Source: an optimization exercise on an open RTL-to-GDS flow (aim: small area, a short achievable clock period and few clock cycles). Production flows keep margins and buffers that such runs may drop. RTL that was checked went through simulation tests only; none was proved equivalent to the original. The series may have gaps, and a smaller design here may also do less where the tests do not look. Function not checked in runs 2 to 4 and 7 to 9: the RTL went through the layout flow alone.

### flow/config.mk
export PLATFORM = sky130hd
export DESIGN_NAME = CONV
export DESIGN_NICKNAME = CONV
export VERILOG_FILES = /design/flow/design.v
export SDC_FILE = /design/flow/constraint.sdc
export NUM_CORES = 4
export LEC_CHECK = 0
export CAP_MARGIN = 20
export CORE_MARGIN = 2
export CORE_UTILIZATION = 45
export SLEW_MARGIN = 20
### flow/constraint.sdc
create_clock -name core_clock -period 12.0 [get_ports {clk}]
set_input_delay 2.4000 -clock core_clock [delete_from_list [all_inputs] [get_ports {clk}]]
set_output_delay 2.4000 -clock core_clock [all_outputs]
set_load 0.01 [all_outputs]
### flow/design.v
`timescale 1ns/10ps
module  convolution(
	input		clk,
	input		reset,	
    input       start,
    output      finish,
	output		[11:0]iaddr,
	input signed[19:0]idata,	
	output	 	cwr,
	output	signed 	[12:0]caddr_wr,
	output	 	[19:0]cdata_wr
	);
        reg [3:0]addr;
        reg signed [6:0] basex_r,basex_w;
        reg signed [6:0] basey_r,basey_w;
        reg signed [1:0] base_add_x;
        reg signed [1:0] base_add_y;
        reg [3:0]add_r,add_w;
        reg state_r;
        wire signed [12:0] y_ex;
        wire signed [12:0]address;
        reg  addr_valid_r,addr_valid_w;
        reg signed [8:0]x,y;
        reg signed [19:0]mul_r,mul_w;
        reg signed [45:0]acum_r,acum_w;
        reg signed[12:0]w_count_r,w_count_w;
        wire signed[19:0]answer;
        wire signed[29:0]shift_ans;
        wire signed[19:0]in;
        assign in=idata;
        assign answer=$signed(shift_ans[20:0])+acum_r[15];
        assign finish=((caddr_wr==4095)&&(cwr==1))?1:0;
        assign cwr=(add_r==0)?1:0;
        assign shift_ans=acum_r>>>16;
        assign caddr_wr=w_count_r;
        assign cdata_wr=((add_r==0)&&(shift_ans[29]==0))?answer:0;
        assign iaddr=address[11:0];
        assign address=x+y_ex;
        assign y_ex={y,6'b0};
        always @(*) begin
            if(add_r==0)begin
                acum_w=$signed(mul_w)*$signed(in)+$signed(36'h013100000);
            end
            else begin
                acum_w=acum_r+mul_w*in;
            end
        end
        always @(*) begin
            x=basex_r+base_add_x;
            y=basey_r+base_add_y;
            w_count_w=(add_r==1)?w_count_r+1:w_count_r;
        end
        always @(*) begin
            if((x>=0)&&(x<=63)&&(y>=0)&&(y<=63))begin
                addr_valid_w=1;
            end
            else begin
                addr_valid_w=0;
            end
        end
        always @(*)begin
            case(add_r)
            0:begin
                base_add_x=-1;
                base_add_y=-1;
                mul_w=(addr_valid_w)?20'h0A89E:0;
            end
            1:begin
                base_add_x=0;
                base_add_y=-1;
                mul_w=(addr_valid_w)?20'h092D5:0;
            end
            2:begin
                base_add_x=1;
                base_add_y=-1;
                mul_w=(addr_valid_w)?20'h06D43:0;
            end
            3:begin
                base_add_x=-1;
                base_add_y=0;
                mul_w=(addr_valid_w)?20'h01004:0;
            end
            4:begin
                base_add_x=0;
                base_add_y=0;
                mul_w=(addr_valid_w)?20'hF8F71:0;
            end
            5:begin
                base_add_x=1;
                base_add_y=0;
                mul_w=(addr_valid_w)?20'hF6E54:0;
            end
            6:begin
                base_add_x=-1;
                base_add_y=1;
                mul_w=(addr_valid_w)?20'hFA6D7:0;
            end
            7:begin
                base_add_x=0;
                base_add_y=1;
                mul_w=(addr_valid_w)?20'hFC834:0;
            end
            8:begin
                base_add_x=1;
                base_add_y=1;
                mul_w=(addr_valid_w)?20'hFAC19:0;
            end
            default: begin
                base_add_x=0;
                base_add_y=0;
                mul_w=(addr_valid_w)?20'hFAC19:0;
            end
            endcase
        end
        always @(*) begin
            if(state_r)begin
                add_w=(add_r==8)?0:add_r+1;
            end
            else begin
                add_w=add_r;
            end
        end
        always @(*) begin
            if(add_r==8)begin
                basex_w=(basex_r==63)?0:basex_r+1;
                basey_w=(basex_r==63)?basey_r+1:basey_r;
            end
            else begin
                basex_w=basex_r;
                basey_w=basey_r;
            end
        end
    always @(posedge clk or posedge reset) begin
        if(reset)begin
            basex_r<=0;
            basey_r<=0;
            state_r<=0;
            mul_r<=0;
            acum_r<=0;
            w_count_r<=-1;
            addr_valid_r<=0;
            add_r<=0;
        end
        else begin
            acum_r<=acum_w;
            mul_r<=mul_w;
            basex_r<=basex_w;
            basey_r<=basey_w;
            state_r<=(start)?1:0;
            add_r<=add_w;
            w_count_r<=w_count_w;
            addr_valid_r<=addr_valid_w;
        end
    end
endmodule
`timescale 1ns/10ps
module  L1(
	input		  L1_start,   
	output		  L1_finished,   
	input		  clk,
	input		  reset,			
	output	 	  cwr,
	output [11:0] caddr_wr,
	output [19:0] cdata_wr,
	output	 	  crd,
	output [11:0] caddr_rd,
	input signed [19:0] cdata_rd,
	output [ 2:0] csel
	);
localparam S_IDLE  = 0;
localparam S_READ  = 1;
localparam S_WRITE = 2;
reg 	   [ 1:0] L1_state_w, L1_state_r;
reg signed [19:0] peak_w, peak_r;
reg 	   [11:0] counter_w, counter_r;
reg 	   [ 0:0] L1_finished_w, L1_finished_r;
assign L1_finished = L1_finished_r;
assign cwr = (L1_state_r == S_WRITE); 
assign caddr_wr = (counter_r == 0) ? 10'd1023 : counter_r[11:2] - 1;
assign cdata_wr = peak_r;
assign crd = (L1_state_r == S_READ);
assign caddr_rd = {counter_r[11:7], counter_r[1:1], counter_r[6:2], counter_r[0:0]};
assign csel = (L1_state_r == S_WRITE) ? 3'd3 : 3'd1;
always @(*) begin
	case(L1_state_r)
	S_IDLE: begin
		L1_state_w = (L1_start) ? S_READ : S_IDLE;
		counter_w = counter_r;
		L1_finished_w = 0;
		peak_w = -524288;
	end
	S_READ: begin
		L1_state_w = (counter_r[1:0] == 2'd3) ? S_WRITE : S_READ;
		counter_w = counter_r + 1;
		L1_finished_w = 0;
		peak_w = (peak_r > cdata_rd) ? peak_r : cdata_rd;
	end
	S_WRITE: begin
		L1_state_w = (counter_r == 12'd0) ? S_IDLE : S_READ;
		counter_w = counter_r;
		L1_finished_w = (counter_r == 12'd0) ? 1 : 0;
		peak_w = -524288;
	end
	default: begin
		L1_state_w = S_IDLE;
		counter_w = counter_r;
		L1_finished_w = 0;
		peak_w = -524288;
	end
	endcase
end
always @(posedge clk or posedge reset) begin
    if (reset) begin
		L1_state_r <= S_IDLE;
		counter_r <= 0;
		L1_finished_r <= 0;
		peak_r <= -524288;   
    end
    else begin
        L1_state_r <= L1_state_w;
		counter_r <= counter_w;
		L1_finished_r <= L1_finished_w;
		peak_r <= peak_w;
    end
end
endmodule
`timescale 1ns/10ps
module  CONV(
	input		  clk,
	input		  reset,
	output		  busy,	
	input		  ready,	
	output [11:0] iaddr,
	input  [19:0] idata,	
	output	 	  cwr,
	output [11:0] caddr_wr,
	output [19:0] cdata_wr,
	output	 	  crd,
	output [11:0] caddr_rd,
	input  [19:0] cdata_rd,
	output [ 2:0] csel
	);
parameter S_IDLE = 0;
parameter S_LAY0 = 1;
parameter S_LAY1 = 2;
reg [ 1:0] state_w, state_r;
reg [ 0:0] busy_w, busy_r;
assign busy = busy_r;
wire L0_start;
assign L0_start = (state_r == S_LAY0);
wire L0_finish;
wire [11:0] L0_iaddr;
assign iaddr = L0_iaddr;
wire L0_cwr;
wire [12:0] L0_caddr_wr;
wire [19:0] L0_cdata_wr;
wire L1_start;
wire L1_finish;
assign L1_start = (state_r == S_LAY1) && !L1_finish;
wire L1_cwr;
wire [11:0] L1_caddr_wr;
wire [19:0] L1_cdata_wr;
wire L1_crd;
wire [11:0] L1_caddr_rd;
assign crd = L1_crd;
assign caddr_rd = L1_caddr_rd;
assign cwr = (state_r == S_LAY0) ? L0_cwr : L1_cwr;
assign caddr_wr = (state_r == S_LAY0) ? L0_caddr_wr : L1_caddr_wr;
assign cdata_wr = (state_r == S_LAY0) ? L0_cdata_wr : L1_cdata_wr;
wire [2:0] L1_csel;
assign csel = L1_csel;
always @(*) begin
	case(state_r)
	S_IDLE: begin
		state_w = (ready) ? S_LAY0 : S_IDLE;
		busy_w = (ready) ? 1 : 0;
	end
	S_LAY0: begin
		state_w = (L0_finish) ? S_LAY1 : S_LAY0;
		busy_w = 1;
	end
	S_LAY1: begin
		state_w = (L1_finish) ? S_IDLE : S_LAY1;
		busy_w = (L1_finish) ? 0 : 1;
	end
	default: begin
		state_w = S_IDLE;
		busy_w = 0;
	end
	endcase
end
convolution L0 (
	.clk(clk),
	.reset(reset),
	.start(L0_start),
	.finish(L0_finish),
	.iaddr(L0_iaddr),
	.idata(idata),
	.cwr(L0_cwr),
	.caddr_wr(L0_caddr_wr),
	.cdata_wr(L0_cdata_wr)
);
L1 L1 (
	.L1_start(L1_start),
	.L1_finished(L1_finish),
	.clk(clk),
	.reset(reset),			
	.cwr(L1_cwr),
	.caddr_wr(L1_caddr_wr),
	.cdata_wr(L1_cdata_wr),
	.crd(L1_crd),
	.caddr_rd(L1_caddr_rd),
	.cdata_rd(cdata_rd),
	.csel(L1_csel)
);
always @(posedge clk or posedge reset) begin
    if (reset) begin
		state_r <= S_IDLE;
		busy_r <= 0;
    end
    else begin
        state_r <= state_w;
		busy_r <= busy_w;
    end
end
endmodule
### flow/run.sh
#!/bin/bash
# synth_recipe.tcl (not shown) runs the flow's synth.tcl, then flattens the netlist and writes it again
# the make line also repeats each setting of config.mk as NAME=value (left out here)
make -C /OpenROAD-flow-scripts/flow DESIGN_CONFIG=/design/flow/config.mk WORK_HOME=/design/flow/orfs CLKGATE_MAP_FILE= SYNTH_SCRIPT=/design/flow/synth_recipe.tcl finish
Run 1, signal wires on met2:
Drawn at 3 px/µm.
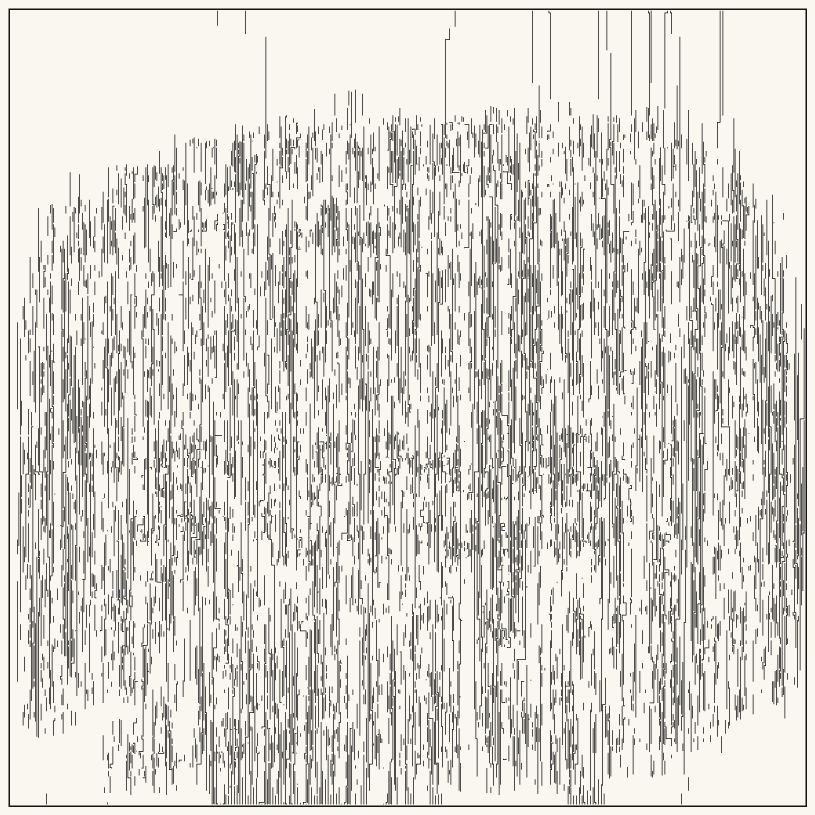
The longest straight run is 81.9 µm. The wires run mostly vertical. The layer carries 42.0 mm of wire. The layer holds 53% of the routed length.

Run 1, gate families picked out:
Drawn at 2 px/µm.
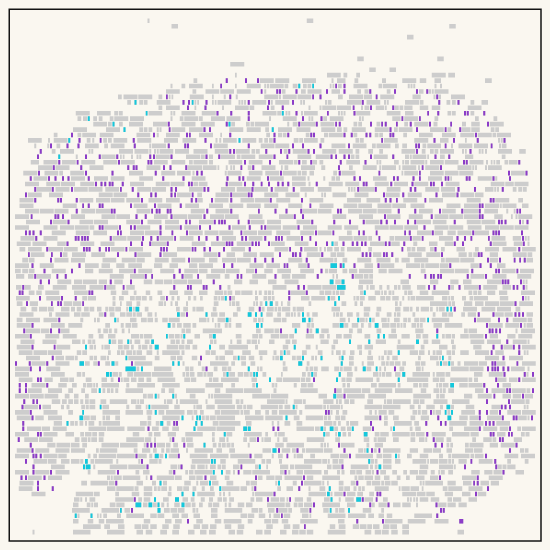
inverters: marked purple, cells 823, most used inv_1. NOR gates: marked cyan, cells 173, most used nor2_1.

==> results.txt, run 1 <==
- Largest reg by FF count: L0.acum_r
- Cell mode on critical path: fa_1
- H-tree Lvls: 4
- CP Launch Type: register
- DP HPWL: approximately 69000 µm
- #FFs+latches synth: 116
- Largest net degree at the start of global routing: between 70 and 80
- HP Start: L0.basey_r[6]$_DFFE_PP0P_
- Flop2flop setup slack: between 0.5 and 0.6 ns
- Cts hold-fix bufs: 0
- Met2 GRT Util: between 40% and 50%
- CTS tree: yes
- MaxCap Viol Count: 0
- DRC viols: 0
- Sequential share of the synthesized area: roughly a tenth
- Share of cells above drive strength 1: between 4 and 5%
- Biggest regs: L0.acum_r: 46 flops, L1.peak_r: 20 flops, L0.w_count_r: 13 flops
- Initial drt markers: ~1200
- Die area: about 70000 µm²
- Antenna violations before repair: 1
- Post-synth ARST share: 100%
- Largest register FFs: 46
- Finished Cell Area: between 30000 and 40000 µm²
- Sequential Area: approximately 2900 µm²
- Metal2 WL: around 42000 µm
- # rows: 95
- Sum of negative setup slack: 0 ns
- Origin of the critical flop-to-flop path: L0.add_r[0]$_DFFE_PP0P_
- Global route overflow: 0
- Outcome: complete, no violations
- WL met1: around 33000 µm
- Post-Synthesis Cells: around 3400
- Top cell family by delay on the critical path: adder cells
- Fillcell total: about 6500
- Slowest cell delay on critical path: about 0.63 ns
- Most frequent cells in the layout: inv_1 (820), fa_1 (616), nand2_1 (316), ha_1 (267), and2_1 (182)
- Clk pin slew, worst setup/hold paths: around 0.06 ns
- Post-CTS Setup Repair Bufs: 0
- Clock Latency Late Sink: around 0.42 ns
- Core Area: about 67000 µm²
- Final GP Congestion: 0.886
- WP buf/inv: 7
- CTS Buf Count: 17
- Primary FF master, synth: dfrtp_1
- Signal buf overhead: 4.59%
Testbench counts for the RTL of run 1, summed over its fixed seeds: cycles 503,868.
Run 1, I/O pins on the die edge:
Drawn at 2 px/µm. Pins as bars across the die edge, other pins in grey.
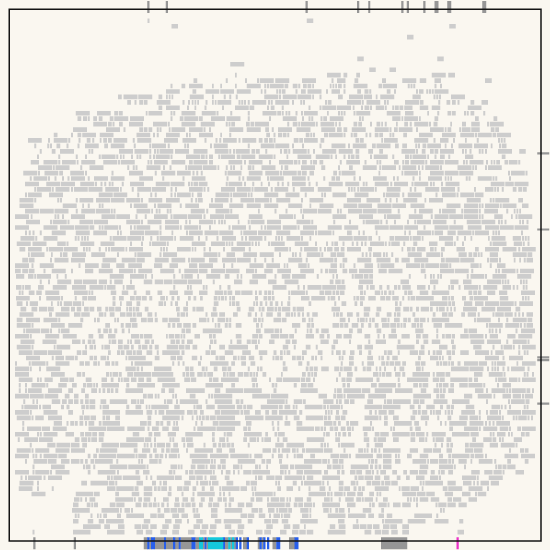
`caddr_wr`: marked cyan, pins 12, direction output, edge bottom. `reset`: marked magenta, pins 1, direction input, edge bottom. `cdata_rd`: marked blue, pins 20, direction input, edge bottom.
All pins by edge: 86 bottom, 14 top, 5 right.
Die H: 265 µm
number of port buffers: 102
chip width: 265 µm

-- run 1: cell families after synthesis --
| group | share of synthesized area [%] |
|---|---|
| xor gates and xnor gates | 4.70 |
| muxes | 0.926 |
| other | 0.0245 |
| and+or+nand+nor | 12.7 |
| AOI/OAI and AO/OA | 9.40 |
| adders and majority gates | 51.2 |
| DFF | 9.52 |
| buffers and inverters | 11.6 |
-- run 1: cells in the mapped netlist, types with 40 or more instances --
library cell | number | area [µm²]
a21o_1 | 65 | 488
a21oi_1 | 124 | 621
and2_1 | 183 | 1140
clkbuf_1 | 101 | 379
dfrtp_1 | 102 | 2550
fa_1 | 616 | 12300
ha_1 | 269 | 3370
inv_1 | 823 | 3090
nand2_1 | 317 | 1190
nand3_1 | 40 | 200
nor2_1 | 122 | 458
o21ai_0 | 75 | 375
xnor2_1 | 108 | 946
xor2_1 | 53 | 464
-- run 1: per-stage QoR --
step	setup slack (ns)	std cells
4_1_cts	0.346	4333
3_5_place_dp	0.387	4301
3_3_place_gp	0.593	4301
5_1_grt	0.0120	4335
6_report	0.588	4335
2_1_floorplan	0.303	3380
==> run 2: too many edits to list; what changed since run 1 <==
flow/design.v: 326 -> 2640 lines; modules unchanged: 0
  convolution: edited, 154 -> 2439 lines
  conv_fa: new, 4 lines
  conv_ha: new, 4 lines
  L1: edited, 70 -> 42 lines
  CONV: edited, 99 -> 149 lines
==> module conv_ha as of run 2 <==
module conv_ha(input a, input b, output s, output co);
assign s = a ^ b;
assign co = a & b;
endmodule
==> module L1 as of run 2 <==
module  L1(
	input             clk,
	input             reset,
	input             rd_next,    
	input             gap_next,   
	output            crd,
	output     [11:0] caddr_rd,
	input      [19:0] cdata_rd,
	output            wr,         
	output     [19:0] val
	);
reg        crd_r, hv;
reg [11:0] q;           
reg        qdone;
reg signed [19:0] m, h;
wire signed [19:0] d = cdata_rd;
wire signed [19:0] mx = (m > d) ? m : d;
assign crd = crd_r;
assign caddr_rd = {q[11:9], q[3:2], q[0], q[8:4], q[1]};
wire blk_end = crd_r && (q[1:0] == 2'd3);
wire wr_b = blk_end && q[2];               
wire wr_h = gap_next && hv && !wr_b;       
assign wr  = wr_b || wr_h;
assign val = wr_b ? mx : h;
always @(posedge clk or posedge reset) begin
	if (reset) begin
		crd_r <= 1'b0; hv <= 1'b0; q <= 12'd0; qdone <= 1'b0;
	end else begin
		crd_r <= rd_next && !qdone;
		if (crd_r) begin
			q <= q + 12'd1;
			if (q == 12'd4095) qdone <= 1'b1;
		end
		if (blk_end && !q[2]) hv <= 1'b1;
		else if (wr_h) hv <= 1'b0;
	end
end
always @(posedge clk) begin
	if (crd_r) m <= (q[1:0] == 2'd0) ? d : mx;
	if (blk_end && !q[2]) h <= mx;
end
endmodule
==> module CONV as of run 2 <==
module  CONV(
	input		  clk,
	input		  reset,
	output		  busy,
	input		  ready,
	output [11:0] iaddr,
	input  [19:0] idata,
	output	 	  cwr,
	output [11:0] caddr_wr,
	output [19:0] cdata_wr,
	output	 	  crd,
	output [11:0] caddr_rd,
	input  [19:0] cdata_rd,
	output [ 2:0] csel
	);
localparam LAT = 1;    
reg        busy_r, done_r, run_r, started_r;
reg [11:0] ra_r;       
reg [ 3:0] rr_r;       
reg        rv_r;       
wire       l1_last;
assign busy  = busy_r;
assign iaddr = ra_r;
wire rlast = (rr_r == 4'd9);
always @(posedge clk or posedge reset) begin
	if (reset) begin
		busy_r    <= 1'b0;
		run_r     <= 1'b0;
		started_r <= 1'b0;
		ra_r      <= 12'd4032;    
		rr_r      <= 4'd0;
		rv_r      <= 1'b0;
	end else begin
		if (!busy_r && !done_r && ready) begin
			busy_r <= 1'b1;
			run_r  <= 1'b1;
		end
		if (l1_last) begin
			busy_r <= 1'b0;
			run_r  <= 1'b0;
		end
		if (run_r) begin
			if (rlast) begin
				rr_r <= 4'd0;
				ra_r <= (ra_r[5:0] == 6'd63) ? ra_r - 12'd127 : ra_r - 12'd575;
				started_r <= 1'b1;
				rv_r <= (ra_r[5:0] != 6'd63) ? (ra_r[11:6] != 6'd8) : 1'b1;
			end else begin
				rr_r <= rr_r + 4'd1;
				ra_r <= ra_r + 12'd64;
				rv_r <= !(rr_r == 4'd8 && ra_r[11:6] == 6'd63);
			end
		end
	end
end
reg [19:0] px [0:22];
reg        vld1;                   
reg [5:0]  mr1, ml1;               
integer i;
always @(posedge clk) begin
	px[0] <= rv_r ? idata : 20'd0;
	for (i = 1; i < 23; i = i + 1) px[i] <= px[i-1];
end
always @(posedge clk or posedge reset) begin
	if (reset) begin
		vld1 <= 1'b0; mr1 <= 6'd0; ml1 <= 6'd0;
	end else begin
		vld1 <= run_r && started_r && (rr_r >= 4'd2);
		mr1  <= {6{ra_r[5:0] == 6'd0}};    
		ml1  <= {6{ra_r[5:0] == 6'd1}};    
	end
end
wire [19:0] rgt0 = {{10{!mr1[0]}}, {10{!mr1[1]}}} & px[0];
wire [19:0] rgt1 = {{10{!mr1[2]}}, {10{!mr1[3]}}} & px[1];
wire [19:0] rgt2 = {{10{!mr1[4]}}, {10{!mr1[5]}}} & px[2];
wire [19:0] lft0 = {{10{!ml1[0]}}, {10{!ml1[1]}}} & px[20];
wire [19:0] lft1 = {{10{!ml1[2]}}, {10{!ml1[3]}}} & px[21];
wire [19:0] lft2 = {{10{!ml1[4]}}, {10{!ml1[5]}}} & px[22];
wire [19:0] res;
convolution u_conv (
	.clk(clk),
	.t0(rgt0), .t1(rgt1), .t2(rgt2),
	.t3(px[10]), .t4(px[11]), .t5(px[12]),
	.t6(lft0), .t7(lft1), .t8(lft2),
	.res(res)
);
reg [LAT-1:0] vpipe;
always @(posedge clk or posedge reset) begin
	if (reset) vpipe <= {LAT{1'b0}};
	else       vpipe <= {vpipe, vld1};
end
wire bnext   = vpipe[LAT-1];
reg  l0_done;
wire l0_next = bnext && !l0_done;
reg        cwr_r;
reg [ 2:0] csel_r;
reg [11:0] cad_r;
reg [19:0] cdat_r;
reg [11:0] wa_r;         
reg [ 9:0] lc_r;         
wire        l1_wr;       
wire [19:0] l1_val;
assign cwr      = cwr_r;
assign csel     = csel_r;
assign caddr_wr = cad_r;
assign cdata_wr = cdat_r;
assign l1_last  = cwr_r && done_r;
always @(posedge clk or posedge reset) begin
	if (reset) begin
		cwr_r <= 1'b0; csel_r <= 3'd1; cad_r <= 12'd0; cdat_r <= 20'd0;
		wa_r <= 12'd0; l0_done <= 1'b0; lc_r <= 10'd0; done_r <= 1'b0;
	end else begin
		cwr_r <= (l0_next || l1_wr) && !done_r;
		if (l0_next) begin
			csel_r <= 3'd1;
			cad_r  <= wa_r;
			cdat_r <= res;
			if (wa_r[8:6] != 3'd7) wa_r <= wa_r + 12'd64;
			else if (wa_r[5:0] == 6'd63) wa_r <= wa_r + 12'd1;
			else wa_r <= wa_r - 12'd447;
			if (wa_r == 12'd4095) l0_done <= 1'b1;
		end else begin
			csel_r <= l1_wr ? 3'd3 : 3'd1;
			cad_r  <= {2'b00, lc_r[9:7], lc_r[1], !lc_r[0], lc_r[6:2]};
			cdat_r <= l1_val;
			if (l1_wr) begin
				lc_r <= lc_r + 10'd1;
				if (lc_r == 10'd1023) done_r <= 1'b1;
			end
		end
	end
end
reg pool_on;
always @(posedge clk or posedge reset) begin
	if (reset) pool_on <= 1'b0;
	else if (l0_next && wa_r == 12'd449) pool_on <= 1'b1;    
end
L1 u_pool (
	.clk(clk),
	.reset(reset),
	.rd_next(bnext && pool_on),
	.gap_next(!bnext),
	.crd(crd),
	.caddr_rd(caddr_rd),
	.cdata_rd(cdata_rd),
	.wr(l1_wr),
	.val(l1_val)
);
endmodule
==> module conv_fa as of run 2 <==
module conv_fa(input a, input b, input c, output s, output co);
assign s = a ^ b ^ c;
assign co = (a & b) | (a & c) | (b & c);
endmodule
==> flow/flow/run.sh (new file) <==
#!/bin/bash
set -euo pipefail
bash standard.sh SETUP_SLACK_MARGIN=8 finish > make.log 2>&1
==> flow/standard.sh (new file) <==
#!/bin/bash
# synth_recipe.tcl (not shown) runs the flow's synth.tcl, then flattens the netlist and writes it again
# the make line also repeats each setting of config.mk as NAME=value (left out here)
make -C /OpenROAD-flow-scripts/flow DESIGN_CONFIG=/design/flow/config.mk WORK_HOME=/design/flow/orfs CLKGATE_MAP_FILE= SYNTH_SCRIPT=/design/flow/synth_recipe.tcl "${@:-finish}"
--- a/flow/config.mk
+++ b/flow/config.mk
@@ -10,2 +10,4 @@
 export CORE_UTILIZATION = 45
 export SLEW_MARGIN = 20
+export SYNTH_HIERARCHICAL = 1
+export SYNTH_MINIMUM_KEEP_SIZE = 0
removed: flow/run.sh
Run 2, signal wires on met2:
Drawn at 2 px/µm.
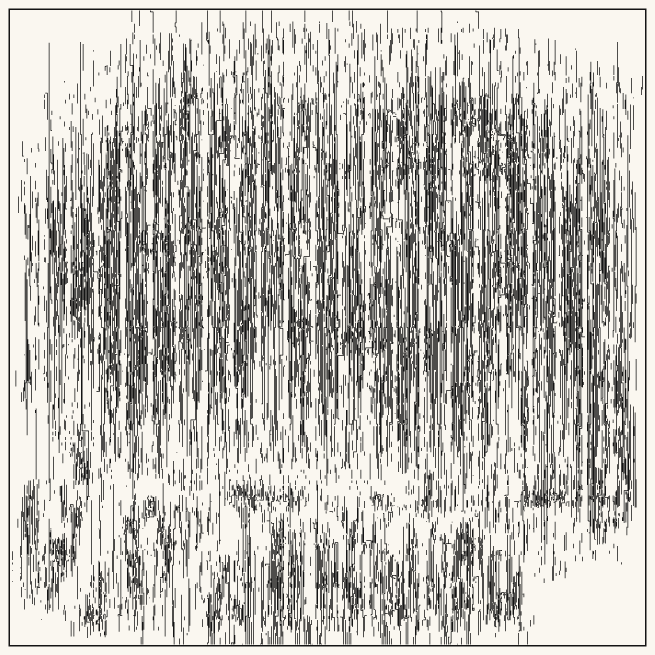
The longest straight run is 220 µm. 4247 nets have wire on it. The layer carries 70.2 mm of wire. The wires run mostly vertical.

==> run 2 against run 1 <==
  * Sequential share of layout area increased by 22 points
  * Utilization is 6.8 points higher
  * Clock skew is 0.024 ns higher
  * Non-clock buffer count rose by 222
  * Clock-buffer cell count is 102 higher
  * Design area up 64%
  * Fmax increased by 140%
  * Wire length is 83% higher
  * Critical endpoint is now cdat_r[19]$_DFF_PP0_
==> results.txt, run 2 <==
- Outcome: complete, no violations
- Cts hold-fix bufs: 0
- Die H: 317 µm
- Clk pin slew, worst setup/hold paths: 0.07 ns
- Metal2 WL: between 70000 and 80000 µm
- H-tree Lvls: 3
- Share of cells above drive strength 1: ~30%
- Synth area leaders: fa_1 (44%), dfxtp_1 (30%), dfrtp_1 (5.1%), ha_1 (3.9%), edfxtp_1 (2.7%)
- Antenna violations before repair: 1
- Largest family of logic cells by synthesized area: adder cells
- Core Area: about 97000 µm²
- DRC viols: 0
- Global route overflow: 0
- Xor/xnor share of the synthesized area: 1.07%
- Signal buf overhead: under 10%
- Sum of negative setup slack: 0 ns
- Top cell type's share of synthesized area: between 40% and 50%
- Area leader, netlist: fa_1
- Die area: around 100000 µm²
- Post-CTS Setup Repair Bufs: ~190
- Largest net degree at the start of global routing: just over 80
- DP HPWL: 116000 µm
- Chip width: approximately 320 µm
- Compound-Gate Fraction of Synth Area: under 10%
- Most frequent cells in the layout: fa_1 (706), dfxtp_1 (664), fa_2 (259), inv_1 (198), buf_4 (194)
- Sequential share of the synthesized area: just under 40%
- Finished Cell Area: 54900 µm²
- Post-Synth Adder-Cell Area: ~48%
- WP buf/inv: 2
- #FFs+latches synth: 809
Run 2, sizing map:
Drawn at 1.5 px/µm.
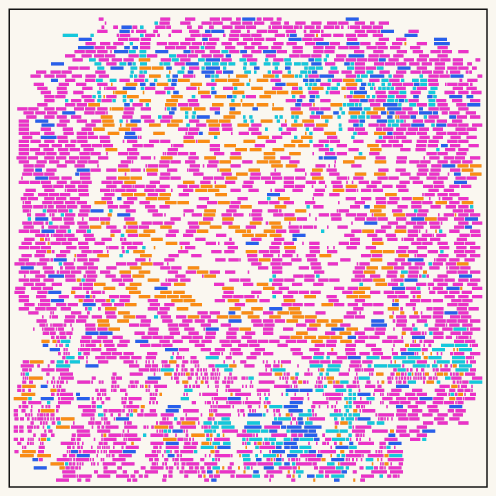
drive 6 and up: marked blue, cells 235, share 6.6%. drive 1 or less: marked magenta, cells 2490, share 70%. drive 3 to 4: marked cyan, cells 403, share 11%. drive 2: marked orange, cells 422, share 12%.

-- run 2: cell count changes after synthesis, moves of 69 or more --
cell | previous run | this run
clkbuf_1 | 101 | 32
nor2b_1 | 12 | 127
xnor2_1 | 108 | 36
and2_1 | 183 | 28
a21oi_1 | 124 | 46
ha_1 | 269 | 138
nor2_1 | 122 | 50
inv_1 | 823 | 288
nand2_1 | 317 | 182
fa_1 | 616 | 965
dfxtp_1 | 0 | 672
-- run 2: worst paths after layout --
check / cells past startpoint / from / slack (ns) / endpoint
max in group asynchronous: 3 / reset / 8.77 / mr1[0]$_DFF_PP0_
setup reg to reg: 17 / u_conv.s1_c17_0$_DFF_P_ / 7.26 / cdat_r[19]$_DFF_PP0_
min in group asynchronous: 2 / reset / 2.04 / cdat_r[19]$_DFF_PP0_
hold / removal: 0 / px[8][18]$_DFF_P_ / 0.31 / px[9][18]$_DFF_P_
setup / recovery: 17 / u_conv.s1_c17_0$_DFF_P_ / 7.26 / cdat_r[19]$_DFF_PP0_
hold reg to reg: 0 / px[8][18]$_DFF_P_ / 0.31 / px[9][18]$_DFF_P_
Run 2, I/O pins on the die edge:
Drawn at 1.5 px/µm. Pins as bars across the die edge, other pins in grey.
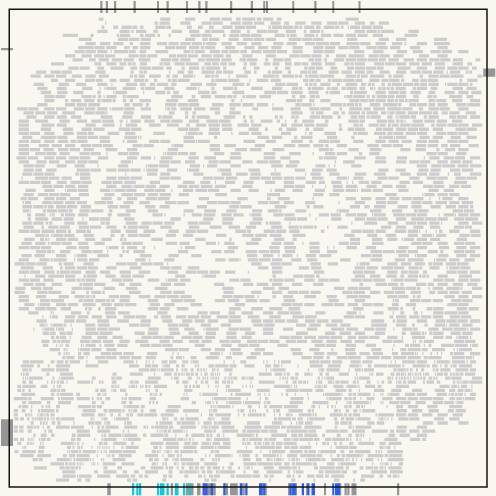

==> inputs of run 3 (changes only) <==
==> flow/flow/run.sh (replaced) <==
#!/bin/bash
set -euo pipefail
bash standard.sh SETUP_SLACK_MARGIN=7 finish > make.log 2>&1
Run 3, I/O pins on the die edge:
Drawn at 1.5 px/µm. Pins as bars across the die edge, other pins in grey.
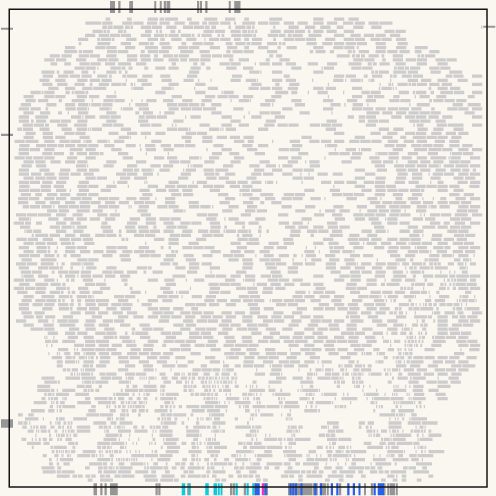
`reset`: marked magenta, pins 1, direction input, edge bottom. `caddr_wr`: marked cyan, pins 12, direction output, edge bottom. `cdata_rd`: marked blue, pins 20, direction input, edge bottom.
Die H: 317 µm
chip width: 317 µm

Run 3, signal wires on met2:
Drawn at 2 px/µm.
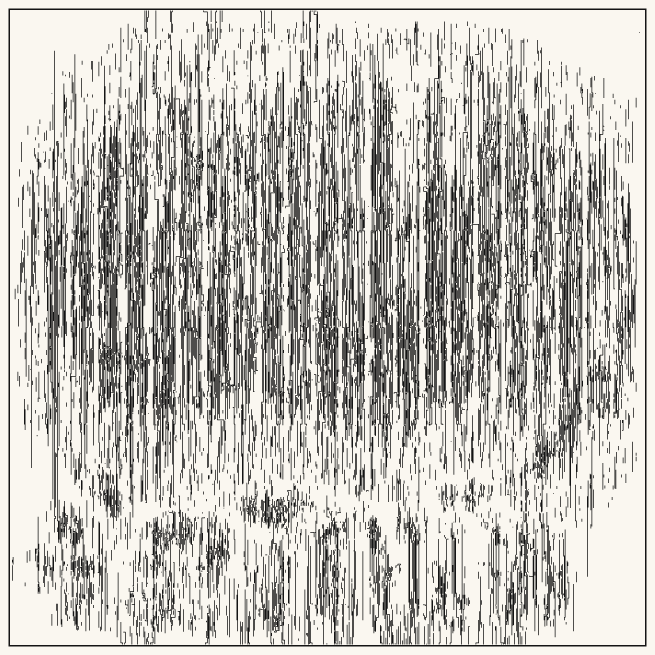
The layer holds 48% of the routed length. The layer carries 66.0 mm of wire. 3989 nets have wire on it.

==> run 3 against run 2 <==
  * Hold slack better by 0.012 ns
  * Global-route usage is 1.1 points lower
  * First-iteration DRC count is 8.4% lower
  * Wire length is 4.8% lower
  * Flip-flop and latch count stayed put
  * Die area stayed put
  * Non-clock buffer count is 230 lower
  * Fmax is 4.3% lower
  * Clock-buffer cell count is 1 lower
  * Utilization is 4.5 points lower
  * Final cell count is 4.7% lower
  * Via count is 4.5% lower
  * Critical path type unchanged
  * Largest cell class unchanged
==> results.txt, run 3 <==
- RR Endpoint: u_conv.s1_c14_0$_DFF_P_
- Count leader, synth: fa_1
- Signal buf overhead: under 10%
- DRC viols: 0
- Sequential Area: roughly 17000 µm²
- Clock Latency Late Sink: 0.68 ns
- Largest register FFs: 460
- MaxCap Viol Count: 0
- Number of port buffers: 102
- Post-synth ARST share: 12.0%
- Flop2flop setup slack: just over 7 ns
- CP startpoint: mr1[0]$_DFF_PP0_
- Sum of negative setup slack: 0 ns
- Remaining antenna violation count: 0
- Fin cells: roughly 4600
- Sequential share of the synthesized area: around two fifths
- DRT Wirelength: 138000 µm
- TAP cells: roughly 1300
- Die area: just over 100000 µm²
- Placed cell count: roughly 4400
- Share of cells above drive strength 1: 10.2%
- Pre-CTS setup slack: a little over 6 ns
- #FFs+latches synth: ~800
- HP Start: px[13][2]$_DFF_P_
- Area leader, netlist: fa_1
- Worst Setup EP: u_conv.s1_c14_0$_DFF_P_
- Post-CTS Setup Repair Bufs: 7
- CTS tree: yes
- Tmin final: just under 5 ns
- Final GP Congestion: slightly below 1
- Antenna violations before repair: 6
- Largest reg by FF count: px
- Primary FF master, synth: dfxtp_1
- DP HPWL: 116000 µm
- Largest net degree at the start of global routing: 80
- Core Area: 97000 µm²
- Clk pin slew, worst setup/hold paths: 0.06 ns
- Post-Synthesis Cells: a little over 3000
- Synth top cells by count: fa_1 (965), dfxtp_1 (672), inv_1 (288), nand2_1 (182), ha_1 (138)
- Synth area leaders: fa_1 (44%), dfxtp_1 (30%), dfrtp_1 (5.1%), ha_1 (3.9%), edfxtp_1 (2.7%)
- Most frequent cells in the layout: fa_1 (965), dfxtp_1 (672), inv_1 (287), nand2_1 (177), ha_1 (129)
- Origin of the critical flop-to-flop path: mr1[0]$_DFF_PP0_
- Outcome: complete, no violations
- Finished Cell Area: a little over 50000 µm²
- H-tree Lvls: 3
- Root buffer cell: clkbuf_16
- CTS Buf Count: 87
- Cts hold-fix bufs: 0
- Fin worst setup slack: between 7 and 8 ns
- Worst r2r path cells: 9
- Global route overflow: 0
- # rows: 114
run 3: cell counts after synthesis:
Identical to the previous run, type by type.
run 3: critical path: stages, from the launching register on:
cell     delay [ns]
dfrtp_2        0.40
buf_8          0.18
nor2b_2        0.45
inv_1          0.27
fa_1           0.70
fa_1           0.48
fa_1           0.51
fa_1           0.53
fa_1           0.67
fa_1           0.47
run 3: cell families after synthesis:
kind of cell / synth area share, %
compound gates: 3.08
simple gates: 5.85
buf+inv: 2.96
flops: 38.6
fa+ha+maj: 47.6
mux: 0.801
other cells: 0.0170
xor+xnor: 1.07
run 3: routing by layer:
metal / GRT usage (%) / wire length (µm)
met1: 36.7 / 56200
met2: 45.2 / 66000
met3: 5.43 / 7620
met4: 13.7 / 8130
met5: 0 / 13
run 3: worst min path at each step:
stage                   endpoint  slack [ns]  cells past startpoint
2_1_floorplan  px[10][0]$_DFF_P_        0.31                      0
6_report       px[14][2]$_DFF_P_        0.32                      0
3_3_place_gp   px[8][12]$_DFF_P_        0.31                      0
5_1_grt         px[6][1]$_DFF_P_        0.33                      0
4_1_cts        px[4][11]$_DFF_P_        0.32                      0
3_5_place_dp   px[14][2]$_DFF_P_        0.31                      0
==> inputs of run 4 (changes only) <==
--- a/flow/design.v
+++ b/flow/design.v
@@ -1226,4 +1226,79 @@
 reg s1_c35_1;
 reg s1_c35_2;
+reg s2_c0_0;
+reg s2_c0_1;
+reg s2_c1_0;
+reg s2_c1_1;
+reg s2_c2_0;
+reg s2_c2_1;
+reg s2_c3_0;
+reg s2_c3_1;
+reg s2_c4_0;
+reg s2_c4_1;
+reg s2_c5_0;
+reg s2_c5_1;
+reg s2_c6_0;
+reg s2_c6_1;
+reg s2_c7_0;
+reg s2_c7_1;
+reg s2_c8_0;
+reg s2_c8_1;
+reg s2_c9_0;
+reg s2_c9_1;
+reg s2_c10_0;
+reg s2_c10_1;
+reg s2_c11_0;
+reg s2_c11_1;
+reg s2_c12_0;
+reg s2_c12_1;
+reg s2_c13_0;
+reg s2_c13_1;
+reg s2_c14_0;
+reg s2_c14_1;
+reg s2_c15_0;
+reg s2_c15_1;
+reg s2_c16_0;
+reg s2_c16_1;
+reg s2_c17_0;
+reg s2_c17_1;
+reg s2_c18_0;
+reg s2_c18_1;
+reg s2_c19_0;
+reg s2_c19_1;
+reg s2_c20_0;
+reg s2_c20_1;
+reg s2_c21_0;
+reg s2_c21_1;
+reg s2_c22_0;
+reg s2_c22_1;
+reg s2_c23_0;
+reg s2_c23_1;
+reg s2_c24_0;
+reg s2_c24_1;
+reg s2_c25_0;
+reg s2_c25_1;
+reg s2_c26_0;
+reg s2_c26_1;
+reg s2_c27_0;
+reg s2_c27_1;
+reg s2_c28_0;
+reg s2_c28_1;
+reg s2_c29_0;
+reg s2_c29_1;
+reg s2_c30_0;
+reg s2_c30_1;
+reg s2_c31_0;
+reg s2_c31_1;
+reg s2_c32_0;
+reg s2_c32_1;
+reg s2_c33_0;
+reg s2_c33_1;
+reg s2_c34_0;
+reg s2_c34_1;
+reg s2_c35_0;
+reg s2_c35_1;
+reg s2_c36_0;
+reg s2_c36_1;
+reg s2_c37_0;
 conv_fa u3 (t0[13], nt0[10], t0[8], w1, w2);
 conv_fa u6 (t0[14], nt0[11], t0[9], w4, w5);
@@ -2432,7 +2507,82 @@
   s1_c35_1 <= w2546;
   s1_c35_2 <= w2549;
+  s2_c0_0 <= w2761;
+  s2_c0_1 <= w2869;
+  s2_c1_0 <= w2872;
+  s2_c1_1 <= w2870;
+  s2_c2_0 <= w2875;
+  s2_c2_1 <= w2873;
+  s2_c3_0 <= w2878;
+  s2_c3_1 <= w2876;
+  s2_c4_0 <= w2881;
+  s2_c4_1 <= w2879;
+  s2_c5_0 <= w2884;
+  s2_c5_1 <= w2882;
+  s2_c6_0 <= w2887;
+  s2_c6_1 <= w2885;
+  s2_c7_0 <= w2890;
+  s2_c7_1 <= w2888;
+  s2_c8_0 <= w2893;
+  s2_c8_1 <= w2891;
+  s2_c9_0 <= w2896;
+  s2_c9_1 <= w2894;
+  s2_c10_0 <= w2899;
+  s2_c10_1 <= w2897;
+  s2_c11_0 <= w2902;
+  s2_c11_1 <= w2900;
+  s2_c12_0 <= w2905;
+  s2_c12_1 <= w2903;
+  s2_c13_0 <= w2908;
+  s2_c13_1 <= w2906;
+  s2_c14_0 <= w2911;
+  s2_c14_1 <= w2909;
+  s2_c15_0 <= w2914;
+  s2_c15_1 <= w2912;
+  s2_c16_0 <= w2917;
+  s2_c16_1 <= w2915;
+  s2_c17_0 <= w2920;
+  s2_c17_1 <= w2918;
+  s2_c18_0 <= w2923;
+  s2_c18_1 <= w2921;
+  s2_c19_0 <= w2926;
+  s2_c19_1 <= w2924;
+  s2_c20_0 <= w2929;
+  s2_c20_1 <= w2927;
+  s2_c21_0 <= w2932;
+  s2_c21_1 <= w2930;
+  s2_c22_0 <= w2935;
+  s2_c22_1 <= w2933;
+  s2_c23_0 <= w2938;
+  s2_c23_1 <= w2936;
+  s2_c24_0 <= w2941;
+  s2_c24_1 <= w2939;
+  s2_c25_0 <= w2944;
+  s2_c25_1 <= w2942;
+  s2_c26_0 <= w2947;
+  s2_c26_1 <= w2945;
+  s2_c27_0 <= w2950;
+  s2_c27_1 <= w2948;
+  s2_c28_0 <= w2953;
+  s2_c28_1 <= w2951;
+  s2_c29_0 <= w2956;
+  s2_c29_1 <= w2954;
+  s2_c30_0 <= w2959;
+  s2_c30_1 <= w2957;
+  s2_c31_0 <= w2962;
+  s2_c31_1 <= w2960;
+  s2_c32_0 <= w2965;
+  s2_c32_1 <= w2963;
+  s2_c33_0 <= w2968;
+  s2_c33_1 <= w2966;
+  s2_c34_0 <= w2971;
+  s2_c34_1 <= w2969;
+  s2_c35_0 <= w2974;
+  s2_c35_1 <= w2972;
+  s2_c36_0 <= w2977;
+  s2_c36_1 <= w2975;
+  s2_c37_0 <= w2978;
 end
-wire [37:0] ra = {w2978, w2977, w2974, w2971, w2968, w2965, w2962, w2959, w2956, w2953, w2950, w2947, w2944, w2941, w2938, w2935, w2932, w2929, w2926, w2923, w2920, w2917, w2914, w2911, w2908, w2905, w2902, w2899, w2896, w2893, w2890, w2887, w2884, w2881, w2878, w2875, w2872, w2761};
-wire [37:0] rb = {1'b0, w2975, w2972, w2969, w2966, w2963, w2960, w2957, w2954, w2951, w2948, w2945, w2942, w2939, w2936, w2933, w2930, w2927, w2924, w2921, w2918, w2915, w2912, w2909, w2906, w2903, w2900, w2897, w2894, w2891, w2888, w2885, w2882, w2879, w2876, w2873, w2870, w2869};
+wire [37:0] ra = {s2_c37_0, s2_c36_0, s2_c35_0, s2_c34_0, s2_c33_0, s2_c32_0, s2_c31_0, s2_c30_0, s2_c29_0, s2_c28_0, s2_c27_0, s2_c26_0, s2_c25_0, s2_c24_0, s2_c23_0, s2_c22_0, s2_c21_0, s2_c20_0, s2_c19_0, s2_c18_0, s2_c17_0, s2_c16_0, s2_c15_0, s2_c14_0, s2_c13_0, s2_c12_0, s2_c11_0, s2_c10_0, s2_c9_0, s2_c8_0, s2_c7_0, s2_c6_0, s2_c5_0, s2_c4_0, s2_c3_0, s2_c2_0, s2_c1_0, s2_c0_0};
+wire [37:0] rb = {1'b0, s2_c36_1, s2_c35_1, s2_c34_1, s2_c33_1, s2_c32_1, s2_c31_1, s2_c30_1, s2_c29_1, s2_c28_1, s2_c27_1, s2_c26_1, s2_c25_1, s2_c24_1, s2_c23_1, s2_c22_1, s2_c21_1, s2_c20_1, s2_c19_1, s2_c18_1, s2_c17_1, s2_c16_1, s2_c15_1, s2_c14_1, s2_c13_1, s2_c12_1, s2_c11_1, s2_c10_1, s2_c9_1, s2_c8_1, s2_c7_1, s2_c6_1, s2_c5_1, s2_c4_1, s2_c3_1, s2_c2_1, s2_c1_1, s2_c0_1};
 wire [37:0] acc = ra + rb + 38'd127586188564;
 assign res = acc[37] ? 20'd0 : acc[35:16];
@@ -2485,5 +2635,5 @@
 end
 always @(posedge clk) begin
-	if (crd_r) m <= (q[1:0] == 2'd0) ? d : mx;
+	m <= (!crd_r || q[1:0] == 2'd0) ? d : mx;    
 	if (blk_end && !q[2]) h <= mx;
 end
@@ -2505,6 +2655,8 @@
 	output [ 2:0] csel
 	);
-localparam LAT = 1;    
-reg        busy_r, done_r, run_r, started_r;
+localparam LAT = 2;    
+reg        busy_r, done_r, run_r;
+reg        zc_r;       
+reg        prv_r;      
 reg [11:0] ra_r;       
 reg [ 3:0] rr_r;       
@@ -2518,5 +2670,6 @@
 		busy_r    <= 1'b0;
 		run_r     <= 1'b0;
-		started_r <= 1'b0;
+		zc_r      <= 1'b1;
+		prv_r     <= 1'b0;
 		ra_r      <= 12'd4032;    
 		rr_r      <= 4'd0;
@@ -2533,12 +2686,23 @@
 		if (run_r) begin
 			if (rlast) begin
-				rr_r <= 4'd0;
-				ra_r <= (ra_r[5:0] == 6'd63) ? ra_r - 12'd127 : ra_r - 12'd575;
-				started_r <= 1'b1;
-				rv_r <= (ra_r[5:0] != 6'd63) ? (ra_r[11:6] != 6'd8) : 1'b1;
+				rr_r  <= 4'd0;
+				prv_r <= !zc_r;
+				if (zc_r) begin
+					zc_r <= 1'b0;
+					rv_r <= (ra_r[11:6] != 6'd63);
+				end else if (ra_r[5:0] == 6'd63) begin
+					zc_r <= 1'b1;
+					rv_r <= 1'b0;
+					ra_r <= ra_r - 12'd127;           
+				end else begin
+					ra_r <= ra_r - 12'd575;           
+					rv_r <= (ra_r[11:6] != 6'd8);
+				end
 			end else begin
 				rr_r <= rr_r + 4'd1;
-				ra_r <= ra_r + 12'd64;
-				rv_r <= !(rr_r == 4'd8 && ra_r[11:6] == 6'd63);
+				if (!zc_r) begin
+					ra_r <= ra_r + 12'd64;
+					rv_r <= !(rr_r == 4'd8 && ra_r[11:6] == 6'd63);
+				end
 			end
 		end
@@ -2547,5 +2711,4 @@
 reg [19:0] px [0:22];
 reg        vld1;                   
-reg [5:0]  mr1, ml1;               
 integer i;
 always @(posedge clk) begin
@@ -2554,24 +2717,13 @@
 end
 always @(posedge clk or posedge reset) begin
-	if (reset) begin
-		vld1 <= 1'b0; mr1 <= 6'd0; ml1 <= 6'd0;
-	end else begin
-		vld1 <= run_r && started_r && (rr_r >= 4'd2);
-		mr1  <= {6{ra_r[5:0] == 6'd0}};    
-		ml1  <= {6{ra_r[5:0] == 6'd1}};    
-	end
+	if (reset) vld1 <= 1'b0;
+	else       vld1 <= run_r && prv_r && (rr_r >= 4'd2);
 end
-wire [19:0] rgt0 = {{10{!mr1[0]}}, {10{!mr1[1]}}} & px[0];
-wire [19:0] rgt1 = {{10{!mr1[2]}}, {10{!mr1[3]}}} & px[1];
-wire [19:0] rgt2 = {{10{!mr1[4]}}, {10{!mr1[5]}}} & px[2];
-wire [19:0] lft0 = {{10{!ml1[0]}}, {10{!ml1[1]}}} & px[20];
-wire [19:0] lft1 = {{10{!ml1[2]}}, {10{!ml1[3]}}} & px[21];
-wire [19:0] lft2 = {{10{!ml1[4]}}, {10{!ml1[5]}}} & px[22];
 wire [19:0] res;
 convolution u_conv (
 	.clk(clk),
-	.t0(rgt0), .t1(rgt1), .t2(rgt2),
+	.t0(px[0]),  .t1(px[1]),  .t2(px[2]),
 	.t3(px[10]), .t4(px[11]), .t5(px[12]),
-	.t6(lft0), .t7(lft1), .t8(lft2),
+	.t6(px[20]), .t7(px[21]), .t8(px[22]),
 	.res(res)
 );
@@ -2599,5 +2751,5 @@
 always @(posedge clk or posedge reset) begin
 	if (reset) begin
-		cwr_r <= 1'b0; csel_r <= 3'd1; cad_r <= 12'd0; cdat_r <= 20'd0;
+		cwr_r <= 1'b0; csel_r <= 3'd1;
 		wa_r <= 12'd0; l0_done <= 1'b0; lc_r <= 10'd0; done_r <= 1'b0;
 	end else begin
@@ -2605,6 +2757,4 @@
 		if (l0_next) begin
 			csel_r <= 3'd1;
-			cad_r  <= wa_r;
-			cdat_r <= res;
 			if (wa_r[8:6] != 3'd7) wa_r <= wa_r + 12'd64;
 			else if (wa_r[5:0] == 6'd63) wa_r <= wa_r + 12'd1;
@@ -2613,6 +2763,4 @@
 		end else begin
 			csel_r <= l1_wr ? 3'd3 : 3'd1;
-			cad_r  <= {2'b00, lc_r[9:7], lc_r[1], !lc_r[0], lc_r[6:2]};
-			cdat_r <= l1_val;
 			if (l1_wr) begin
 				lc_r <= lc_r + 10'd1;
@@ -2622,4 +2770,13 @@
 	end
 end
+always @(posedge clk) begin
+	if (l0_next) begin
+		cad_r  <= wa_r;
+		cdat_r <= res;
+	end else begin
+		cad_r  <= {2'b00, lc_r[9:7], lc_r[1], !lc_r[0], lc_r[6:2]};
+		cdat_r <= l1_val;
+	end
+end
 reg pool_on;
 always @(posedge clk or posedge reset) begin
==> flow/flow/run.sh (replaced) <==
#!/bin/bash
set -euo pipefail
bash standard.sh SETUP_SLACK_MARGIN=8 finish > make.log 2>&1
--- a/flow/config.mk
+++ b/flow/config.mk
@@ -8,5 +8,5 @@
 export CAP_MARGIN = 20
 export CORE_MARGIN = 2
-export CORE_UTILIZATION = 45
+export CORE_UTILIZATION = 65
 export SLEW_MARGIN = 20
 export SYNTH_HIERARCHICAL = 1
==> run 4 against run 3 <==
  * Still clean
  * Critical path depth is 5 higher
  * Clock skew is 0.012 ns higher
  * Utilization is 24 points higher
  * Critical endpoint is now cdat_r[17]$_DFF_P_
==> results.txt, run 4 <==
- Sum of negative setup slack: 0 ns
- Outcome: complete, no violations
- Clk pin slew, worst setup/hold paths: around 0.070 ns
- Largest family of logic cells by synthesized area: adder cells
- Antenna violations before repair: 6
- # rows: 95
- Worst path depth: 14
- Post-Synthesis Cells: ~3000
- Slowest cell delay on critical path: 0.42 ns
- Die area: 70600 µm²
- Simple-gate share of the synthesized area: between 4 and 5%
- Most frequent cells in the layout: fa_1 (953), dfxtp_1 (732), inv_1 (239), nand2_1 (183), ha_1 (117)
- Tmin final: ~4.3 ns
- Primary FF master, synth: dfxtp_1
- CP Launch Type: input pin
- Synth area leaders: fa_1 (43%), dfxtp_1 (36%), ha_1 (3.8%), dfrtp_1 (3.3%), inv_1 (2.4%)
- Top cell type's share of synthesized area: 43.4%
- Share of cells above drive strength 1: between 10% and 20%
- Pre-CTS setup slack: about 5.8 ns
- Core Area: between 60000 and 70000 µm²
- Clock Latency Late Sink: approximately 0.66 ns
- CTS tree: yes
- Origin of the critical flop-to-flop path: px[0][12]$_SDFF_PN0_
- DRC viols: 0
- Critical Path, Cell by Cell: buf_8 > inv_4 > ha_4 > nand4_1 > nor3_2 > and3_4 > a221o_2 > mux2_8 > buf_6 > buf_12 > nand3_4 > o311ai_4 > nand2_1 > nand2_1
- Cts hold-fix bufs: 0
- Synth top cells by count: fa_1 (965), dfxtp_1 (799), inv_1 (290), nand2_1 (186), ha_1 (135)
- Die H: roughly 270 µm
- MaxCap Viol Count: 0
- WHS Endpoint: px[7][13]$_DFF_P_
- Largest reg by FF count: px
- RR Endpoint: u_conv.s1_c15_0$_DFF_P_
- WP buf/inv: 4
- Cell mode on critical path: nand2_1
- Sequential share of the synthesized area: approximately two fifths
- Global route overflow: 0
- Largest register FFs: 460
- Sequential Area: 18400 µm²
- Worst Setup EP: cdat_r[17]$_DFF_P_
- CP startpoint: cdata_rd[19]
- Hold Path Depth: 0
- Flop2flop setup slack: ~8.0 ns
- CTS Buf Count: between 80 and 90
- Worst r2r path cells: 7
- HP Start: px[6][13]$_DFF_P_
- Number of port buffers: roughly 100
- Final GP Congestion: 1.09
- Post-synthesis mux area share: 0.609%
- Finished Cell Area: around 51000 µm²
- Placed cell count: 3932
- Post-synth ARST share: 7.35%
==> run 4: cell types whose count changed after synthesis, moves of 7 or more <==
cell      before  now
a211oi_1       9    2
o21ai_0       54   27
nor2b_1      127    4
mux2_1         1   20
o21ai_1       10   19
edfxtp_1      40   20
clkbuf_1      32   17
mux2_4        20    1
dfxtp_1      672  799
dfrtp_1       91   58
==> run 4: metal layers <==
layer | vias to the layer above | global-route usage (%) | share of wire [%] | wire length [µm]
li1 | 9914 | - | - | -
met1 | 13346 | 50.6 | 36 | 49300
met2 | 1773 | 62.1 | 46 | 62600
met3 | 423 | 14.6 | 12 | 16800
met4 | 4 | 16.1 | 5.2 | 7050
met5 | - | 0 | 0.019 | 26
==> run 4: Yosys stat by module, one instance, submodules excluded <==
module	cells	times used
conv_ha	1	28
CONV	882	1
L1	312	1
conv_fa	1	965
convolution	801	1
==> run 4: repair_timing <==
| item | 4_1_cts | 5_1_grt |
|---|---|---|
| pin swaps | 29 | 24 |
| gates resized for setup | 238 | 82 |
| buffers inserted | 37 | 22 |
| cloned | 15 | 0 |
| endpoints found under the setup margin | 146 | 93 |
Run 4, signal wires on met2:
Drawn at 3 px/µm.
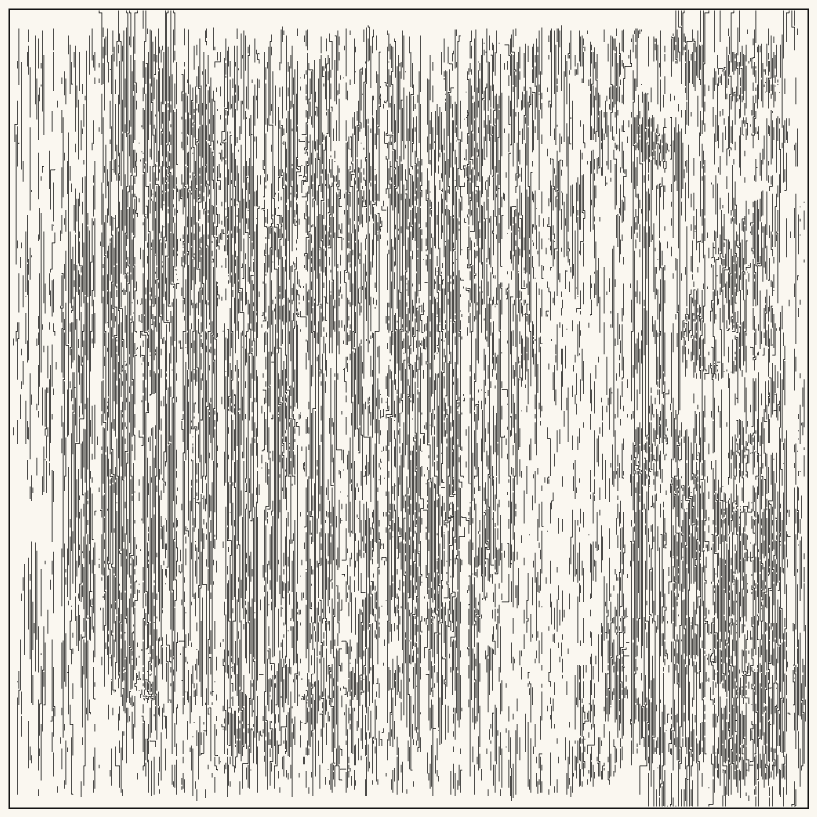
DRT Wirelength: 136000 µm
met2 GRT Util: 62.1%
DR vias: 25460

Run 4, sizing map:
Drawn at 2 px/µm.
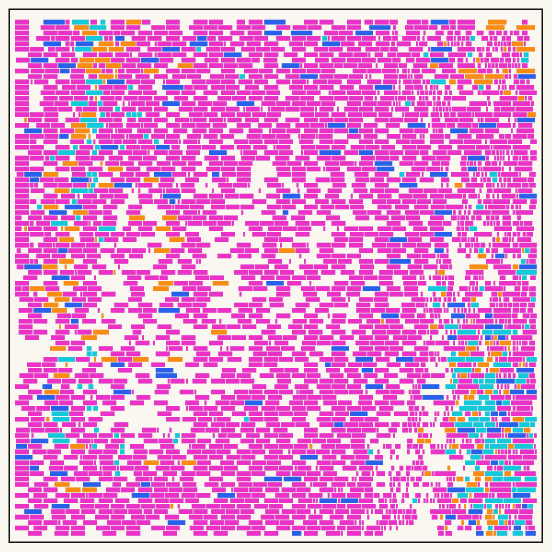
drive 1 or less: marked magenta, cells 2801, share 85%. drive 6 and up: marked blue, cells 145, share 4.4%. drive 2: marked orange, cells 178, share 5.4%. drive 3 to 4: marked cyan, cells 168, share 5.1%.
fin worst setup slack: 7.69 ns
Layout area overhead: 14.6%
Signal buffers: 169

==> run 5: too many edits to list; what changed since run 4 <==
flow/design.v: 2797 -> 2594 lines; modules unchanged: 2
  convolution: edited, 2589 -> 2381 lines
  L1: edited, 42 -> 47 lines
  CONV: edited, 156 -> 156 lines
==> module CONV as of run 5 <==
module  CONV(
	input		  clk,
	input		  reset,
	output		  busy,
	input		  ready,
	output [11:0] iaddr,
	input  [19:0] idata,
	output	 	  cwr,
	output [11:0] caddr_wr,
	output [19:0] cdata_wr,
	output	 	  crd,
	output [11:0] caddr_rd,
	input  [19:0] cdata_rd,
	output [ 2:0] csel
	);
localparam LAT = 2;    
reg        busy_r, done_r, run_r;
reg        zc_r;       
reg        prv_r;      
reg [11:0] ra_r;       
reg [ 3:0] rr_r;       
reg        rv_r;       
wire       l1_last;
assign busy  = busy_r;
assign iaddr = ra_r;
wire rlast = (rr_r == 4'd9);
always @(posedge clk or posedge reset) begin
	if (reset) begin
		busy_r    <= 1'b0;
		run_r     <= 1'b0;
		zc_r      <= 1'b1;
		prv_r     <= 1'b0;
		ra_r      <= 12'd4032;    
		rr_r      <= 4'd0;
		rv_r      <= 1'b0;
	end else begin
		if (!busy_r && !done_r && ready) begin
			busy_r <= 1'b1;
			run_r  <= 1'b1;
		end
		if (l1_last) begin
			busy_r <= 1'b0;
			run_r  <= 1'b0;
		end
		if (run_r) begin
			if (rlast) begin
				rr_r  <= 4'd0;
				prv_r <= !zc_r;
				if (zc_r) begin
					zc_r <= 1'b0;
					rv_r <= (ra_r[11:6] != 6'd63);
				end else if (ra_r[5:0] == 6'd63) begin
					zc_r <= 1'b1;
					rv_r <= 1'b0;
					ra_r <= ra_r - 12'd127;           
				end else begin
					ra_r <= ra_r - 12'd575;           
					rv_r <= (ra_r[11:6] != 6'd8);
				end
			end else begin
				rr_r <= rr_r + 4'd1;
				if (!zc_r) begin
					ra_r <= ra_r + 12'd64;
					rv_r <= !(rr_r == 4'd8 && ra_r[11:6] == 6'd63);
				end
			end
		end
	end
end
reg [19:0] px [0:22];
reg        vld1;                   
integer i;
always @(posedge clk) begin
	px[0] <= rv_r ? idata : 20'd0;
	for (i = 1; i < 23; i = i + 1) px[i] <= px[i-1];
end
always @(posedge clk or posedge reset) begin
	if (reset) vld1 <= 1'b0;
	else       vld1 <= run_r && prv_r && (rr_r >= 4'd2);
end
wire [19:0] res;
convolution u_conv (
	.clk(clk),
	.t0(px[0]),  .t1(px[1]),  .t2(px[2]),
	.t3(px[10]), .t4(px[11]), .t5(px[12]),
	.t6(px[20]), .t7(px[21]), .t8(px[22]),
	.res(res)
);
reg [LAT-1:0] vpipe;
always @(posedge clk or posedge reset) begin
	if (reset) vpipe <= {LAT{1'b0}};
	else       vpipe <= {vpipe, vld1};
end
wire bnext   = vpipe[LAT-1];
reg  l0_done;
wire l0_next = bnext && !l0_done;
reg        cwr_r;
reg [ 2:0] csel_r;
reg [11:0] cad_r;
reg [19:0] cdat_r;
reg [11:0] wa_r;         
reg [ 9:0] lc_r;         
wire        l1_wr;       
wire [19:0] l1_val;
assign cwr      = cwr_r;
assign csel     = csel_r;
assign caddr_wr = cad_r;
assign cdata_wr = cdat_r;
assign l1_last  = cwr_r && done_r;
always @(posedge clk or posedge reset) begin
	if (reset) begin
		cwr_r <= 1'b0; csel_r <= 3'd1;
		wa_r <= 12'd0; l0_done <= 1'b0; lc_r <= 10'd0; done_r <= 1'b0;
	end else begin
		cwr_r <= (l0_next || l1_wr) && !done_r;
		if (l0_next) begin
			csel_r <= 3'd1;
			if (wa_r[8:6] != 3'd7) wa_r <= wa_r + 12'd64;
			else if (wa_r[5:0] == 6'd63) wa_r <= wa_r + 12'd1;
			else wa_r <= wa_r - 12'd447;
			if (wa_r == 12'd4095) l0_done <= 1'b1;
		end else begin
			csel_r <= l1_wr ? 3'd3 : 3'd1;
			if (l1_wr) begin
				lc_r <= lc_r + 10'd1;
				if (lc_r == 10'd1023) done_r <= 1'b1;
			end
		end
	end
end
always @(posedge clk) begin
	if (l0_next) begin
		cad_r  <= wa_r;
		cdat_r <= res;
	end else begin
		cad_r  <= {2'b00, lc_r[9:7], lc_r[1:0], lc_r[6:2]};
		cdat_r <= l1_val;
	end
end
reg pool_on;
always @(posedge clk or posedge reset) begin
	if (reset) pool_on <= 1'b0;
	else if (l0_next && wa_r == 12'd449) pool_on <= 1'b1;    
end
L1 u_pool (
	.clk(clk),
	.reset(reset),
	.rd_next(bnext && pool_on),
	.gap_next(!bnext),
	.crd(crd),
	.caddr_rd(caddr_rd),
	.cdata_rd(cdata_rd),
	.wr(l1_wr),
	.val(l1_val)
);
endmodule
==> module L1 as of run 5 <==
module  L1(
	input             clk,
	input             reset,
	input             rd_next,    
	input             gap_next,   
	output            crd,
	output     [11:0] caddr_rd,
	input      [19:0] cdata_rd,
	output            wr,         
	output     [19:0] val
	);
reg        crd_r, hv, rd_d;
reg [ 2:0] qd;          
reg [19:0] rd_q;
reg [11:0] q;           
reg        qdone;
reg signed [19:0] m, h;
wire signed [19:0] d = rd_q;
wire signed [19:0] mx = (m > d) ? m : d;
assign crd = crd_r;
assign caddr_rd = {q[11:9], q[3:2], q[0], q[8:4], q[1]};
wire blk_end = rd_d && (qd[1:0] == 2'd3);
wire wr_b = blk_end && qd[2];              
wire wr_h = gap_next && hv && !wr_b;       
assign wr  = wr_b || wr_h;
assign val = wr_b ? mx : h;
always @(posedge clk or posedge reset) begin
	if (reset) begin
		crd_r <= 1'b0; hv <= 1'b0; q <= 12'd0; qdone <= 1'b0; rd_d <= 1'b0; qd <= 3'd0;
	end else begin
		crd_r <= rd_next && !qdone;
		rd_d  <= crd_r;
		qd    <= q[2:0];
		if (crd_r) begin
			q <= q + 12'd1;
			if (q == 12'd4095) qdone <= 1'b1;
		end
		if (blk_end && !qd[2]) hv <= 1'b1;
		else if (wr_h) hv <= 1'b0;
	end
end
always @(posedge clk) begin
	rd_q <= cdata_rd;    
	m <= (!rd_d || qd[1:0] == 2'd0) ? d : mx;    
	if (blk_end && !qd[2]) h <= mx;
end
endmodule
--- a/flow/config.mk
+++ b/flow/config.mk
@@ -9,4 +9,7 @@
 export CORE_MARGIN = 2
 export CORE_UTILIZATION = 65
+export CTS_BUF_LIST = sky130_fd_sc_hd__clkbuf_8
+export CTS_CLUSTER_DIAMETER = 50
+export CTS_CLUSTER_SIZE = 16
 export SLEW_MARGIN = 20
 export SYNTH_HIERARCHICAL = 1
Run 5, gate families picked out:
Drawn at 2 px/µm.
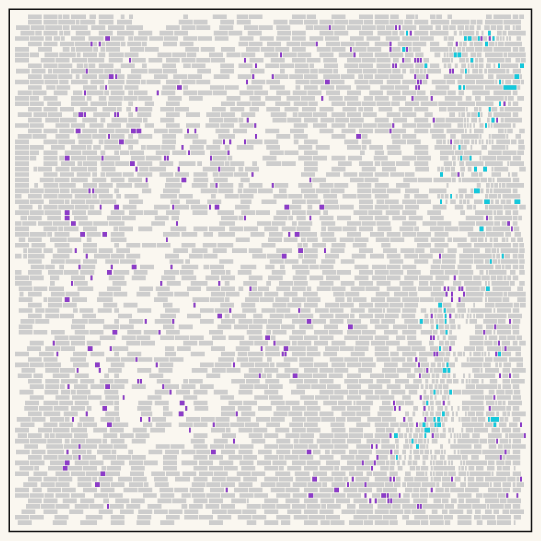
multi-input gate share of total cell area: 51.4%
most common cell after layout, fill and taps aside: fa_1
fin cells: 4047

==> run 5 against run 4 <==
  * Clock skew increased by 0.0034 ns
  * Utilization down 1.7 points
  * Register-to-register slack got worse by 0.07 ns
  * Clock-buffer cell count down 31
  * First-iteration DRC count decreased by 12%
  * Hold slack got worse by 0.0050 ns
  * Largest cell class unchanged
==> results.txt, run 5 <==
- Outcome: complete, no violations
- Worst path depth: 8
- Top cell family by delay on the critical path: adder cells
- Worst Setup EP: u_conv.s1_c25_2$_DFF_P_
- MaxCap Viol Count: 0
- Die area: around 68000 µm²
- Number of port buffers: about 100
- WP buf/inv: 2
- Clock Latency Late Sink: around 0.71 ns
- Post-synth ARST share: 8.50%
- CTS tree: yes
- Pre-CTS setup slack: 7.51 ns
- DP HPWL: between 100000 and 150000 µm
- Global route overflow: 0
- Critical Path, Cell by Cell: clkinvlp_4 > buf_4 > fa_2 > fa_1 > fa_1 > fa_1 > fa_1 > fa_1
- Sequential share of the synthesized area: about 39%
- Root buffer cell: clkbuf_8
- Fin worst setup slack: between 7 and 8 ns
- Cell mode on critical path: fa_1
- Synth area leaders: fa_1 (46%), dfxtp_1 (34%), dfrtp_1 (3.6%), ha_1 (2.7%), inv_1 (2.4%)
- Top cell type's share of synthesized area: between 40% and 50%
- H-tree Lvls: 3
- Xor/xnor share of the synthesized area: 1.19%
- Initial drt markers: between 2000 and 3000
- Origin of the critical flop-to-flop path: px[0][11]$_SDFF_PN0_
- Post-Synthesis Cells: between 2000 and 3000
- Top sig layer: met4
- Chip width: between 200 and 300 µm
- Signal buf overhead: 4.67%
- Met2 GRT Util: 59.7%
- Simple-gate share of the synthesized area: around 3.9%
- Primary FF master, synth: dfxtp_1
- Fillcell total: about 4000
- Sequential Area: between 15000 and 20000 µm²
- DR vias: between 20000 and 25000
- Slowest cell delay on critical path: 0.62 ns
- Cts hold-fix bufs: 0
- Synth top cells by count: fa_1 (977), dfxtp_1 (723), inv_1 (268), nand2_1 (135), ha_1 (93)
- Metal2 WL: approximately 58000 µm
- # rows: 94
- GR met1 Demand/Resource: 51.3%
- Share of cells above drive strength 1: 20.5%
- Largest register FFs: 460
Testbench counts for the RTL of run 5, summed over its fixed seeds: cycles 62,964.
Run 5, I/O pins on the die edge:
Drawn at 2 px/µm. Pins as bars across the die edge, other pins in grey.
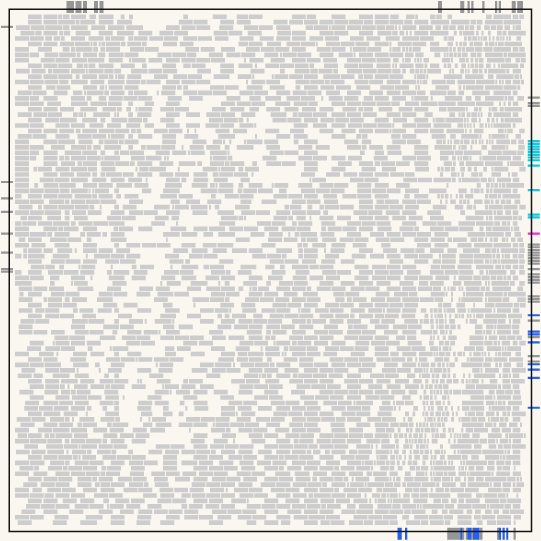
`caddr_wr`: marked cyan, pins 12, direction output, edge right. `cdata_rd`: marked blue, pins 20, direction input, edge 12 bottom, 8 right. `reset`: marked magenta, pins 1, direction input, edge right.
All pins by edge: 44 right, 27 top, 26 bottom, 8 left.

[run 5: cell types whose count changed in the layout (fill, tap and decap cells not counted), moves of 48 or more]
cell,delta
dfxtp_4,+61
nand2_1,-48
clkbuf_16,-87
mux2_2,+56
clkbuf_8,+72
dfxtp_1,-165
buf_4,+92
[run 5: logic make-up after synthesis]
group / Yosys count
other cells: 2
mux: 62
compound gates: 175
xor+xnor: 58
buf+inv: 305
flops: 812
fa+ha+maj: 1070
simple gates: 331
[run 5: worst min-delay path by stage]
stage                               endpoint          startpoint
after floorplan            px[10][0]$_DFF_P_    px[9][0]$_DFF_P_
after global placement    px[19][17]$_DFF_P_  px[18][17]$_DFF_P_
after detailed placement   px[4][13]$_DFF_P_   px[3][13]$_DFF_P_
after CTS                 px[10][16]$_DFF_P_   px[9][16]$_DFF_P_
after global routing      px[10][16]$_DFF_P_   px[9][16]$_DFF_P_
final                     px[10][16]$_DFF_P_   px[9][16]$_DFF_P_
[run 5: modules after synthesis (local to each module, per instance)]
module	cells	copies in the design	cell area (µm²)
CONV	882	1	13000
L1	260	1	3390
conv_fa	1	977	20.0
conv_ha	1	6	12.5
convolution	690	1	6680
==> inputs of run 6 (changes only) <==
--- a/flow/config.mk
+++ b/flow/config.mk
@@ -9,7 +9,4 @@
 export CORE_MARGIN = 2
 export CORE_UTILIZATION = 65
-export CTS_BUF_LIST = sky130_fd_sc_hd__clkbuf_8
-export CTS_CLUSTER_DIAMETER = 50
-export CTS_CLUSTER_SIZE = 16
 export SLEW_MARGIN = 20
 export SYNTH_HIERARCHICAL = 1
Run 6, I/O pins on the die edge:
Drawn at 2 px/µm. Pins as bars across the die edge, other pins in grey.
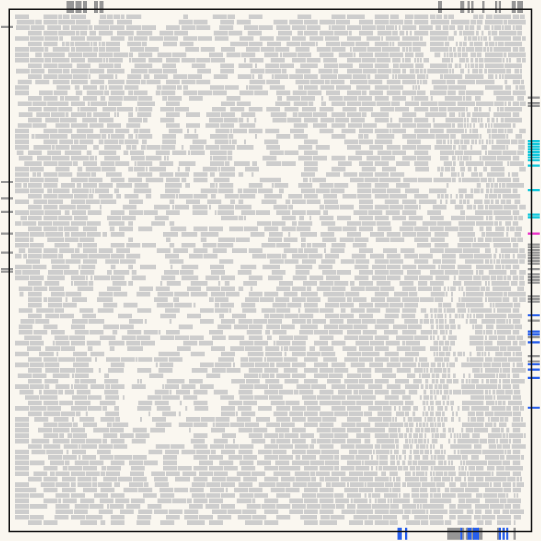
`reset`: marked magenta, pins 1, direction input, edge right. `caddr_wr`: marked cyan, pins 12, direction output, edge right. `cdata_rd`: marked blue, pins 20, direction input, edge 12 bottom, 8 right.
chip width: 260 µm
Die H: 260 µm

Run 6, gate families picked out:
Drawn at 2 px/µm.
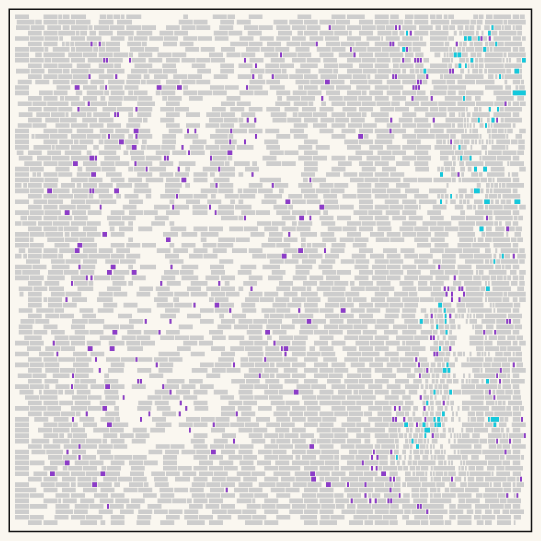
inverters: marked purple, cells 268, most used inv_1, where all over the die. NOR gates: marked cyan, cells 70, most used nor2_1, where a vertical strip on the right.

==> run 6 against run 5 <==
  * Synthesized cell count did not move
  * Final cell count down 0.57%
  * Via count decreased by 0.12%
  * Largest cell class unchanged
  * Still clean on timing, DRC and antenna
  * Area after synthesis stayed put
  * Critical endpoint unchanged
  * Critical path depth is 1 lower
==> results.txt, run 6 <==
- DP HPWL: between 100000 and 150000 µm
- GR met1 Demand/Resource: between 50% and 60%
- Largest register FFs: 460
- Largest net degree at the start of global routing: 51
- Synth area leaders: fa_1 (46%), dfxtp_1 (34%), dfrtp_1 (3.6%), ha_1 (2.7%), inv_1 (2.4%)
- CTS tree: yes
- Tmin final: roughly 4.0 ns
- # rows: between 90 and 100
- Routed wl met3: between 15000 and 20000 µm
- Clk pin slew, worst setup/hold paths: approximately 0.07 ns
- Finished Cell Area: ~50000 µm²
- Outcome: complete, no violations
- Clock Latency Late Sink: between 0.6 and 0.7 ns
- Count leader, synth: fa_1
- WL met1: 48000 µm
- Sum of negative setup slack: 0 ns
- GR peak layer: met2
- Post-synth ARST share: roughly 8.5%
- Fillcell total: around 3800
- Fin worst setup slack: approximately 8 ns
- Antenna violations before repair: 4
- Post-synthesis mux area share: ~1.6%
- Most common cell after layout, fill and taps aside: fa_1
- Resize count post-CTS: 248
- Met3 GRT Util: between 10% and 20%
- CP Launch Type: register
- Number of port buffers: 102
- Largest reg by FF count: px
- Area leader, netlist: fa_1
- Post-Synth Adder-Cell Area: 48.5%
==> run 6: cell counts after synthesis <==
Identical to the previous run, type by type.
==> run 6: final timing paths <==
check | start | endpoint | slack [ns] | cells past startpoint
min reg2reg | px[18][10]$_DFF_P_ | px[19][10]$_DFF_P_ | 0.31 | 0
max | px[0][11]$_SDFF_PN0_ | u_conv.s1_c25_2$_DFF_P_ | 7.97 | 7
min in group asynchronous | reset | u_pool.q[9]$_DFFE_PP0P_ | 2.27 | 2
max reg2reg | px[0][11]$_SDFF_PN0_ | u_conv.s1_c25_2$_DFF_P_ | 7.97 | 7
min | px[18][10]$_DFF_P_ | px[19][10]$_DFF_P_ | 0.31 | 0
max in group asynchronous | reset | run_r$_DFFE_PP0P_ | 9.13 | 2
==> run 6: area by class of cell <==
type / count / area [µm²] / share of cell area (%)
inverter: 268 / 1190 / 2.42
clock inverter: 52 / 727 / 1.47
tap: 864 / 1080 / 2.19
timing repair buffer: 233 / 2060 / 4.17
multi-input combinational: 1699 / 24900 / 50.5
sequential: 812 / 17200 / 34.9
clock buffer: 96 / 2180 / 4.43
Run 6, signal wires on met2:
Drawn at 3 px/µm.
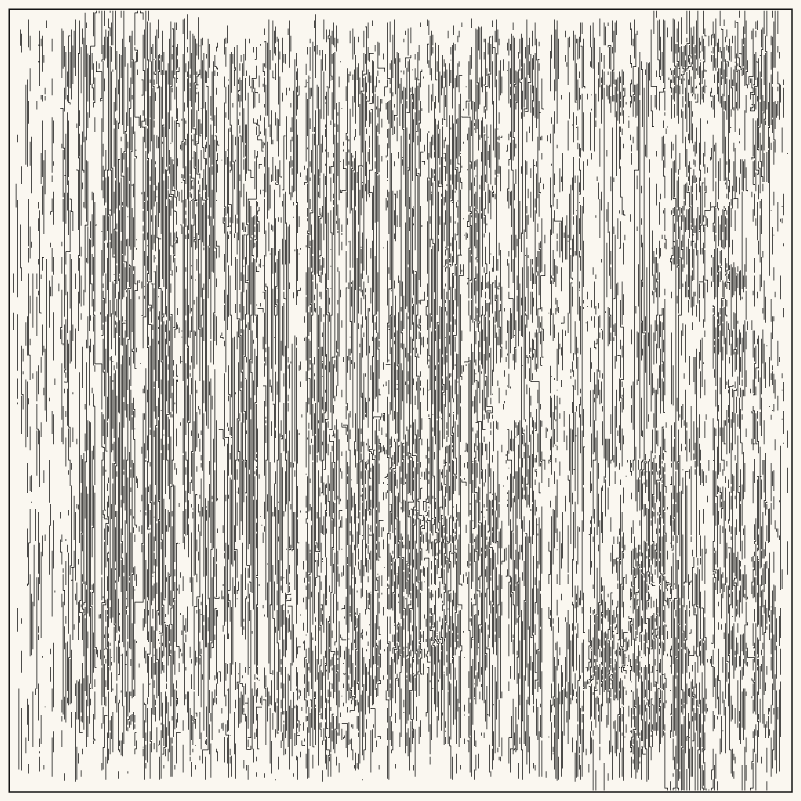

==> inputs of run 7 (changes only) <==
--- a/flow/design.v
+++ b/flow/design.v
@@ -1004,4 +1004,33 @@
 wire w2944, w2945;
 wire w2947, w2948;
+wire w2950, w2951;
+wire w2952, w2953;
+wire w2954, w2955;
+wire w2956, w2957;
+wire w2958, w2959;
+wire w2960, w2961;
+wire w2962, w2963;
+wire w2964, w2965;
+wire w2966, w2967;
+wire w2968, w2969;
+wire w2970, w2971;
+wire w2972, w2973;
+wire w2974, w2975;
+wire w2976, w2977;
+wire w2978, w2979;
+wire w2980, w2981;
+wire w2982, w2983;
+wire w2984, w2985;
+wire w2986, w2987;
+wire w2988, w2989;
+wire w2990, w2991;
+wire w2992, w2993;
+wire w2994, w2995;
+wire w2996, w2997;
+wire w2998, w2999;
+wire w3000, w3001;
+wire w3002, w3003;
+wire w3004, w3005;
+wire w3006, w3007;
 reg s1_c0_0;
 reg s1_c1_0;
@@ -1134,28 +1163,4 @@
 reg s1_c36_0;
 reg s1_c36_1;
-reg s2_c0_0;
-reg s2_c1_0;
-reg s2_c1_1;
-reg s2_c2_0;
-reg s2_c2_1;
-reg s2_c3_0;
-reg s2_c4_0;
-reg s2_c4_1;
-reg s2_c5_0;
-reg s2_c5_1;
-reg s2_c6_0;
-reg s2_c7_0;
-reg s2_c8_0;
-reg s2_c9_0;
-reg s2_c10_0;
-reg s2_c10_1;
-reg s2_c11_0;
-reg s2_c12_0;
-reg s2_c12_1;
-reg s2_c13_0;
-reg s2_c13_1;
-reg s2_c14_0;
-reg s2_c15_0;
-reg s2_c15_1;
 reg s2_c16_0;
 reg s2_c16_1;
@@ -1163,6 +1168,6 @@
 reg s2_c17_1;
 reg s2_c18_0;
+reg s2_c18_1;
 reg s2_c19_0;
-reg s2_c19_1;
 reg s2_c20_0;
 reg s2_c20_1;
@@ -1186,7 +1191,8 @@
 reg s2_c29_1;
 reg s2_c30_0;
+reg s2_c30_1;
 reg s2_c31_0;
-reg s2_c31_1;
 reg s2_c32_0;
+reg s2_c32_1;
 reg s2_c33_0;
 reg s2_c33_1;
@@ -1194,7 +1200,10 @@
 reg s2_c34_1;
 reg s2_c35_0;
+reg s2_c35_1;
 reg s2_c36_0;
 reg s2_c36_1;
 reg s2_c37_0;
+reg s2_c37_1;
+reg s_cin;
 conv_fa u3 (t0[0], nt2[0], t4[0], w1, w2);
 conv_fa u6 (t0[1], nt2[1], t4[1], w4, w5);
@@ -2180,4 +2189,63 @@
 conv_fa u2946 (s1_c35_0, s1_c35_1, w2891, w2944, w2945);
 conv_ha u2949 (s1_c36_0, s1_c36_1, w2947, w2948);
+assign w2950 = s1_c1_0 ^ s1_c1_1 ^ 1'b0;
+assign w2951 = (s1_c1_0 & s1_c1_1) | (s1_c1_0 & 1'b0) | (s1_c1_1 & 1'b0);
+assign w2952 = s1_c2_0 ^ s1_c2_1 ^ 1'b1;
+assign w2953 = (s1_c2_0 & s1_c2_1) | (s1_c2_0 & 1'b1) | (s1_c2_1 & 1'b1);
+assign w2954 = s1_c4_0 ^ s1_c4_1 ^ 1'b1;
+assign w2955 = (s1_c4_0 & s1_c4_1) | (s1_c4_0 & 1'b1) | (s1_c4_1 & 1'b1);
+assign w2956 = s1_c5_0 ^ s1_c5_1 ^ 1'b0;
+assign w2957 = (s1_c5_0 & s1_c5_1) | (s1_c5_0 & 1'b0) | (s1_c5_1 & 1'b0);
+assign w2958 = w2833 ^ 1'b1 ^ 1'b0;
+assign w2959 = (w2833 & 1'b1) | (w2833 & 1'b0) | (1'b1 & 1'b0);
+assign w2960 = w2836 ^ w2894 ^ 1'b1;
+assign w2961 = (w2836 & w2894) | (w2836 & 1'b1) | (w2894 & 1'b1);
+assign w2962 = w2896 ^ 1'b1 ^ 1'b0;
+assign w2963 = (w2896 & 1'b1) | (w2896 & 1'b0) | (1'b1 & 1'b0);
+assign w2964 = w2839 ^ w2897 ^ 1'b1;
+assign w2965 = (w2839 & w2897) | (w2839 & 1'b1) | (w2897 & 1'b1);
+assign w2966 = w2842 ^ w2840 ^ 1'b1;
+assign w2967 = (w2842 & w2840) | (w2842 & 1'b1) | (w2840 & 1'b1);
+assign w2968 = w2845 ^ w2900 ^ 1'b1;
+assign w2969 = (w2845 & w2900) | (w2845 & 1'b1) | (w2900 & 1'b1);
+assign w2970 = w2848 ^ w2846 ^ 1'b0;
+assign w2971 = (w2848 & w2846) | (w2848 & 1'b0) | (w2846 & 1'b0);
+assign w2972 = w2851 ^ w2849 ^ 1'b1;
+assign w2973 = (w2851 & w2849) | (w2851 & 1'b1) | (w2849 & 1'b1);
+assign w2974 = w2905 ^ w2903 ^ 1'b1;
+assign w2975 = (w2905 & w2903) | (w2905 & 1'b1) | (w2903 & 1'b1);
+assign w2976 = w2908 ^ w2906 ^ 1'b1;
+assign w2977 = (w2908 & w2906) | (w2908 & 1'b1) | (w2906 & 1'b1);
+assign w2978 = w2911 ^ w2909 ^ 1'b1;
+assign w2979 = (w2911 & w2909) | (w2911 & 1'b1) | (w2909 & 1'b1);
+assign w2980 = w2914 ^ w2912 ^ 1'b0;
+assign w2981 = (w2914 & w2912) | (w2914 & 1'b0) | (w2912 & 1'b0);
+assign w2982 = w2917 ^ w2915 ^ 1'b1;
+assign w2983 = (w2917 & w2915) | (w2917 & 1'b1) | (w2915 & 1'b1);
+assign w2984 = w2920 ^ w2918 ^ 1'b0;
+assign w2985 = (w2920 & w2918) | (w2920 & 1'b0) | (w2918 & 1'b0);
+assign w2986 = w2923 ^ w2921 ^ 1'b0;
+assign w2987 = (w2923 & w2921) | (w2923 & 1'b0) | (w2921 & 1'b0);
+assign w2988 = w2926 ^ w2924 ^ 1'b1;
+assign w2989 = (w2926 & w2924) | (w2926 & 1'b1) | (w2924 & 1'b1);
+assign w2990 = w2929 ^ w2927 ^ 1'b0;
+assign w2991 = (w2929 & w2927) | (w2929 & 1'b0) | (w2927 & 1'b0);
+assign w2992 = w2932 ^ w2930 ^ 1'b1;
+assign w2993 = (w2932 & w2930) | (w2932 & 1'b1) | (w2930 & 1'b1);
+assign w2994 = w2884 ^ w2933 ^ 1'b1;
+assign w2995 = (w2884 & w2933) | (w2884 & 1'b1) | (w2933 & 1'b1);
+assign w2996 = w2887 ^ w2936 ^ 1'b1;
+assign w2997 = (w2887 & w2936) | (w2887 & 1'b1) | (w2936 & 1'b1);
+assign w2998 = w2938 ^ 1'b1 ^ 1'b0;
+assign w2999 = (w2938 & 1'b1) | (w2938 & 1'b0) | (1'b1 & 1'b0);
+assign w3000 = w2941 ^ w2939 ^ 1'b0;
+assign w3001 = (w2941 & w2939) | (w2941 & 1'b0) | (w2939 & 1'b0);
+assign w3002 = w2890 ^ w2942 ^ 1'b1;
+assign w3003 = (w2890 & w2942) | (w2890 & 1'b1) | (w2942 & 1'b1);
+assign w3004 = w2944 ^ 1'b1 ^ 1'b0;
+assign w3005 = (w2944 & 1'b1) | (w2944 & 1'b0) | (1'b1 & 1'b0);
+assign w3006 = w2947 ^ w2945 ^ 1'b1;
+assign w3007 = (w2947 & w2945) | (w2947 & 1'b1) | (w2945 & 1'b1);
+wire [16:0] lowsum = {1'b0, {w2968, w2967, w2965, w2963, w2961, w2960, w2959, w2958, w2731, w2957, w2955, w2954, w2953, w2951, w2950, s1_c0_0}} + {1'b0, {1'b0, w2899, w2966, w2964, w2962, 1'b0, w2893, 1'b0, 1'b0, s1_c6_0, w2956, 1'b0, s1_c3_0, w2952, 1'b0, 1'b0}};
 always @(posedge clk) begin
   s1_c0_0 <= w1000;
@@ -2311,72 +2379,52 @@
   s1_c36_0 <= w2114;
   s1_c36_1 <= w2612;
-  s2_c0_0 <= s1_c0_0;
-  s2_c1_0 <= s1_c1_0;
-  s2_c1_1 <= s1_c1_1;
-  s2_c2_0 <= s1_c2_0;
-  s2_c2_1 <= s1_c2_1;
-  s2_c3_0 <= s1_c3_0;
-  s2_c4_0 <= s1_c4_0;
-  s2_c4_1 <= s1_c4_1;
-  s2_c5_0 <= s1_c5_0;
-  s2_c5_1 <= s1_c5_1;
-  s2_c6_0 <= s1_c6_0;
-  s2_c7_0 <= w2731;
-  s2_c8_0 <= w2833;
-  s2_c9_0 <= w2893;
-  s2_c10_0 <= w2836;
-  s2_c10_1 <= w2894;
-  s2_c11_0 <= w2896;
-  s2_c12_0 <= w2839;
-  s2_c12_1 <= w2897;
-  s2_c13_0 <= w2842;
-  s2_c13_1 <= w2840;
-  s2_c14_0 <= w2899;
-  s2_c15_0 <= w2845;
-  s2_c15_1 <= w2900;
-  s2_c16_0 <= w2848;
-  s2_c16_1 <= w2846;
-  s2_c17_0 <= w2851;
-  s2_c17_1 <= w2849;
-  s2_c18_0 <= w2902;
-  s2_c19_0 <= w2905;
-  s2_c19_1 <= w2903;
-  s2_c20_0 <= w2908;
-  s2_c20_1 <= w2906;
-  s2_c21_0 <= w2911;
-  s2_c21_1 <= w2909;
-  s2_c22_0 <= w2914;
-  s2_c22_1 <= w2912;
-  s2_c23_0 <= w2917;
-  s2_c23_1 <= w2915;
-  s2_c24_0 <= w2920;
-  s2_c24_1 <= w2918;
-  s2_c25_0 <= w2923;
-  s2_c25_1 <= w2921;
-  s2_c26_0 <= w2926;
-  s2_c26_1 <= w2924;
-  s2_c27_0 <= w2929;
-  s2_c27_1 <= w2927;
-  s2_c28_0 <= w2932;
-  s2_c28_1 <= w2930;
-  s2_c29_0 <= w2884;
-  s2_c29_1 <= w2933;
-  s2_c30_0 <= w2935;
-  s2_c31_0 <= w2887;
-  s2_c31_1 <= w2936;
-  s2_c32_0 <= w2938;
-  s2_c33_0 <= w2941;
-  s2_c33_1 <= w2939;
-  s2_c34_0 <= w2890;
-  s2_c34_1 <= w2942;
-  s2_c35_0 <= w2944;
-  s2_c36_0 <= w2947;
-  s2_c36_1 <= w2945;
-  s2_c37_0 <= w2948;
+  s2_c16_0 <= w2969;
+  s2_c16_1 <= w2970;
+  s2_c17_0 <= w2971;
+  s2_c17_1 <= w2972;
+  s2_c18_0 <= w2973;
+  s2_c18_1 <= w2902;
+  s2_c19_0 <= w2974;
+  s2_c20_0 <= w2975;
+  s2_c20_1 <= w2976;
+  s2_c21_0 <= w2977;
+  s2_c21_1 <= w2978;
+  s2_c22_0 <= w2979;
+  s2_c22_1 <= w2980;
+  s2_c23_0 <= w2981;
+  s2_c23_1 <= w2982;
+  s2_c24_0 <= w2983;
+  s2_c24_1 <= w2984;
+  s2_c25_0 <= w2985;
+  s2_c25_1 <= w2986;
+  s2_c26_0 <= w2987;
+  s2_c26_1 <= w2988;
+  s2_c27_0 <= w2989;
+  s2_c27_1 <= w2990;
+  s2_c28_0 <= w2991;
+  s2_c28_1 <= w2992;
+  s2_c29_0 <= w2993;
+  s2_c29_1 <= w2994;
+  s2_c30_0 <= w2995;
+  s2_c30_1 <= w2935;
+  s2_c31_0 <= w2996;
+  s2_c32_0 <= w2997;
+  s2_c32_1 <= w2998;
+  s2_c33_0 <= w2999;
+  s2_c33_1 <= w3000;
+  s2_c34_0 <= w3001;
+  s2_c34_1 <= w3002;
+  s2_c35_0 <= w3003;
+  s2_c35_1 <= w3004;
+  s2_c36_0 <= w3005;
+  s2_c36_1 <= w3006;
+  s2_c37_0 <= w3007;
+  s2_c37_1 <= w2948;
+  s_cin <= lowsum[16];
 end
-wire [37:0] ra = {s2_c37_0, s2_c36_0, s2_c35_0, s2_c34_0, s2_c33_0, s2_c32_0, s2_c31_0, s2_c30_0, s2_c29_0, s2_c28_0, s2_c27_0, s2_c26_0, s2_c25_0, s2_c24_0, s2_c23_0, s2_c22_0, s2_c21_0, s2_c20_0, s2_c19_0, s2_c18_0, s2_c17_0, s2_c16_0, s2_c15_0, s2_c14_0, s2_c13_0, s2_c12_0, s2_c11_0, s2_c10_0, s2_c9_0, s2_c8_0, s2_c7_0, s2_c6_0, s2_c5_0, s2_c4_0, s2_c3_0, s2_c2_0, s2_c1_0, s2_c0_0};
-wire [37:0] rb = {1'b0, s2_c36_1, 1'b0, s2_c34_1, s2_c33_1, 1'b0, s2_c31_1, 1'b0, s2_c29_1, s2_c28_1, s2_c27_1, s2_c26_1, s2_c25_1, s2_c24_1, s2_c23_1, s2_c22_1, s2_c21_1, s2_c20_1, s2_c19_1, 1'b0, s2_c17_1, s2_c16_1, s2_c15_1, 1'b0, s2_c13_1, s2_c12_1, 1'b0, s2_c10_1, 1'b0, 1'b0, 1'b0, 1'b0, s2_c5_1, s2_c4_1, 1'b0, s2_c2_1, s2_c1_1, 1'b0};
-wire [37:0] acc = ra + rb + 38'd127586188564;
-assign res = acc[37] ? 20'd0 : acc[35:16];
+wire [21:0] ra = {s2_c37_0, s2_c36_0, s2_c35_0, s2_c34_0, s2_c33_0, s2_c32_0, s2_c31_0, s2_c30_0, s2_c29_0, s2_c28_0, s2_c27_0, s2_c26_0, s2_c25_0, s2_c24_0, s2_c23_0, s2_c22_0, s2_c21_0, s2_c20_0, s2_c19_0, s2_c18_0, s2_c17_0, s2_c16_0};
+wire [21:0] rb = {s2_c37_1, s2_c36_1, s2_c35_1, s2_c34_1, s2_c33_1, s2_c32_1, 1'b0, s2_c30_1, s2_c29_1, s2_c28_1, s2_c27_1, s2_c26_1, s2_c25_1, s2_c24_1, s2_c23_1, s2_c22_1, s2_c21_1, s2_c20_1, 1'b0, s2_c18_1, s2_c17_1, s2_c16_1};
+wire [21:0] acc = ra + rb + s_cin;
+assign res = acc[21] ? 20'd0 : acc[19:0];
 endmodule
 module conv_fa(input a, input b, input c, output s, output co);
==> flow/flow/run.sh (replaced) <==
#!/bin/bash
# The standard layout (standard.sh), with two changes to how it is made; the
# constraints are unchanged:
#  - repair_timing aims for 8 ns of setup slack at the design's clock period;
#  - the port buffers that buffer_ports inserts on every input and output are buf_4 cells.
# Each tool's output is in orfs/logs/; make's own output is in make.log.
set -euo pipefail
bash standard.sh SETUP_SLACK_MARGIN=8 "BUFFER_PORTS_ARGS=-buffer_cell sky130_fd_sc_hd__buf_4" finish > make.log 2>&1
--- a/flow/config.mk
+++ b/flow/config.mk
@@ -9,4 +9,7 @@
 export CORE_MARGIN = 2
 export CORE_UTILIZATION = 65
+export CTS_BUF_LIST = sky130_fd_sc_hd__clkbuf_8
+export CTS_CLUSTER_DIAMETER = 55
+export CTS_CLUSTER_SIZE = 18
 export SLEW_MARGIN = 20
 export SYNTH_HIERARCHICAL = 1
Run 7, signal wires on met2:
Drawn at 3 px/µm.
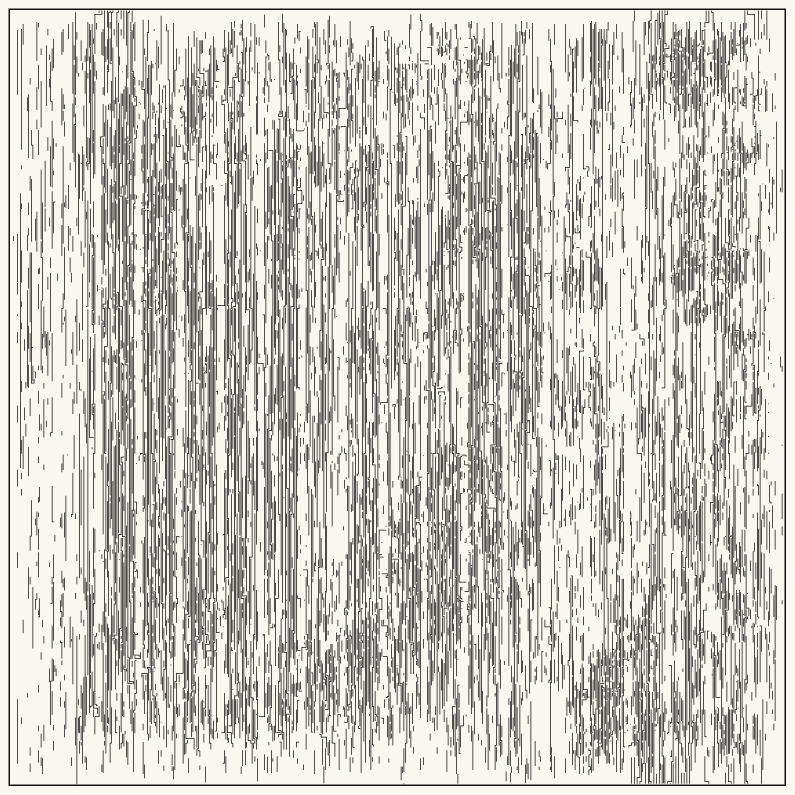
3716 nets have wire on it. The layer holds 45% of the routed length.
DRT Wirelength: 124000 µm
met2 GRT Util: 57.6%

==> run 7 against run 6 <==
  * Flip-flop and latch count down 19
  * Fmax decreased by 0.17%
  * Register-to-register slack about the same
  * Clock-buffer cell count fell by 25
  * Synthesized cell count down 3.2%
  * Via count is 4.5% lower
  * Design area down 4.8%
  * Setup slack got worse by 0.0070 ns
  * Critical path type unchanged
  * Critical endpoint is now u_conv.s1_c26_1$_DFF_P_
==> results.txt, run 7 <==
- Post-synthesis mux area share: 1.66%
- Metal2 WL: ~56000 µm
- Primary FF master, synth: dfxtp_1
- H-tree Lvls: 3
- Compound-Gate Fraction of Synth Area: 2.11%
- Most common cell after layout, fill and taps aside: fa_1
- Worst Setup EP: u_conv.s1_c26_1$_DFF_P_
- Clock Latency Late Sink: 0.69 ns
- Most frequent cells in the layout: fa_1 (927), dfxtp_1 (549), inv_1 (218), buf_4 (212), nand2_1 (132)
- Post-Synth Adder-Cell Area: slightly below 50%
- DR vias: 22886
- Hold Path Depth: 0
- Synth top cells by count: fa_1 (979), dfxtp_1 (704), inv_1 (271), nand2_1 (132), ha_1 (90)
- Largest register FFs: 460
- CP startpoint: px[2][14]$_DFF_P_
- Die area: between 60000 and 70000 µm²
- MaxCap Viol Count: 0
- Antenna violations before repair: 6
- CTS Buf Count: 67
- RR Endpoint: u_conv.s1_c26_1$_DFF_P_
- Post-Synthesis Cells: ~2700
- Cell mode on critical path: fa_1
- Number of port buffers: ~100
- Outcome: complete, no violations
- Origin of the critical flop-to-flop path: px[2][14]$_DFF_P_
- Post-synth ARST share: 8.70%
- Largest family of logic cells by synthesized area: adder cells
- Critical Path, Cell by Cell: inv_1 > fa_1 > fa_1 > fa_1 > fa_1 > fa_1 > fa_1
- CP Launch Type: register
- Top sig layer: met5
- Core Area: roughly 64000 µm²
- Count leader, synth: fa_1
- HP Start: px[9][0]$_DFF_P_
- Xor/xnor share of the synthesized area: between 1 and 1.5%
- Pre-CTS setup slack: between 7 and 8 ns
- # rows: just over 90
- DRC viols: 0
- #FFs+latches synth: between 700 and 800
- Final GP Congestion: 1.06
- Simple-gate share of the synthesized area: under 10%
- Routed wl met3: ~17000 µm
- CTS tree: yes
- Placed cell count: about 3700
Run 7, sizing map:
Drawn at 2 px/µm.
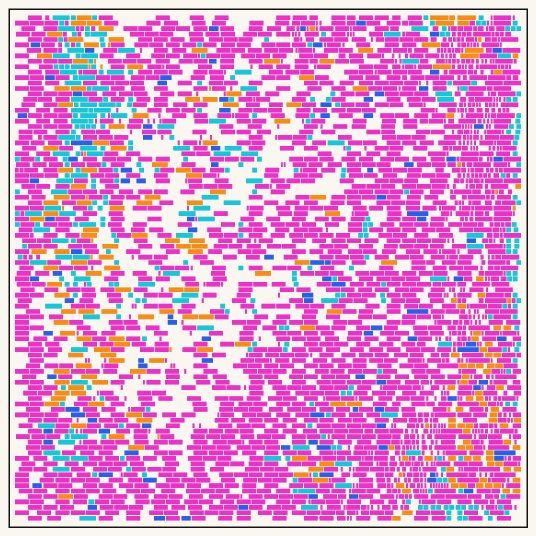
drive 1 or less: marked magenta, cells 2342, share 77%. drive 3 to 4: marked cyan, cells 358, share 12%. drive 2: marked orange, cells 224, share 7.4%. drive 6 and up: marked blue, cells 108, share 3.6%.
Signal buffers: 224
fin worst setup slack: 7.96 ns
Finished Cell Area: 46900 µm²
Layout area overhead: 11.8%

## run 7: changes by cell type in the layout (fill, tap and decap cells not counted), moves of 13 or more
cell             previous run  this run
dfxtp_1                   569       549
clkbuf_16                  81         0
a21oi_1                    59        37
inv_1                     197       218
clkdlybuf4s50_1            86         0
dfxtp_4                    74        87
buf_4                     124       212
clkbuf_8                   10        71
dlygate4sd2_1              15         0
## run 7: cell type report
class | count | area (µm²) | area share, %
diodes | 3 | 7.51 | 0.0160
clock buffers | 71 | 977 | 2.08
clock inverters | 41 | 490 | 1.04
inverters | 271 | 1200 | 2.56
multi-input cells | 1632 | 24500 | 52.3
flip-flops and latches | 793 | 16800 | 35.9
well taps | 855 | 1070 | 2.28
repair buffers | 224 | 1820 | 3.87
## run 7: repair_timing
item | CTS | global route
pin swaps | 2 | 47
resized for setup | 215 | 140
endpoints found under the setup margin | 78 | 59
gates cloned | 0 | 0
setup buffers | 42 | 74
hold endpoints to repair | 0 | 0
==> inputs of run 8 (changes only) <==
--- a/flow/design.v
+++ b/flow/design.v
@@ -2441,5 +2441,4 @@
 	input             reset,
 	input             rd_next,    
-	input             gap_next,   
 	output            crd,
 	output     [11:0] caddr_rd,
@@ -2448,22 +2447,19 @@
 	output     [19:0] val
 	);
-reg        crd_r, hv, rd_d;
+reg        crd_r, rd_d;
 reg [ 2:0] qd;          
 reg [19:0] rd_q;
 reg [11:0] q;           
 reg        qdone;
-reg signed [19:0] m, h;
+reg signed [19:0] r1, r2;
 wire signed [19:0] d = rd_q;
-wire signed [19:0] mx = (m > d) ? m : d;
+wire signed [19:0] mx = (r2 > d) ? r2 : d;
 assign crd = crd_r;
-assign caddr_rd = {q[11:9], q[3:2], q[0], q[8:4], q[1]};
-wire blk_end = rd_d && (qd[1:0] == 2'd3);
-wire wr_b = blk_end && qd[2];              
-wire wr_h = gap_next && hv && !wr_b;       
-assign wr  = wr_b || wr_h;
-assign val = wr_b ? mx : h;
+assign caddr_rd = {q[11:9], q[3], q[0], q[1], q[8:4], q[2]};
+assign wr  = rd_d && (qd[2:1] == 2'd3);    
+assign val = mx;
 always @(posedge clk or posedge reset) begin
 	if (reset) begin
-		crd_r <= 1'b0; hv <= 1'b0; q <= 12'd0; qdone <= 1'b0; rd_d <= 1'b0; qd <= 3'd0;
+		crd_r <= 1'b0; q <= 12'd0; qdone <= 1'b0; rd_d <= 1'b0; qd <= 3'd0;
 	end else begin
 		crd_r <= rd_next && !qdone;
@@ -2474,12 +2470,10 @@
 			if (q == 12'd4095) qdone <= 1'b1;
 		end
-		if (blk_end && !qd[2]) hv <= 1'b1;
-		else if (wr_h) hv <= 1'b0;
 	end
 end
 always @(posedge clk) begin
 	rd_q <= cdata_rd;    
-	m <= (!rd_d || qd[1:0] == 2'd0) ? d : mx;    
-	if (blk_end && !qd[2]) h <= mx;
+	r1 <= (qd[2:1] == 2'd0) ? d : mx;    
+	r2 <= r1;
 end
 endmodule
@@ -2633,5 +2627,4 @@
 	.reset(reset),
 	.rd_next(bnext && pool_on),
-	.gap_next(!bnext),
 	.crd(crd),
 	.caddr_rd(caddr_rd),
==> run 8 against run 7 <==
  * Die area fell by 1.2%
  * Largest cell class unchanged
  * Fmax rose by 0.69%
  * Non-clock buffer count is 4 lower
  * Via count about the same
  * Design area is 1.2% lower
==> results.txt, run 8 <==
- Flop2flop setup slack: around 8 ns
- Worst r2r path cells: 7
- Cell mode on critical path: fa_1
- Post-CTS Setup Repair Bufs: ~50
- Number of port buffers: approximately 100
- Origin of the critical flop-to-flop path: px[0][6]$_SDFF_PN0_
- CP startpoint: px[0][6]$_SDFF_PN0_
- Area leader, netlist: fa_1
- Die area: 65900 µm²
- Largest net degree at the start of global routing: between 50 and 60
- Resize count post-CTS: ~250
- Worst Setup EP: u_conv.s1_c16_0$_DFF_P_
- Antenna violations before repair: 8
- Core Area: between 60000 and 70000 µm²
- Largest family of logic cells by synthesized area: adder cells
- Placed cell count: 3609
- Outcome: complete, no violations
- Post-synth ARST share: under 10%
- Top cell family by delay on the critical path: adder cells
- Remaining antenna violation count: 0
- # rows: 92
- Compound-Gate Fraction of Synth Area: under 10%
- WHS Endpoint: u_pool.r2[18]$_DFF_P_
- CTS Buf Count: between 60 and 70
- Synth top cells by count: fa_1 (979), dfxtp_1 (724), inv_1 (269), nand2_1 (131), ha_1 (90)
- Pre-CTS setup slack: ~7.5 ns
- Initial drt markers: ~2500
- Sum of negative setup slack: 0 ns
- Global route overflow: 0
- Fin worst setup slack: approximately 8.0 ns
- #FFs+latches synth: 791
- Top cell type's share of synthesized area: between 40% and 50%
- Root buffer cell: clkbuf_8
- Fin cells: around 3800
- H-tree Lvls: 3
- DP HPWL: 106000 µm
- Most frequent cells in the layout: fa_1 (927), dfxtp_1 (568), inv_1 (215), buf_4 (210), nand2_1 (131)
- MaxCap Viol Count: 0
- Multi-input logic area: between 20000 and 25000 µm²
- Critical Path, Cell by Cell: clkinvlp_4 > fa_2 > fa_2 > fa_1 > fa_1 > fa_1 > fa_1
- RR Endpoint: u_conv.s1_c16_0$_DFF_P_
- Largest register FFs: 460
- Sequential share of the synthesized area: 39.0%
==> run 8: cell count changes after synthesis, moves of 5 or more <==
cell and change:
dfxtp_1 +20, nand3_1 -8, buf_4 -5, mux2_2 -18
edfxtp_1 -20, nand2b_1 -5, a31oi_1 -6, nor3_1 -5
==> run 8: area by class of cell <==
cell class	count	area share, %
Tap cell	846	2.28
Multi-Input combinational cell	1598	52.4
Sequential cell	791	35.8
Clock inverter	38	0.920
Timing Repair Buffer	220	3.83
Antenna cell	3	0.0162
Clock buffer	75	2.23
Inverter	269	2.58
==> run 8: layer usage <==
layer	vias up	share of wire, %	global-route usage, %	wire length, µm
li1	8846	-	-	-
met4	4	4.1	13.6	5140
met5	-	0.021	0	27
met2	1435	45	59.3	56200
met1	12330	38	53.1	47700
met3	278	13	16.9	16800
==> run 8: cell families (layout without fill, tap and decap cells) <==
| group | after synthesis | in the layout |
|---|---|---|
| fa+ha+maj | 1069 | 1069 |
| flops | 791 | 791 |
| simple gates | 302 | 302 |
| buf+inv | 300 | 602 |
| compound gates | 124 | 124 |
| xor+xnor | 57 | 57 |
| mux | 44 | 44 |
| other cells | 2 | 5 |
Run 8, I/O pins on the die edge:
Drawn at 2 px/µm. Pins as bars across the die edge, other pins in grey.
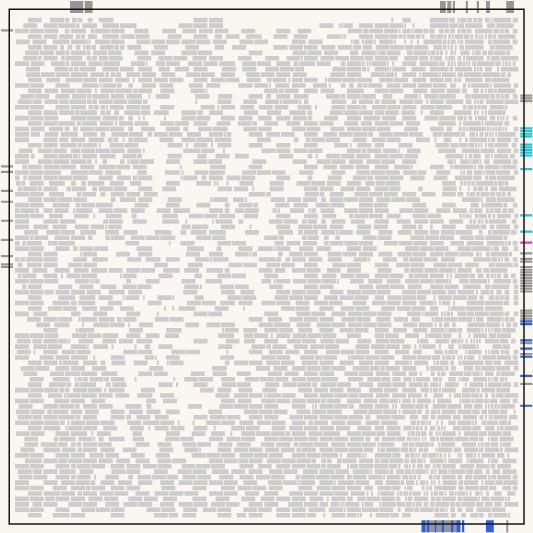
`reset`: marked magenta, pins 1, direction input, edge right. `caddr_wr`: marked cyan, pins 12, direction output, edge right. `cdata_rd`: marked blue, pins 20, direction input, edge 13 bottom, 7 right.
Die H: 257 µm
chip width: 257 µm

Run 8, signal wires on met2:
Drawn at 3 px/µm.
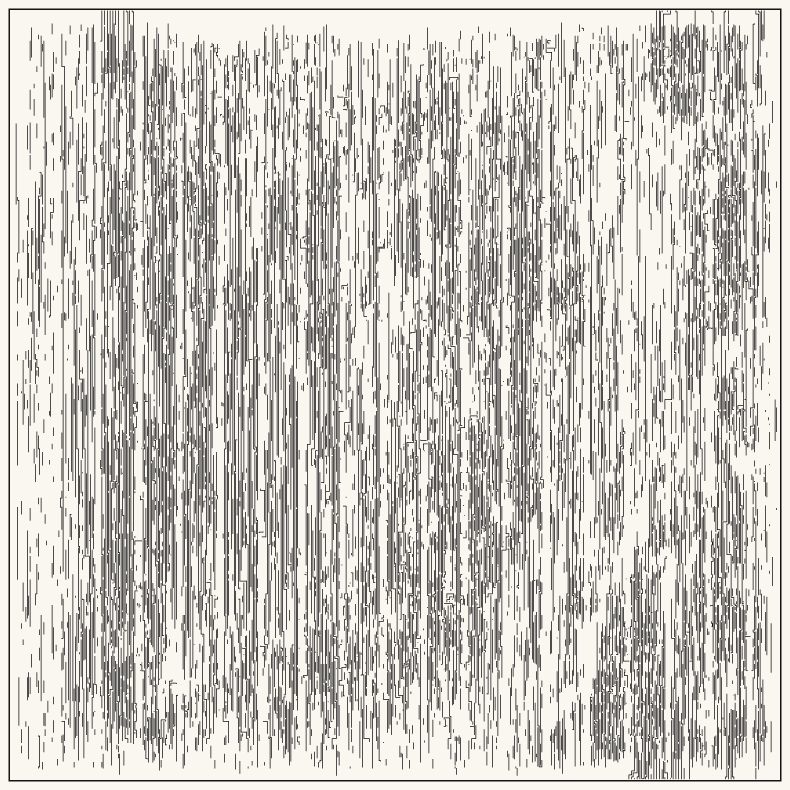
DRT Wirelength: 126000 µm
DR vias: 22893
met2 GRT Util: 59.3%

## Run 9: large edit since run 8, in outline
flow/design.v: 2635 -> 2728 lines; modules unchanged: 3
  convolution: edited, 2429 -> 2521 lines
  CONV: edited, 155 -> 156 lines
==> module CONV as of run 9 <==
module  CONV(
	input		  clk,
	input		  reset,
	output		  busy,
	input		  ready,
	output [11:0] iaddr,
	input  [19:0] idata,
	output	 	  cwr,
	output [11:0] caddr_wr,
	output [19:0] cdata_wr,
	output	 	  crd,
	output [11:0] caddr_rd,
	input  [19:0] cdata_rd,
	output [ 2:0] csel
	);
localparam LAT = 2;    
reg        busy_r, done_r, run_r;
reg        zc_r;       
reg        prv_r;      
reg [11:0] rx_r;       
wire [11:0] ra_r = rx_r ^ 12'hfc0;
reg [ 3:0] rr_r;       
reg        rv_r;       
wire       l1_last;
assign busy  = busy_r;
assign iaddr = ra_r;
wire rlast = (rr_r == 4'd9);
always @(posedge clk or posedge reset) begin
	if (reset) begin
		busy_r    <= 1'b0;
		run_r     <= 1'b0;
		zc_r      <= 1'b1;
		prv_r     <= 1'b0;
		rx_r      <= 12'd0;       
		rr_r      <= 4'd0;
		rv_r      <= 1'b0;
	end else begin
		if (!busy_r && !done_r && ready) begin
			busy_r <= 1'b1;
			run_r  <= 1'b1;
		end
		if (l1_last) begin
			busy_r <= 1'b0;
			run_r  <= 1'b0;
		end
		if (run_r) begin
			if (rlast) begin
				rr_r  <= 4'd0;
				prv_r <= !zc_r;
				if (zc_r) begin
					zc_r <= 1'b0;
					rv_r <= (ra_r[11:6] != 6'd63);
				end else if (ra_r[5:0] == 6'd63) begin
					zc_r <= 1'b1;
					rv_r <= 1'b0;
					rx_r <= (ra_r - 12'd127) ^ 12'hfc0;    
				end else begin
					rx_r <= (ra_r - 12'd575) ^ 12'hfc0;    
					rv_r <= (ra_r[11:6] != 6'd8);
				end
			end else begin
				rr_r <= rr_r + 4'd1;
				if (!zc_r) begin
					rx_r <= (ra_r + 12'd64) ^ 12'hfc0;
					rv_r <= !(rr_r == 4'd8 && ra_r[11:6] == 6'd63);
				end
			end
		end
	end
end
reg [19:0] px [0:22];
reg        vld1;                   
integer i;
always @(posedge clk) begin
	px[0] <= rv_r ? idata : 20'd0;
	for (i = 1; i < 23; i = i + 1) px[i] <= px[i-1];
end
always @(posedge clk or posedge reset) begin
	if (reset) vld1 <= 1'b0;
	else       vld1 <= run_r && prv_r && (rr_r >= 4'd2);
end
wire [19:0] res;
convolution u_conv (
	.clk(clk),
	.t0(px[0]),  .t1(px[1]),  .t2(px[2]),
	.t3(px[10]), .t4(px[11]), .t5(px[12]),
	.t6(px[20]), .t7(px[21]), .t8(px[22]),
	.res(res)
);
reg [LAT-1:0] vpipe;
always @(posedge clk or posedge reset) begin
	if (reset) vpipe <= {LAT{1'b0}};
	else       vpipe <= {vpipe, vld1};
end
wire bnext   = vpipe[LAT-1];
reg  l0_done;
wire l0_next = bnext && !l0_done;
reg        cwr_r;
reg [ 2:0] csel_r;
reg [11:0] cad_r;
reg [19:0] cdat_r;
reg [11:0] wa_r;         
reg [ 9:0] lc_r;         
wire        l1_wr;       
wire [19:0] l1_val;
assign cwr      = cwr_r;
assign csel     = csel_r;
assign caddr_wr = cad_r;
assign cdata_wr = cdat_r;
assign l1_last  = cwr_r && done_r;
always @(posedge clk or posedge reset) begin
	if (reset) begin
		cwr_r <= 1'b0; csel_r <= 3'd1;
		wa_r <= 12'd0; l0_done <= 1'b0; lc_r <= 10'd0; done_r <= 1'b0;
	end else begin
		cwr_r <= (l0_next || l1_wr) && !done_r;
		if (l0_next) begin
			csel_r <= 3'd1;
			if (wa_r[8:6] != 3'd7) wa_r <= wa_r + 12'd64;
			else if (wa_r[5:0] == 6'd63) wa_r <= wa_r + 12'd1;
			else wa_r <= wa_r - 12'd447;
			if (wa_r == 12'd4095) l0_done <= 1'b1;
		end else begin
			csel_r <= l1_wr ? 3'd3 : 3'd1;
			if (l1_wr) begin
				lc_r <= lc_r + 10'd1;
				if (lc_r == 10'd1023) done_r <= 1'b1;
			end
		end
	end
end
always @(posedge clk) begin
	if (l0_next) begin
		cad_r  <= wa_r;
		cdat_r <= res;
	end else begin
		cad_r  <= {2'b00, lc_r[9:7], lc_r[1:0], lc_r[6:2]};
		cdat_r <= l1_val;
	end
end
reg pool_on;
always @(posedge clk or posedge reset) begin
	if (reset) pool_on <= 1'b0;
	else if (l0_next && wa_r == 12'd449) pool_on <= 1'b1;    
end
L1 u_pool (
	.clk(clk),
	.reset(reset),
	.rd_next(bnext && pool_on),
	.crd(crd),
	.caddr_rd(caddr_rd),
	.cdata_rd(cdata_rd),
	.wr(l1_wr),
	.val(l1_val)
);
endmodule
==> run 9 against run 8 <==
  * Die area up 3.0%
  * Flip-flop and latch count up 46
  * Wire length up 2.0%
  * Synthesized cell count up 4.1%
  * Critical path type unchanged
  * Highest routed layer unchanged
==> results.txt, run 9 <==
- GR met1 Demand/Resource: between 50% and 60%
- Clk pin slew, worst setup/hold paths: ~0.1 ns
- Critical Path, Cell by Cell: inv_1 > fa_1 > fa_1 > fa_1 > fa_1 > fa_1
- Count leader, synth: fa_1
- Post-synth ARST share: 8.00%
- Sequential Area: around 17000 µm²
- CTS tree: yes
- Number of port buffers: between 100 and 150
- Die H: between 200 and 300 µm
- Initial drt markers: roughly 2600
- Compound-Gate Fraction of Synth Area: ~2.5%
- # rows: between 90 and 100
- Die area: between 60000 and 70000 µm²
- Multi-input gate share of total cell area: 53.2%
- Met2 GRT Util: between 50 and 60%
- Core Area: about 65000 µm²
- Worst r2r path cells: 6
- DRC viols: 0
- Most common cell after layout, fill and taps aside: fa_1
- Placed cell count: ~3700
- Pre-CTS setup slack: about 7.9 ns
- Area leader, netlist: fa_1
- H-tree Lvls: 3
- Most frequent cells in the layout: fa_1 (977), dfxtp_1 (764), inv_1 (281), nand2_1 (142), buf_4 (105)
- Chip width: around 260 µm
- Sequential share of the synthesized area: between 30% and 40%
- WL met1: 49400 µm
- Largest reg by FF count: px
- DR vias: 23060
- Flop2flop setup slack: 8.04 ns
- Outcome: complete, no violations
- Post-Synthesis Cells: roughly 2800
- Post-CTS Setup Repair Bufs: 0
- Clock Latency Late Sink: between 0.7 and 0.8 ns
- Clock buffers and inverters, area share: around 3.3%
- Fin cells: ~3900
- Share of cells above drive strength 1: around a tenth
- Fillcell total: slightly above 4000
- Synth top cells by count: fa_1 (977), dfxtp_1 (770), inv_1 (275), nand2_1 (142), ha_1 (91)
- WHS Endpoint: px[19][8]$_DFF_P_
- Post-synthesis mux area share: between 1 and 1.5%
- WP buf/inv: 1
- Global route overflow: 0
- Slowest-stage cell, CP: dfxtp_1
- Synth area leaders: fa_1 (46%), dfxtp_1 (36%), dfrtp_1 (3.9%), ha_1 (2.7%), inv_1 (2.4%)
- Met3 GRT Util: roughly 16%
## run 9: cell types whose count changed in the layout (fill, tap and decap cells not counted), moves of 47 or more
cell,change
dfxtp_1,+196
clkinvlp_4,-47
buf_4,-105
fa_2,-52
dfxtp_2,-64
inv_1,+66
dfxtp_4,-86
fa_1,+50
## run 9: how the worst max path moves through the flow
stage	start	to	slack, ns	cells after the start
finish	px[2][9]$_DFF_P_	u_conv.s1_c21_1$_DFF_P_	8.04	6
detailed placement	px[12][10]$_DFF_P_	u_conv.s1_c18_2$_DFF_P_	7.93	6
global route	px[2][9]$_DFF_P_	u_conv.s1_c21_1$_DFF_P_	8.02	6
floorplan	reset	csel_r[1]$_DFF_PP0_	8.40	1
global placement	px[12][17]$_DFF_P_	u_conv.s1_c24_5$_DFF_P_	7.94	6
CTS	px[12][17]$_DFF_P_	u_conv.s1_c24_2$_DFF_P_	8.01	6
## run 9: modules after synthesis, one instance, submodules excluded
module       flops+latches  area, µm²  times used  cells
L1                      77       2900           1    229
conv_ha                  0       12.5           6      1
convolution            218       7060           1    700
CONV                   542      13200           1    887
conv_fa                  0       20.0         977      1
Run 9, sizing map:
Drawn at 2 px/µm.
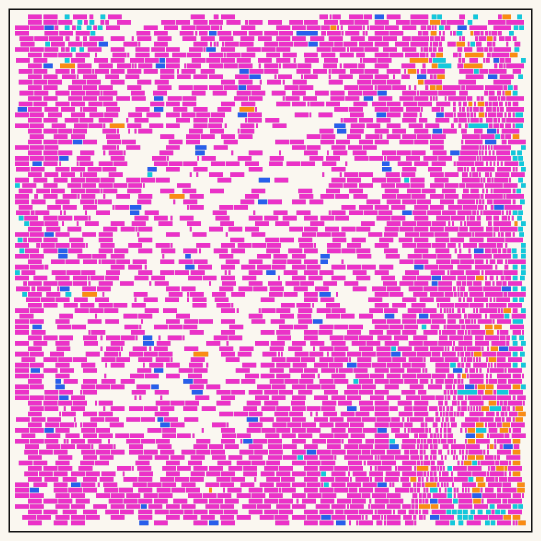
drive 2: marked orange, cells 79, share 2.6%. drive 3 to 4: marked cyan, cells 127, share 4.2%. drive 6 and up: marked blue, cells 101, share 3.4%. drive 1 or less: marked magenta, cells 2683, share 90%.
Finished Cell Area: 45900 µm²
Layout area overhead: 7.45%
Signal buffers: 105
fin worst setup slack: 8.04 ns

Run 9, I/O pins on the die edge:
Drawn at 2 px/µm. Pins as bars across the die edge, other pins in grey.
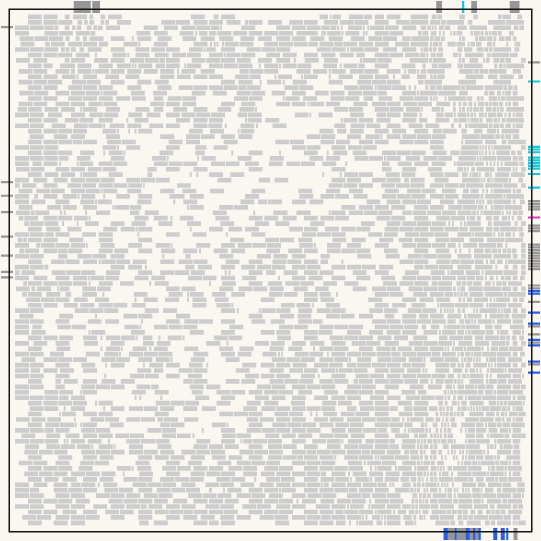
`caddr_wr`: marked cyan, pins 12, direction output, edge 11 right, 1 top. `reset`: marked magenta, pins 1, direction input, edge right. `cdata_rd`: marked blue, pins 20, direction input, edge 12 bottom, 8 right.


==> screenshots <==
Sizing map.
image #1
Drawn at 2 px/µm.
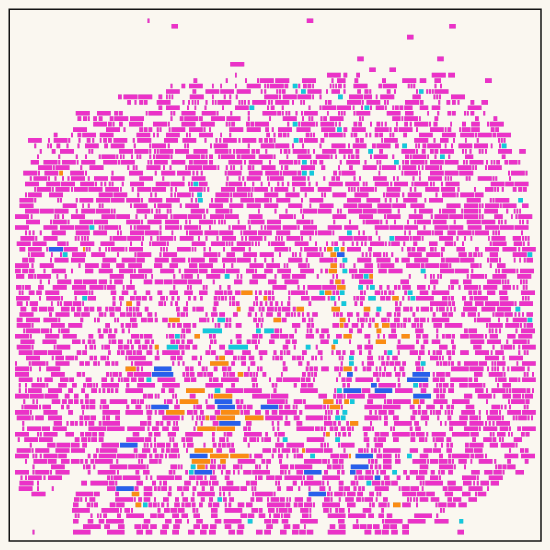
image #2
Drawn at 2 px/µm.
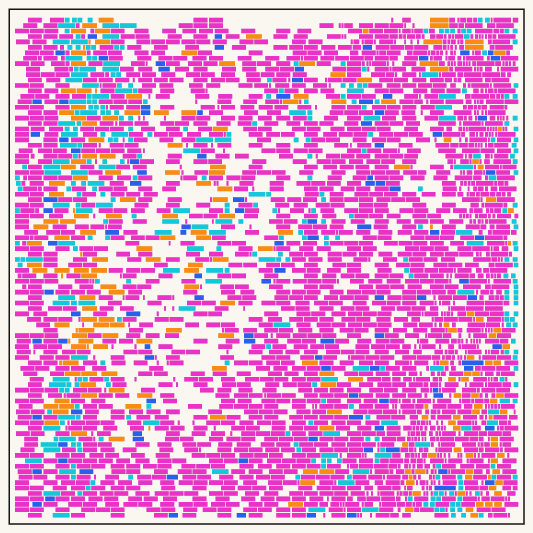
image #3
Drawn at 2 px/µm.
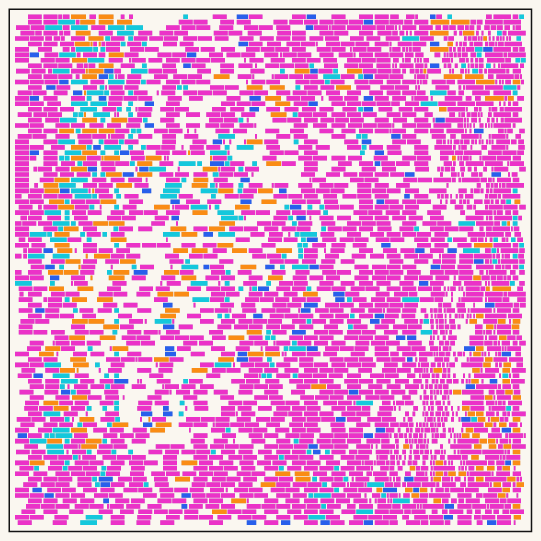
image #4
Drawn at 1.5 px/µm.
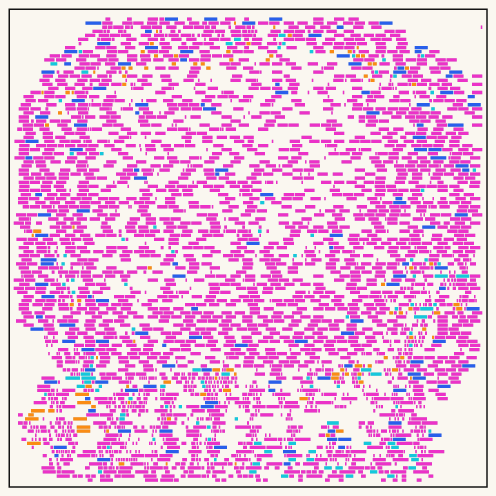
run 3: image #4
run 1: image #1
run 8: image #2
run 5: image #3
- largest die: image #4


## Gallery

Gate families picked out.
Drawn at 2 px/µm.
picture 1
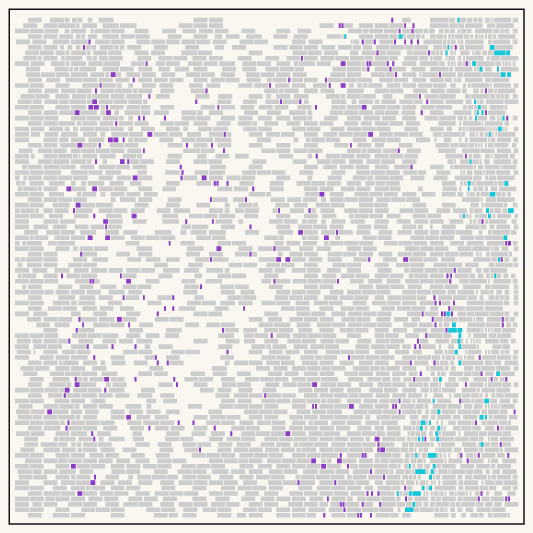
picture 2
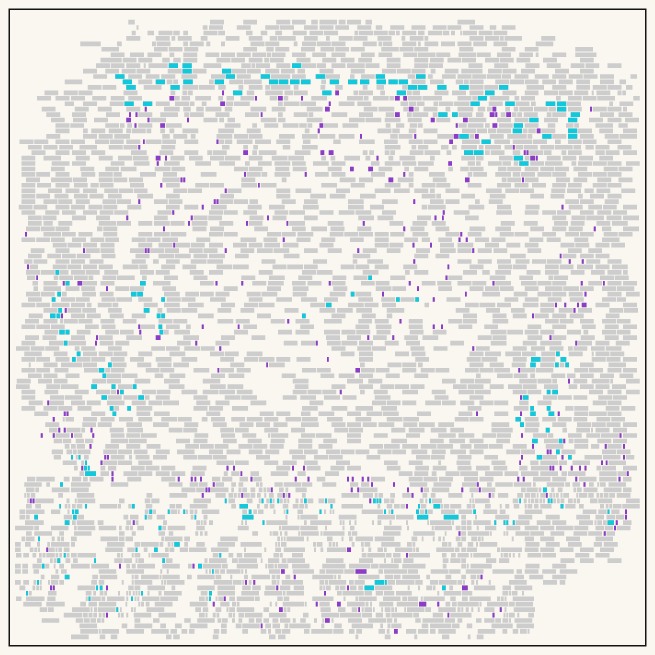
picture 3
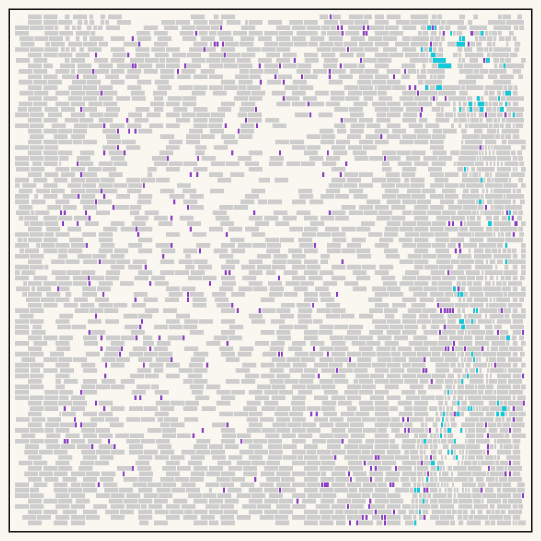
picture 4
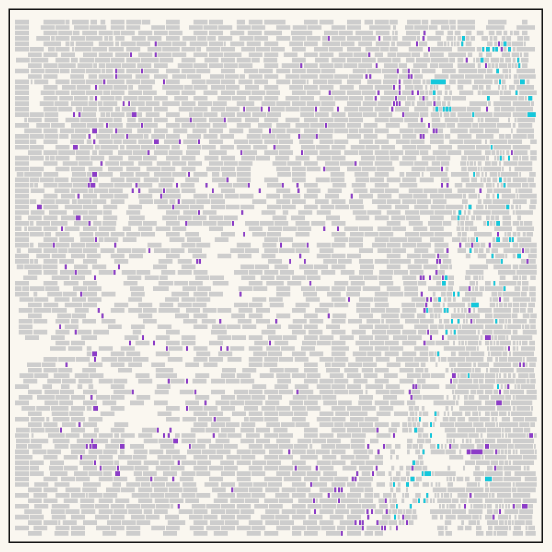
picture 5
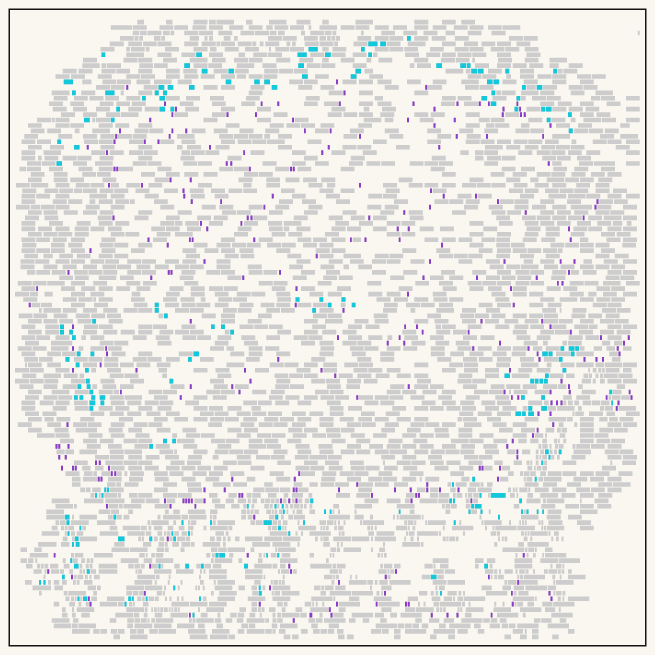
- picture 3 = run 9
- picture 5 = run 3
- picture 4 = run 4
- picture 1 = run 8
- picture 2 = run 2

-- what the ideal ports hide --
The results above use ideal ports. As a check the final layouts listed here were re-extracted and re-timed, cells and wires unchanged.
Step 1 sets driving cells, clkbuf_16 on the clock port and buf_2 on the other inputs (assumed; they add their load-dependent delay and slew).
Step 2 times the ports against the registers' clock, not the clock port: input delays grow and output delays shrink by t, the midpoint of the rising clock arrivals with the driver on.
Three values: no drivers, after step 1, after step 2; two values: the first two.
| run | shift t [ns] | setup slack, ns | pins driven straight from the clock port |
|---|---|---|---|
| run 1 | 0.468 | 0.588 / 0.588 / 0.588 | 1 |
| run 2 | 0.734 | 7.260 / 7.260 / 6.930 | 1 |
| run 3 | 0.732 | 7.047 / 7.047 / 6.401 | 1 |
| run 4 | 0.711 | 7.694 / 7.703 / 6.992 | 1 |
| run 5 | 0.757 | 7.924 / 7.924 / 7.924 | 1 |
| run 6 | 0.701 | 7.968 / 7.966 / 7.968 | 1 |
| run 7 | 0.736 | 7.961 / 7.961 / 7.961 | 1 |
| run 8 | 0.739 | 7.988 / 7.988 / 7.988 | 1 |
| run 9 | 0.769 | 8.042 / 8.009 / 8.042 | 1 |
After both steps every run listed still meets setup and hold. The setup slack of run 4, which loses most, moves by +0.009 ns with the drivers and by -0.702 ns with both steps.
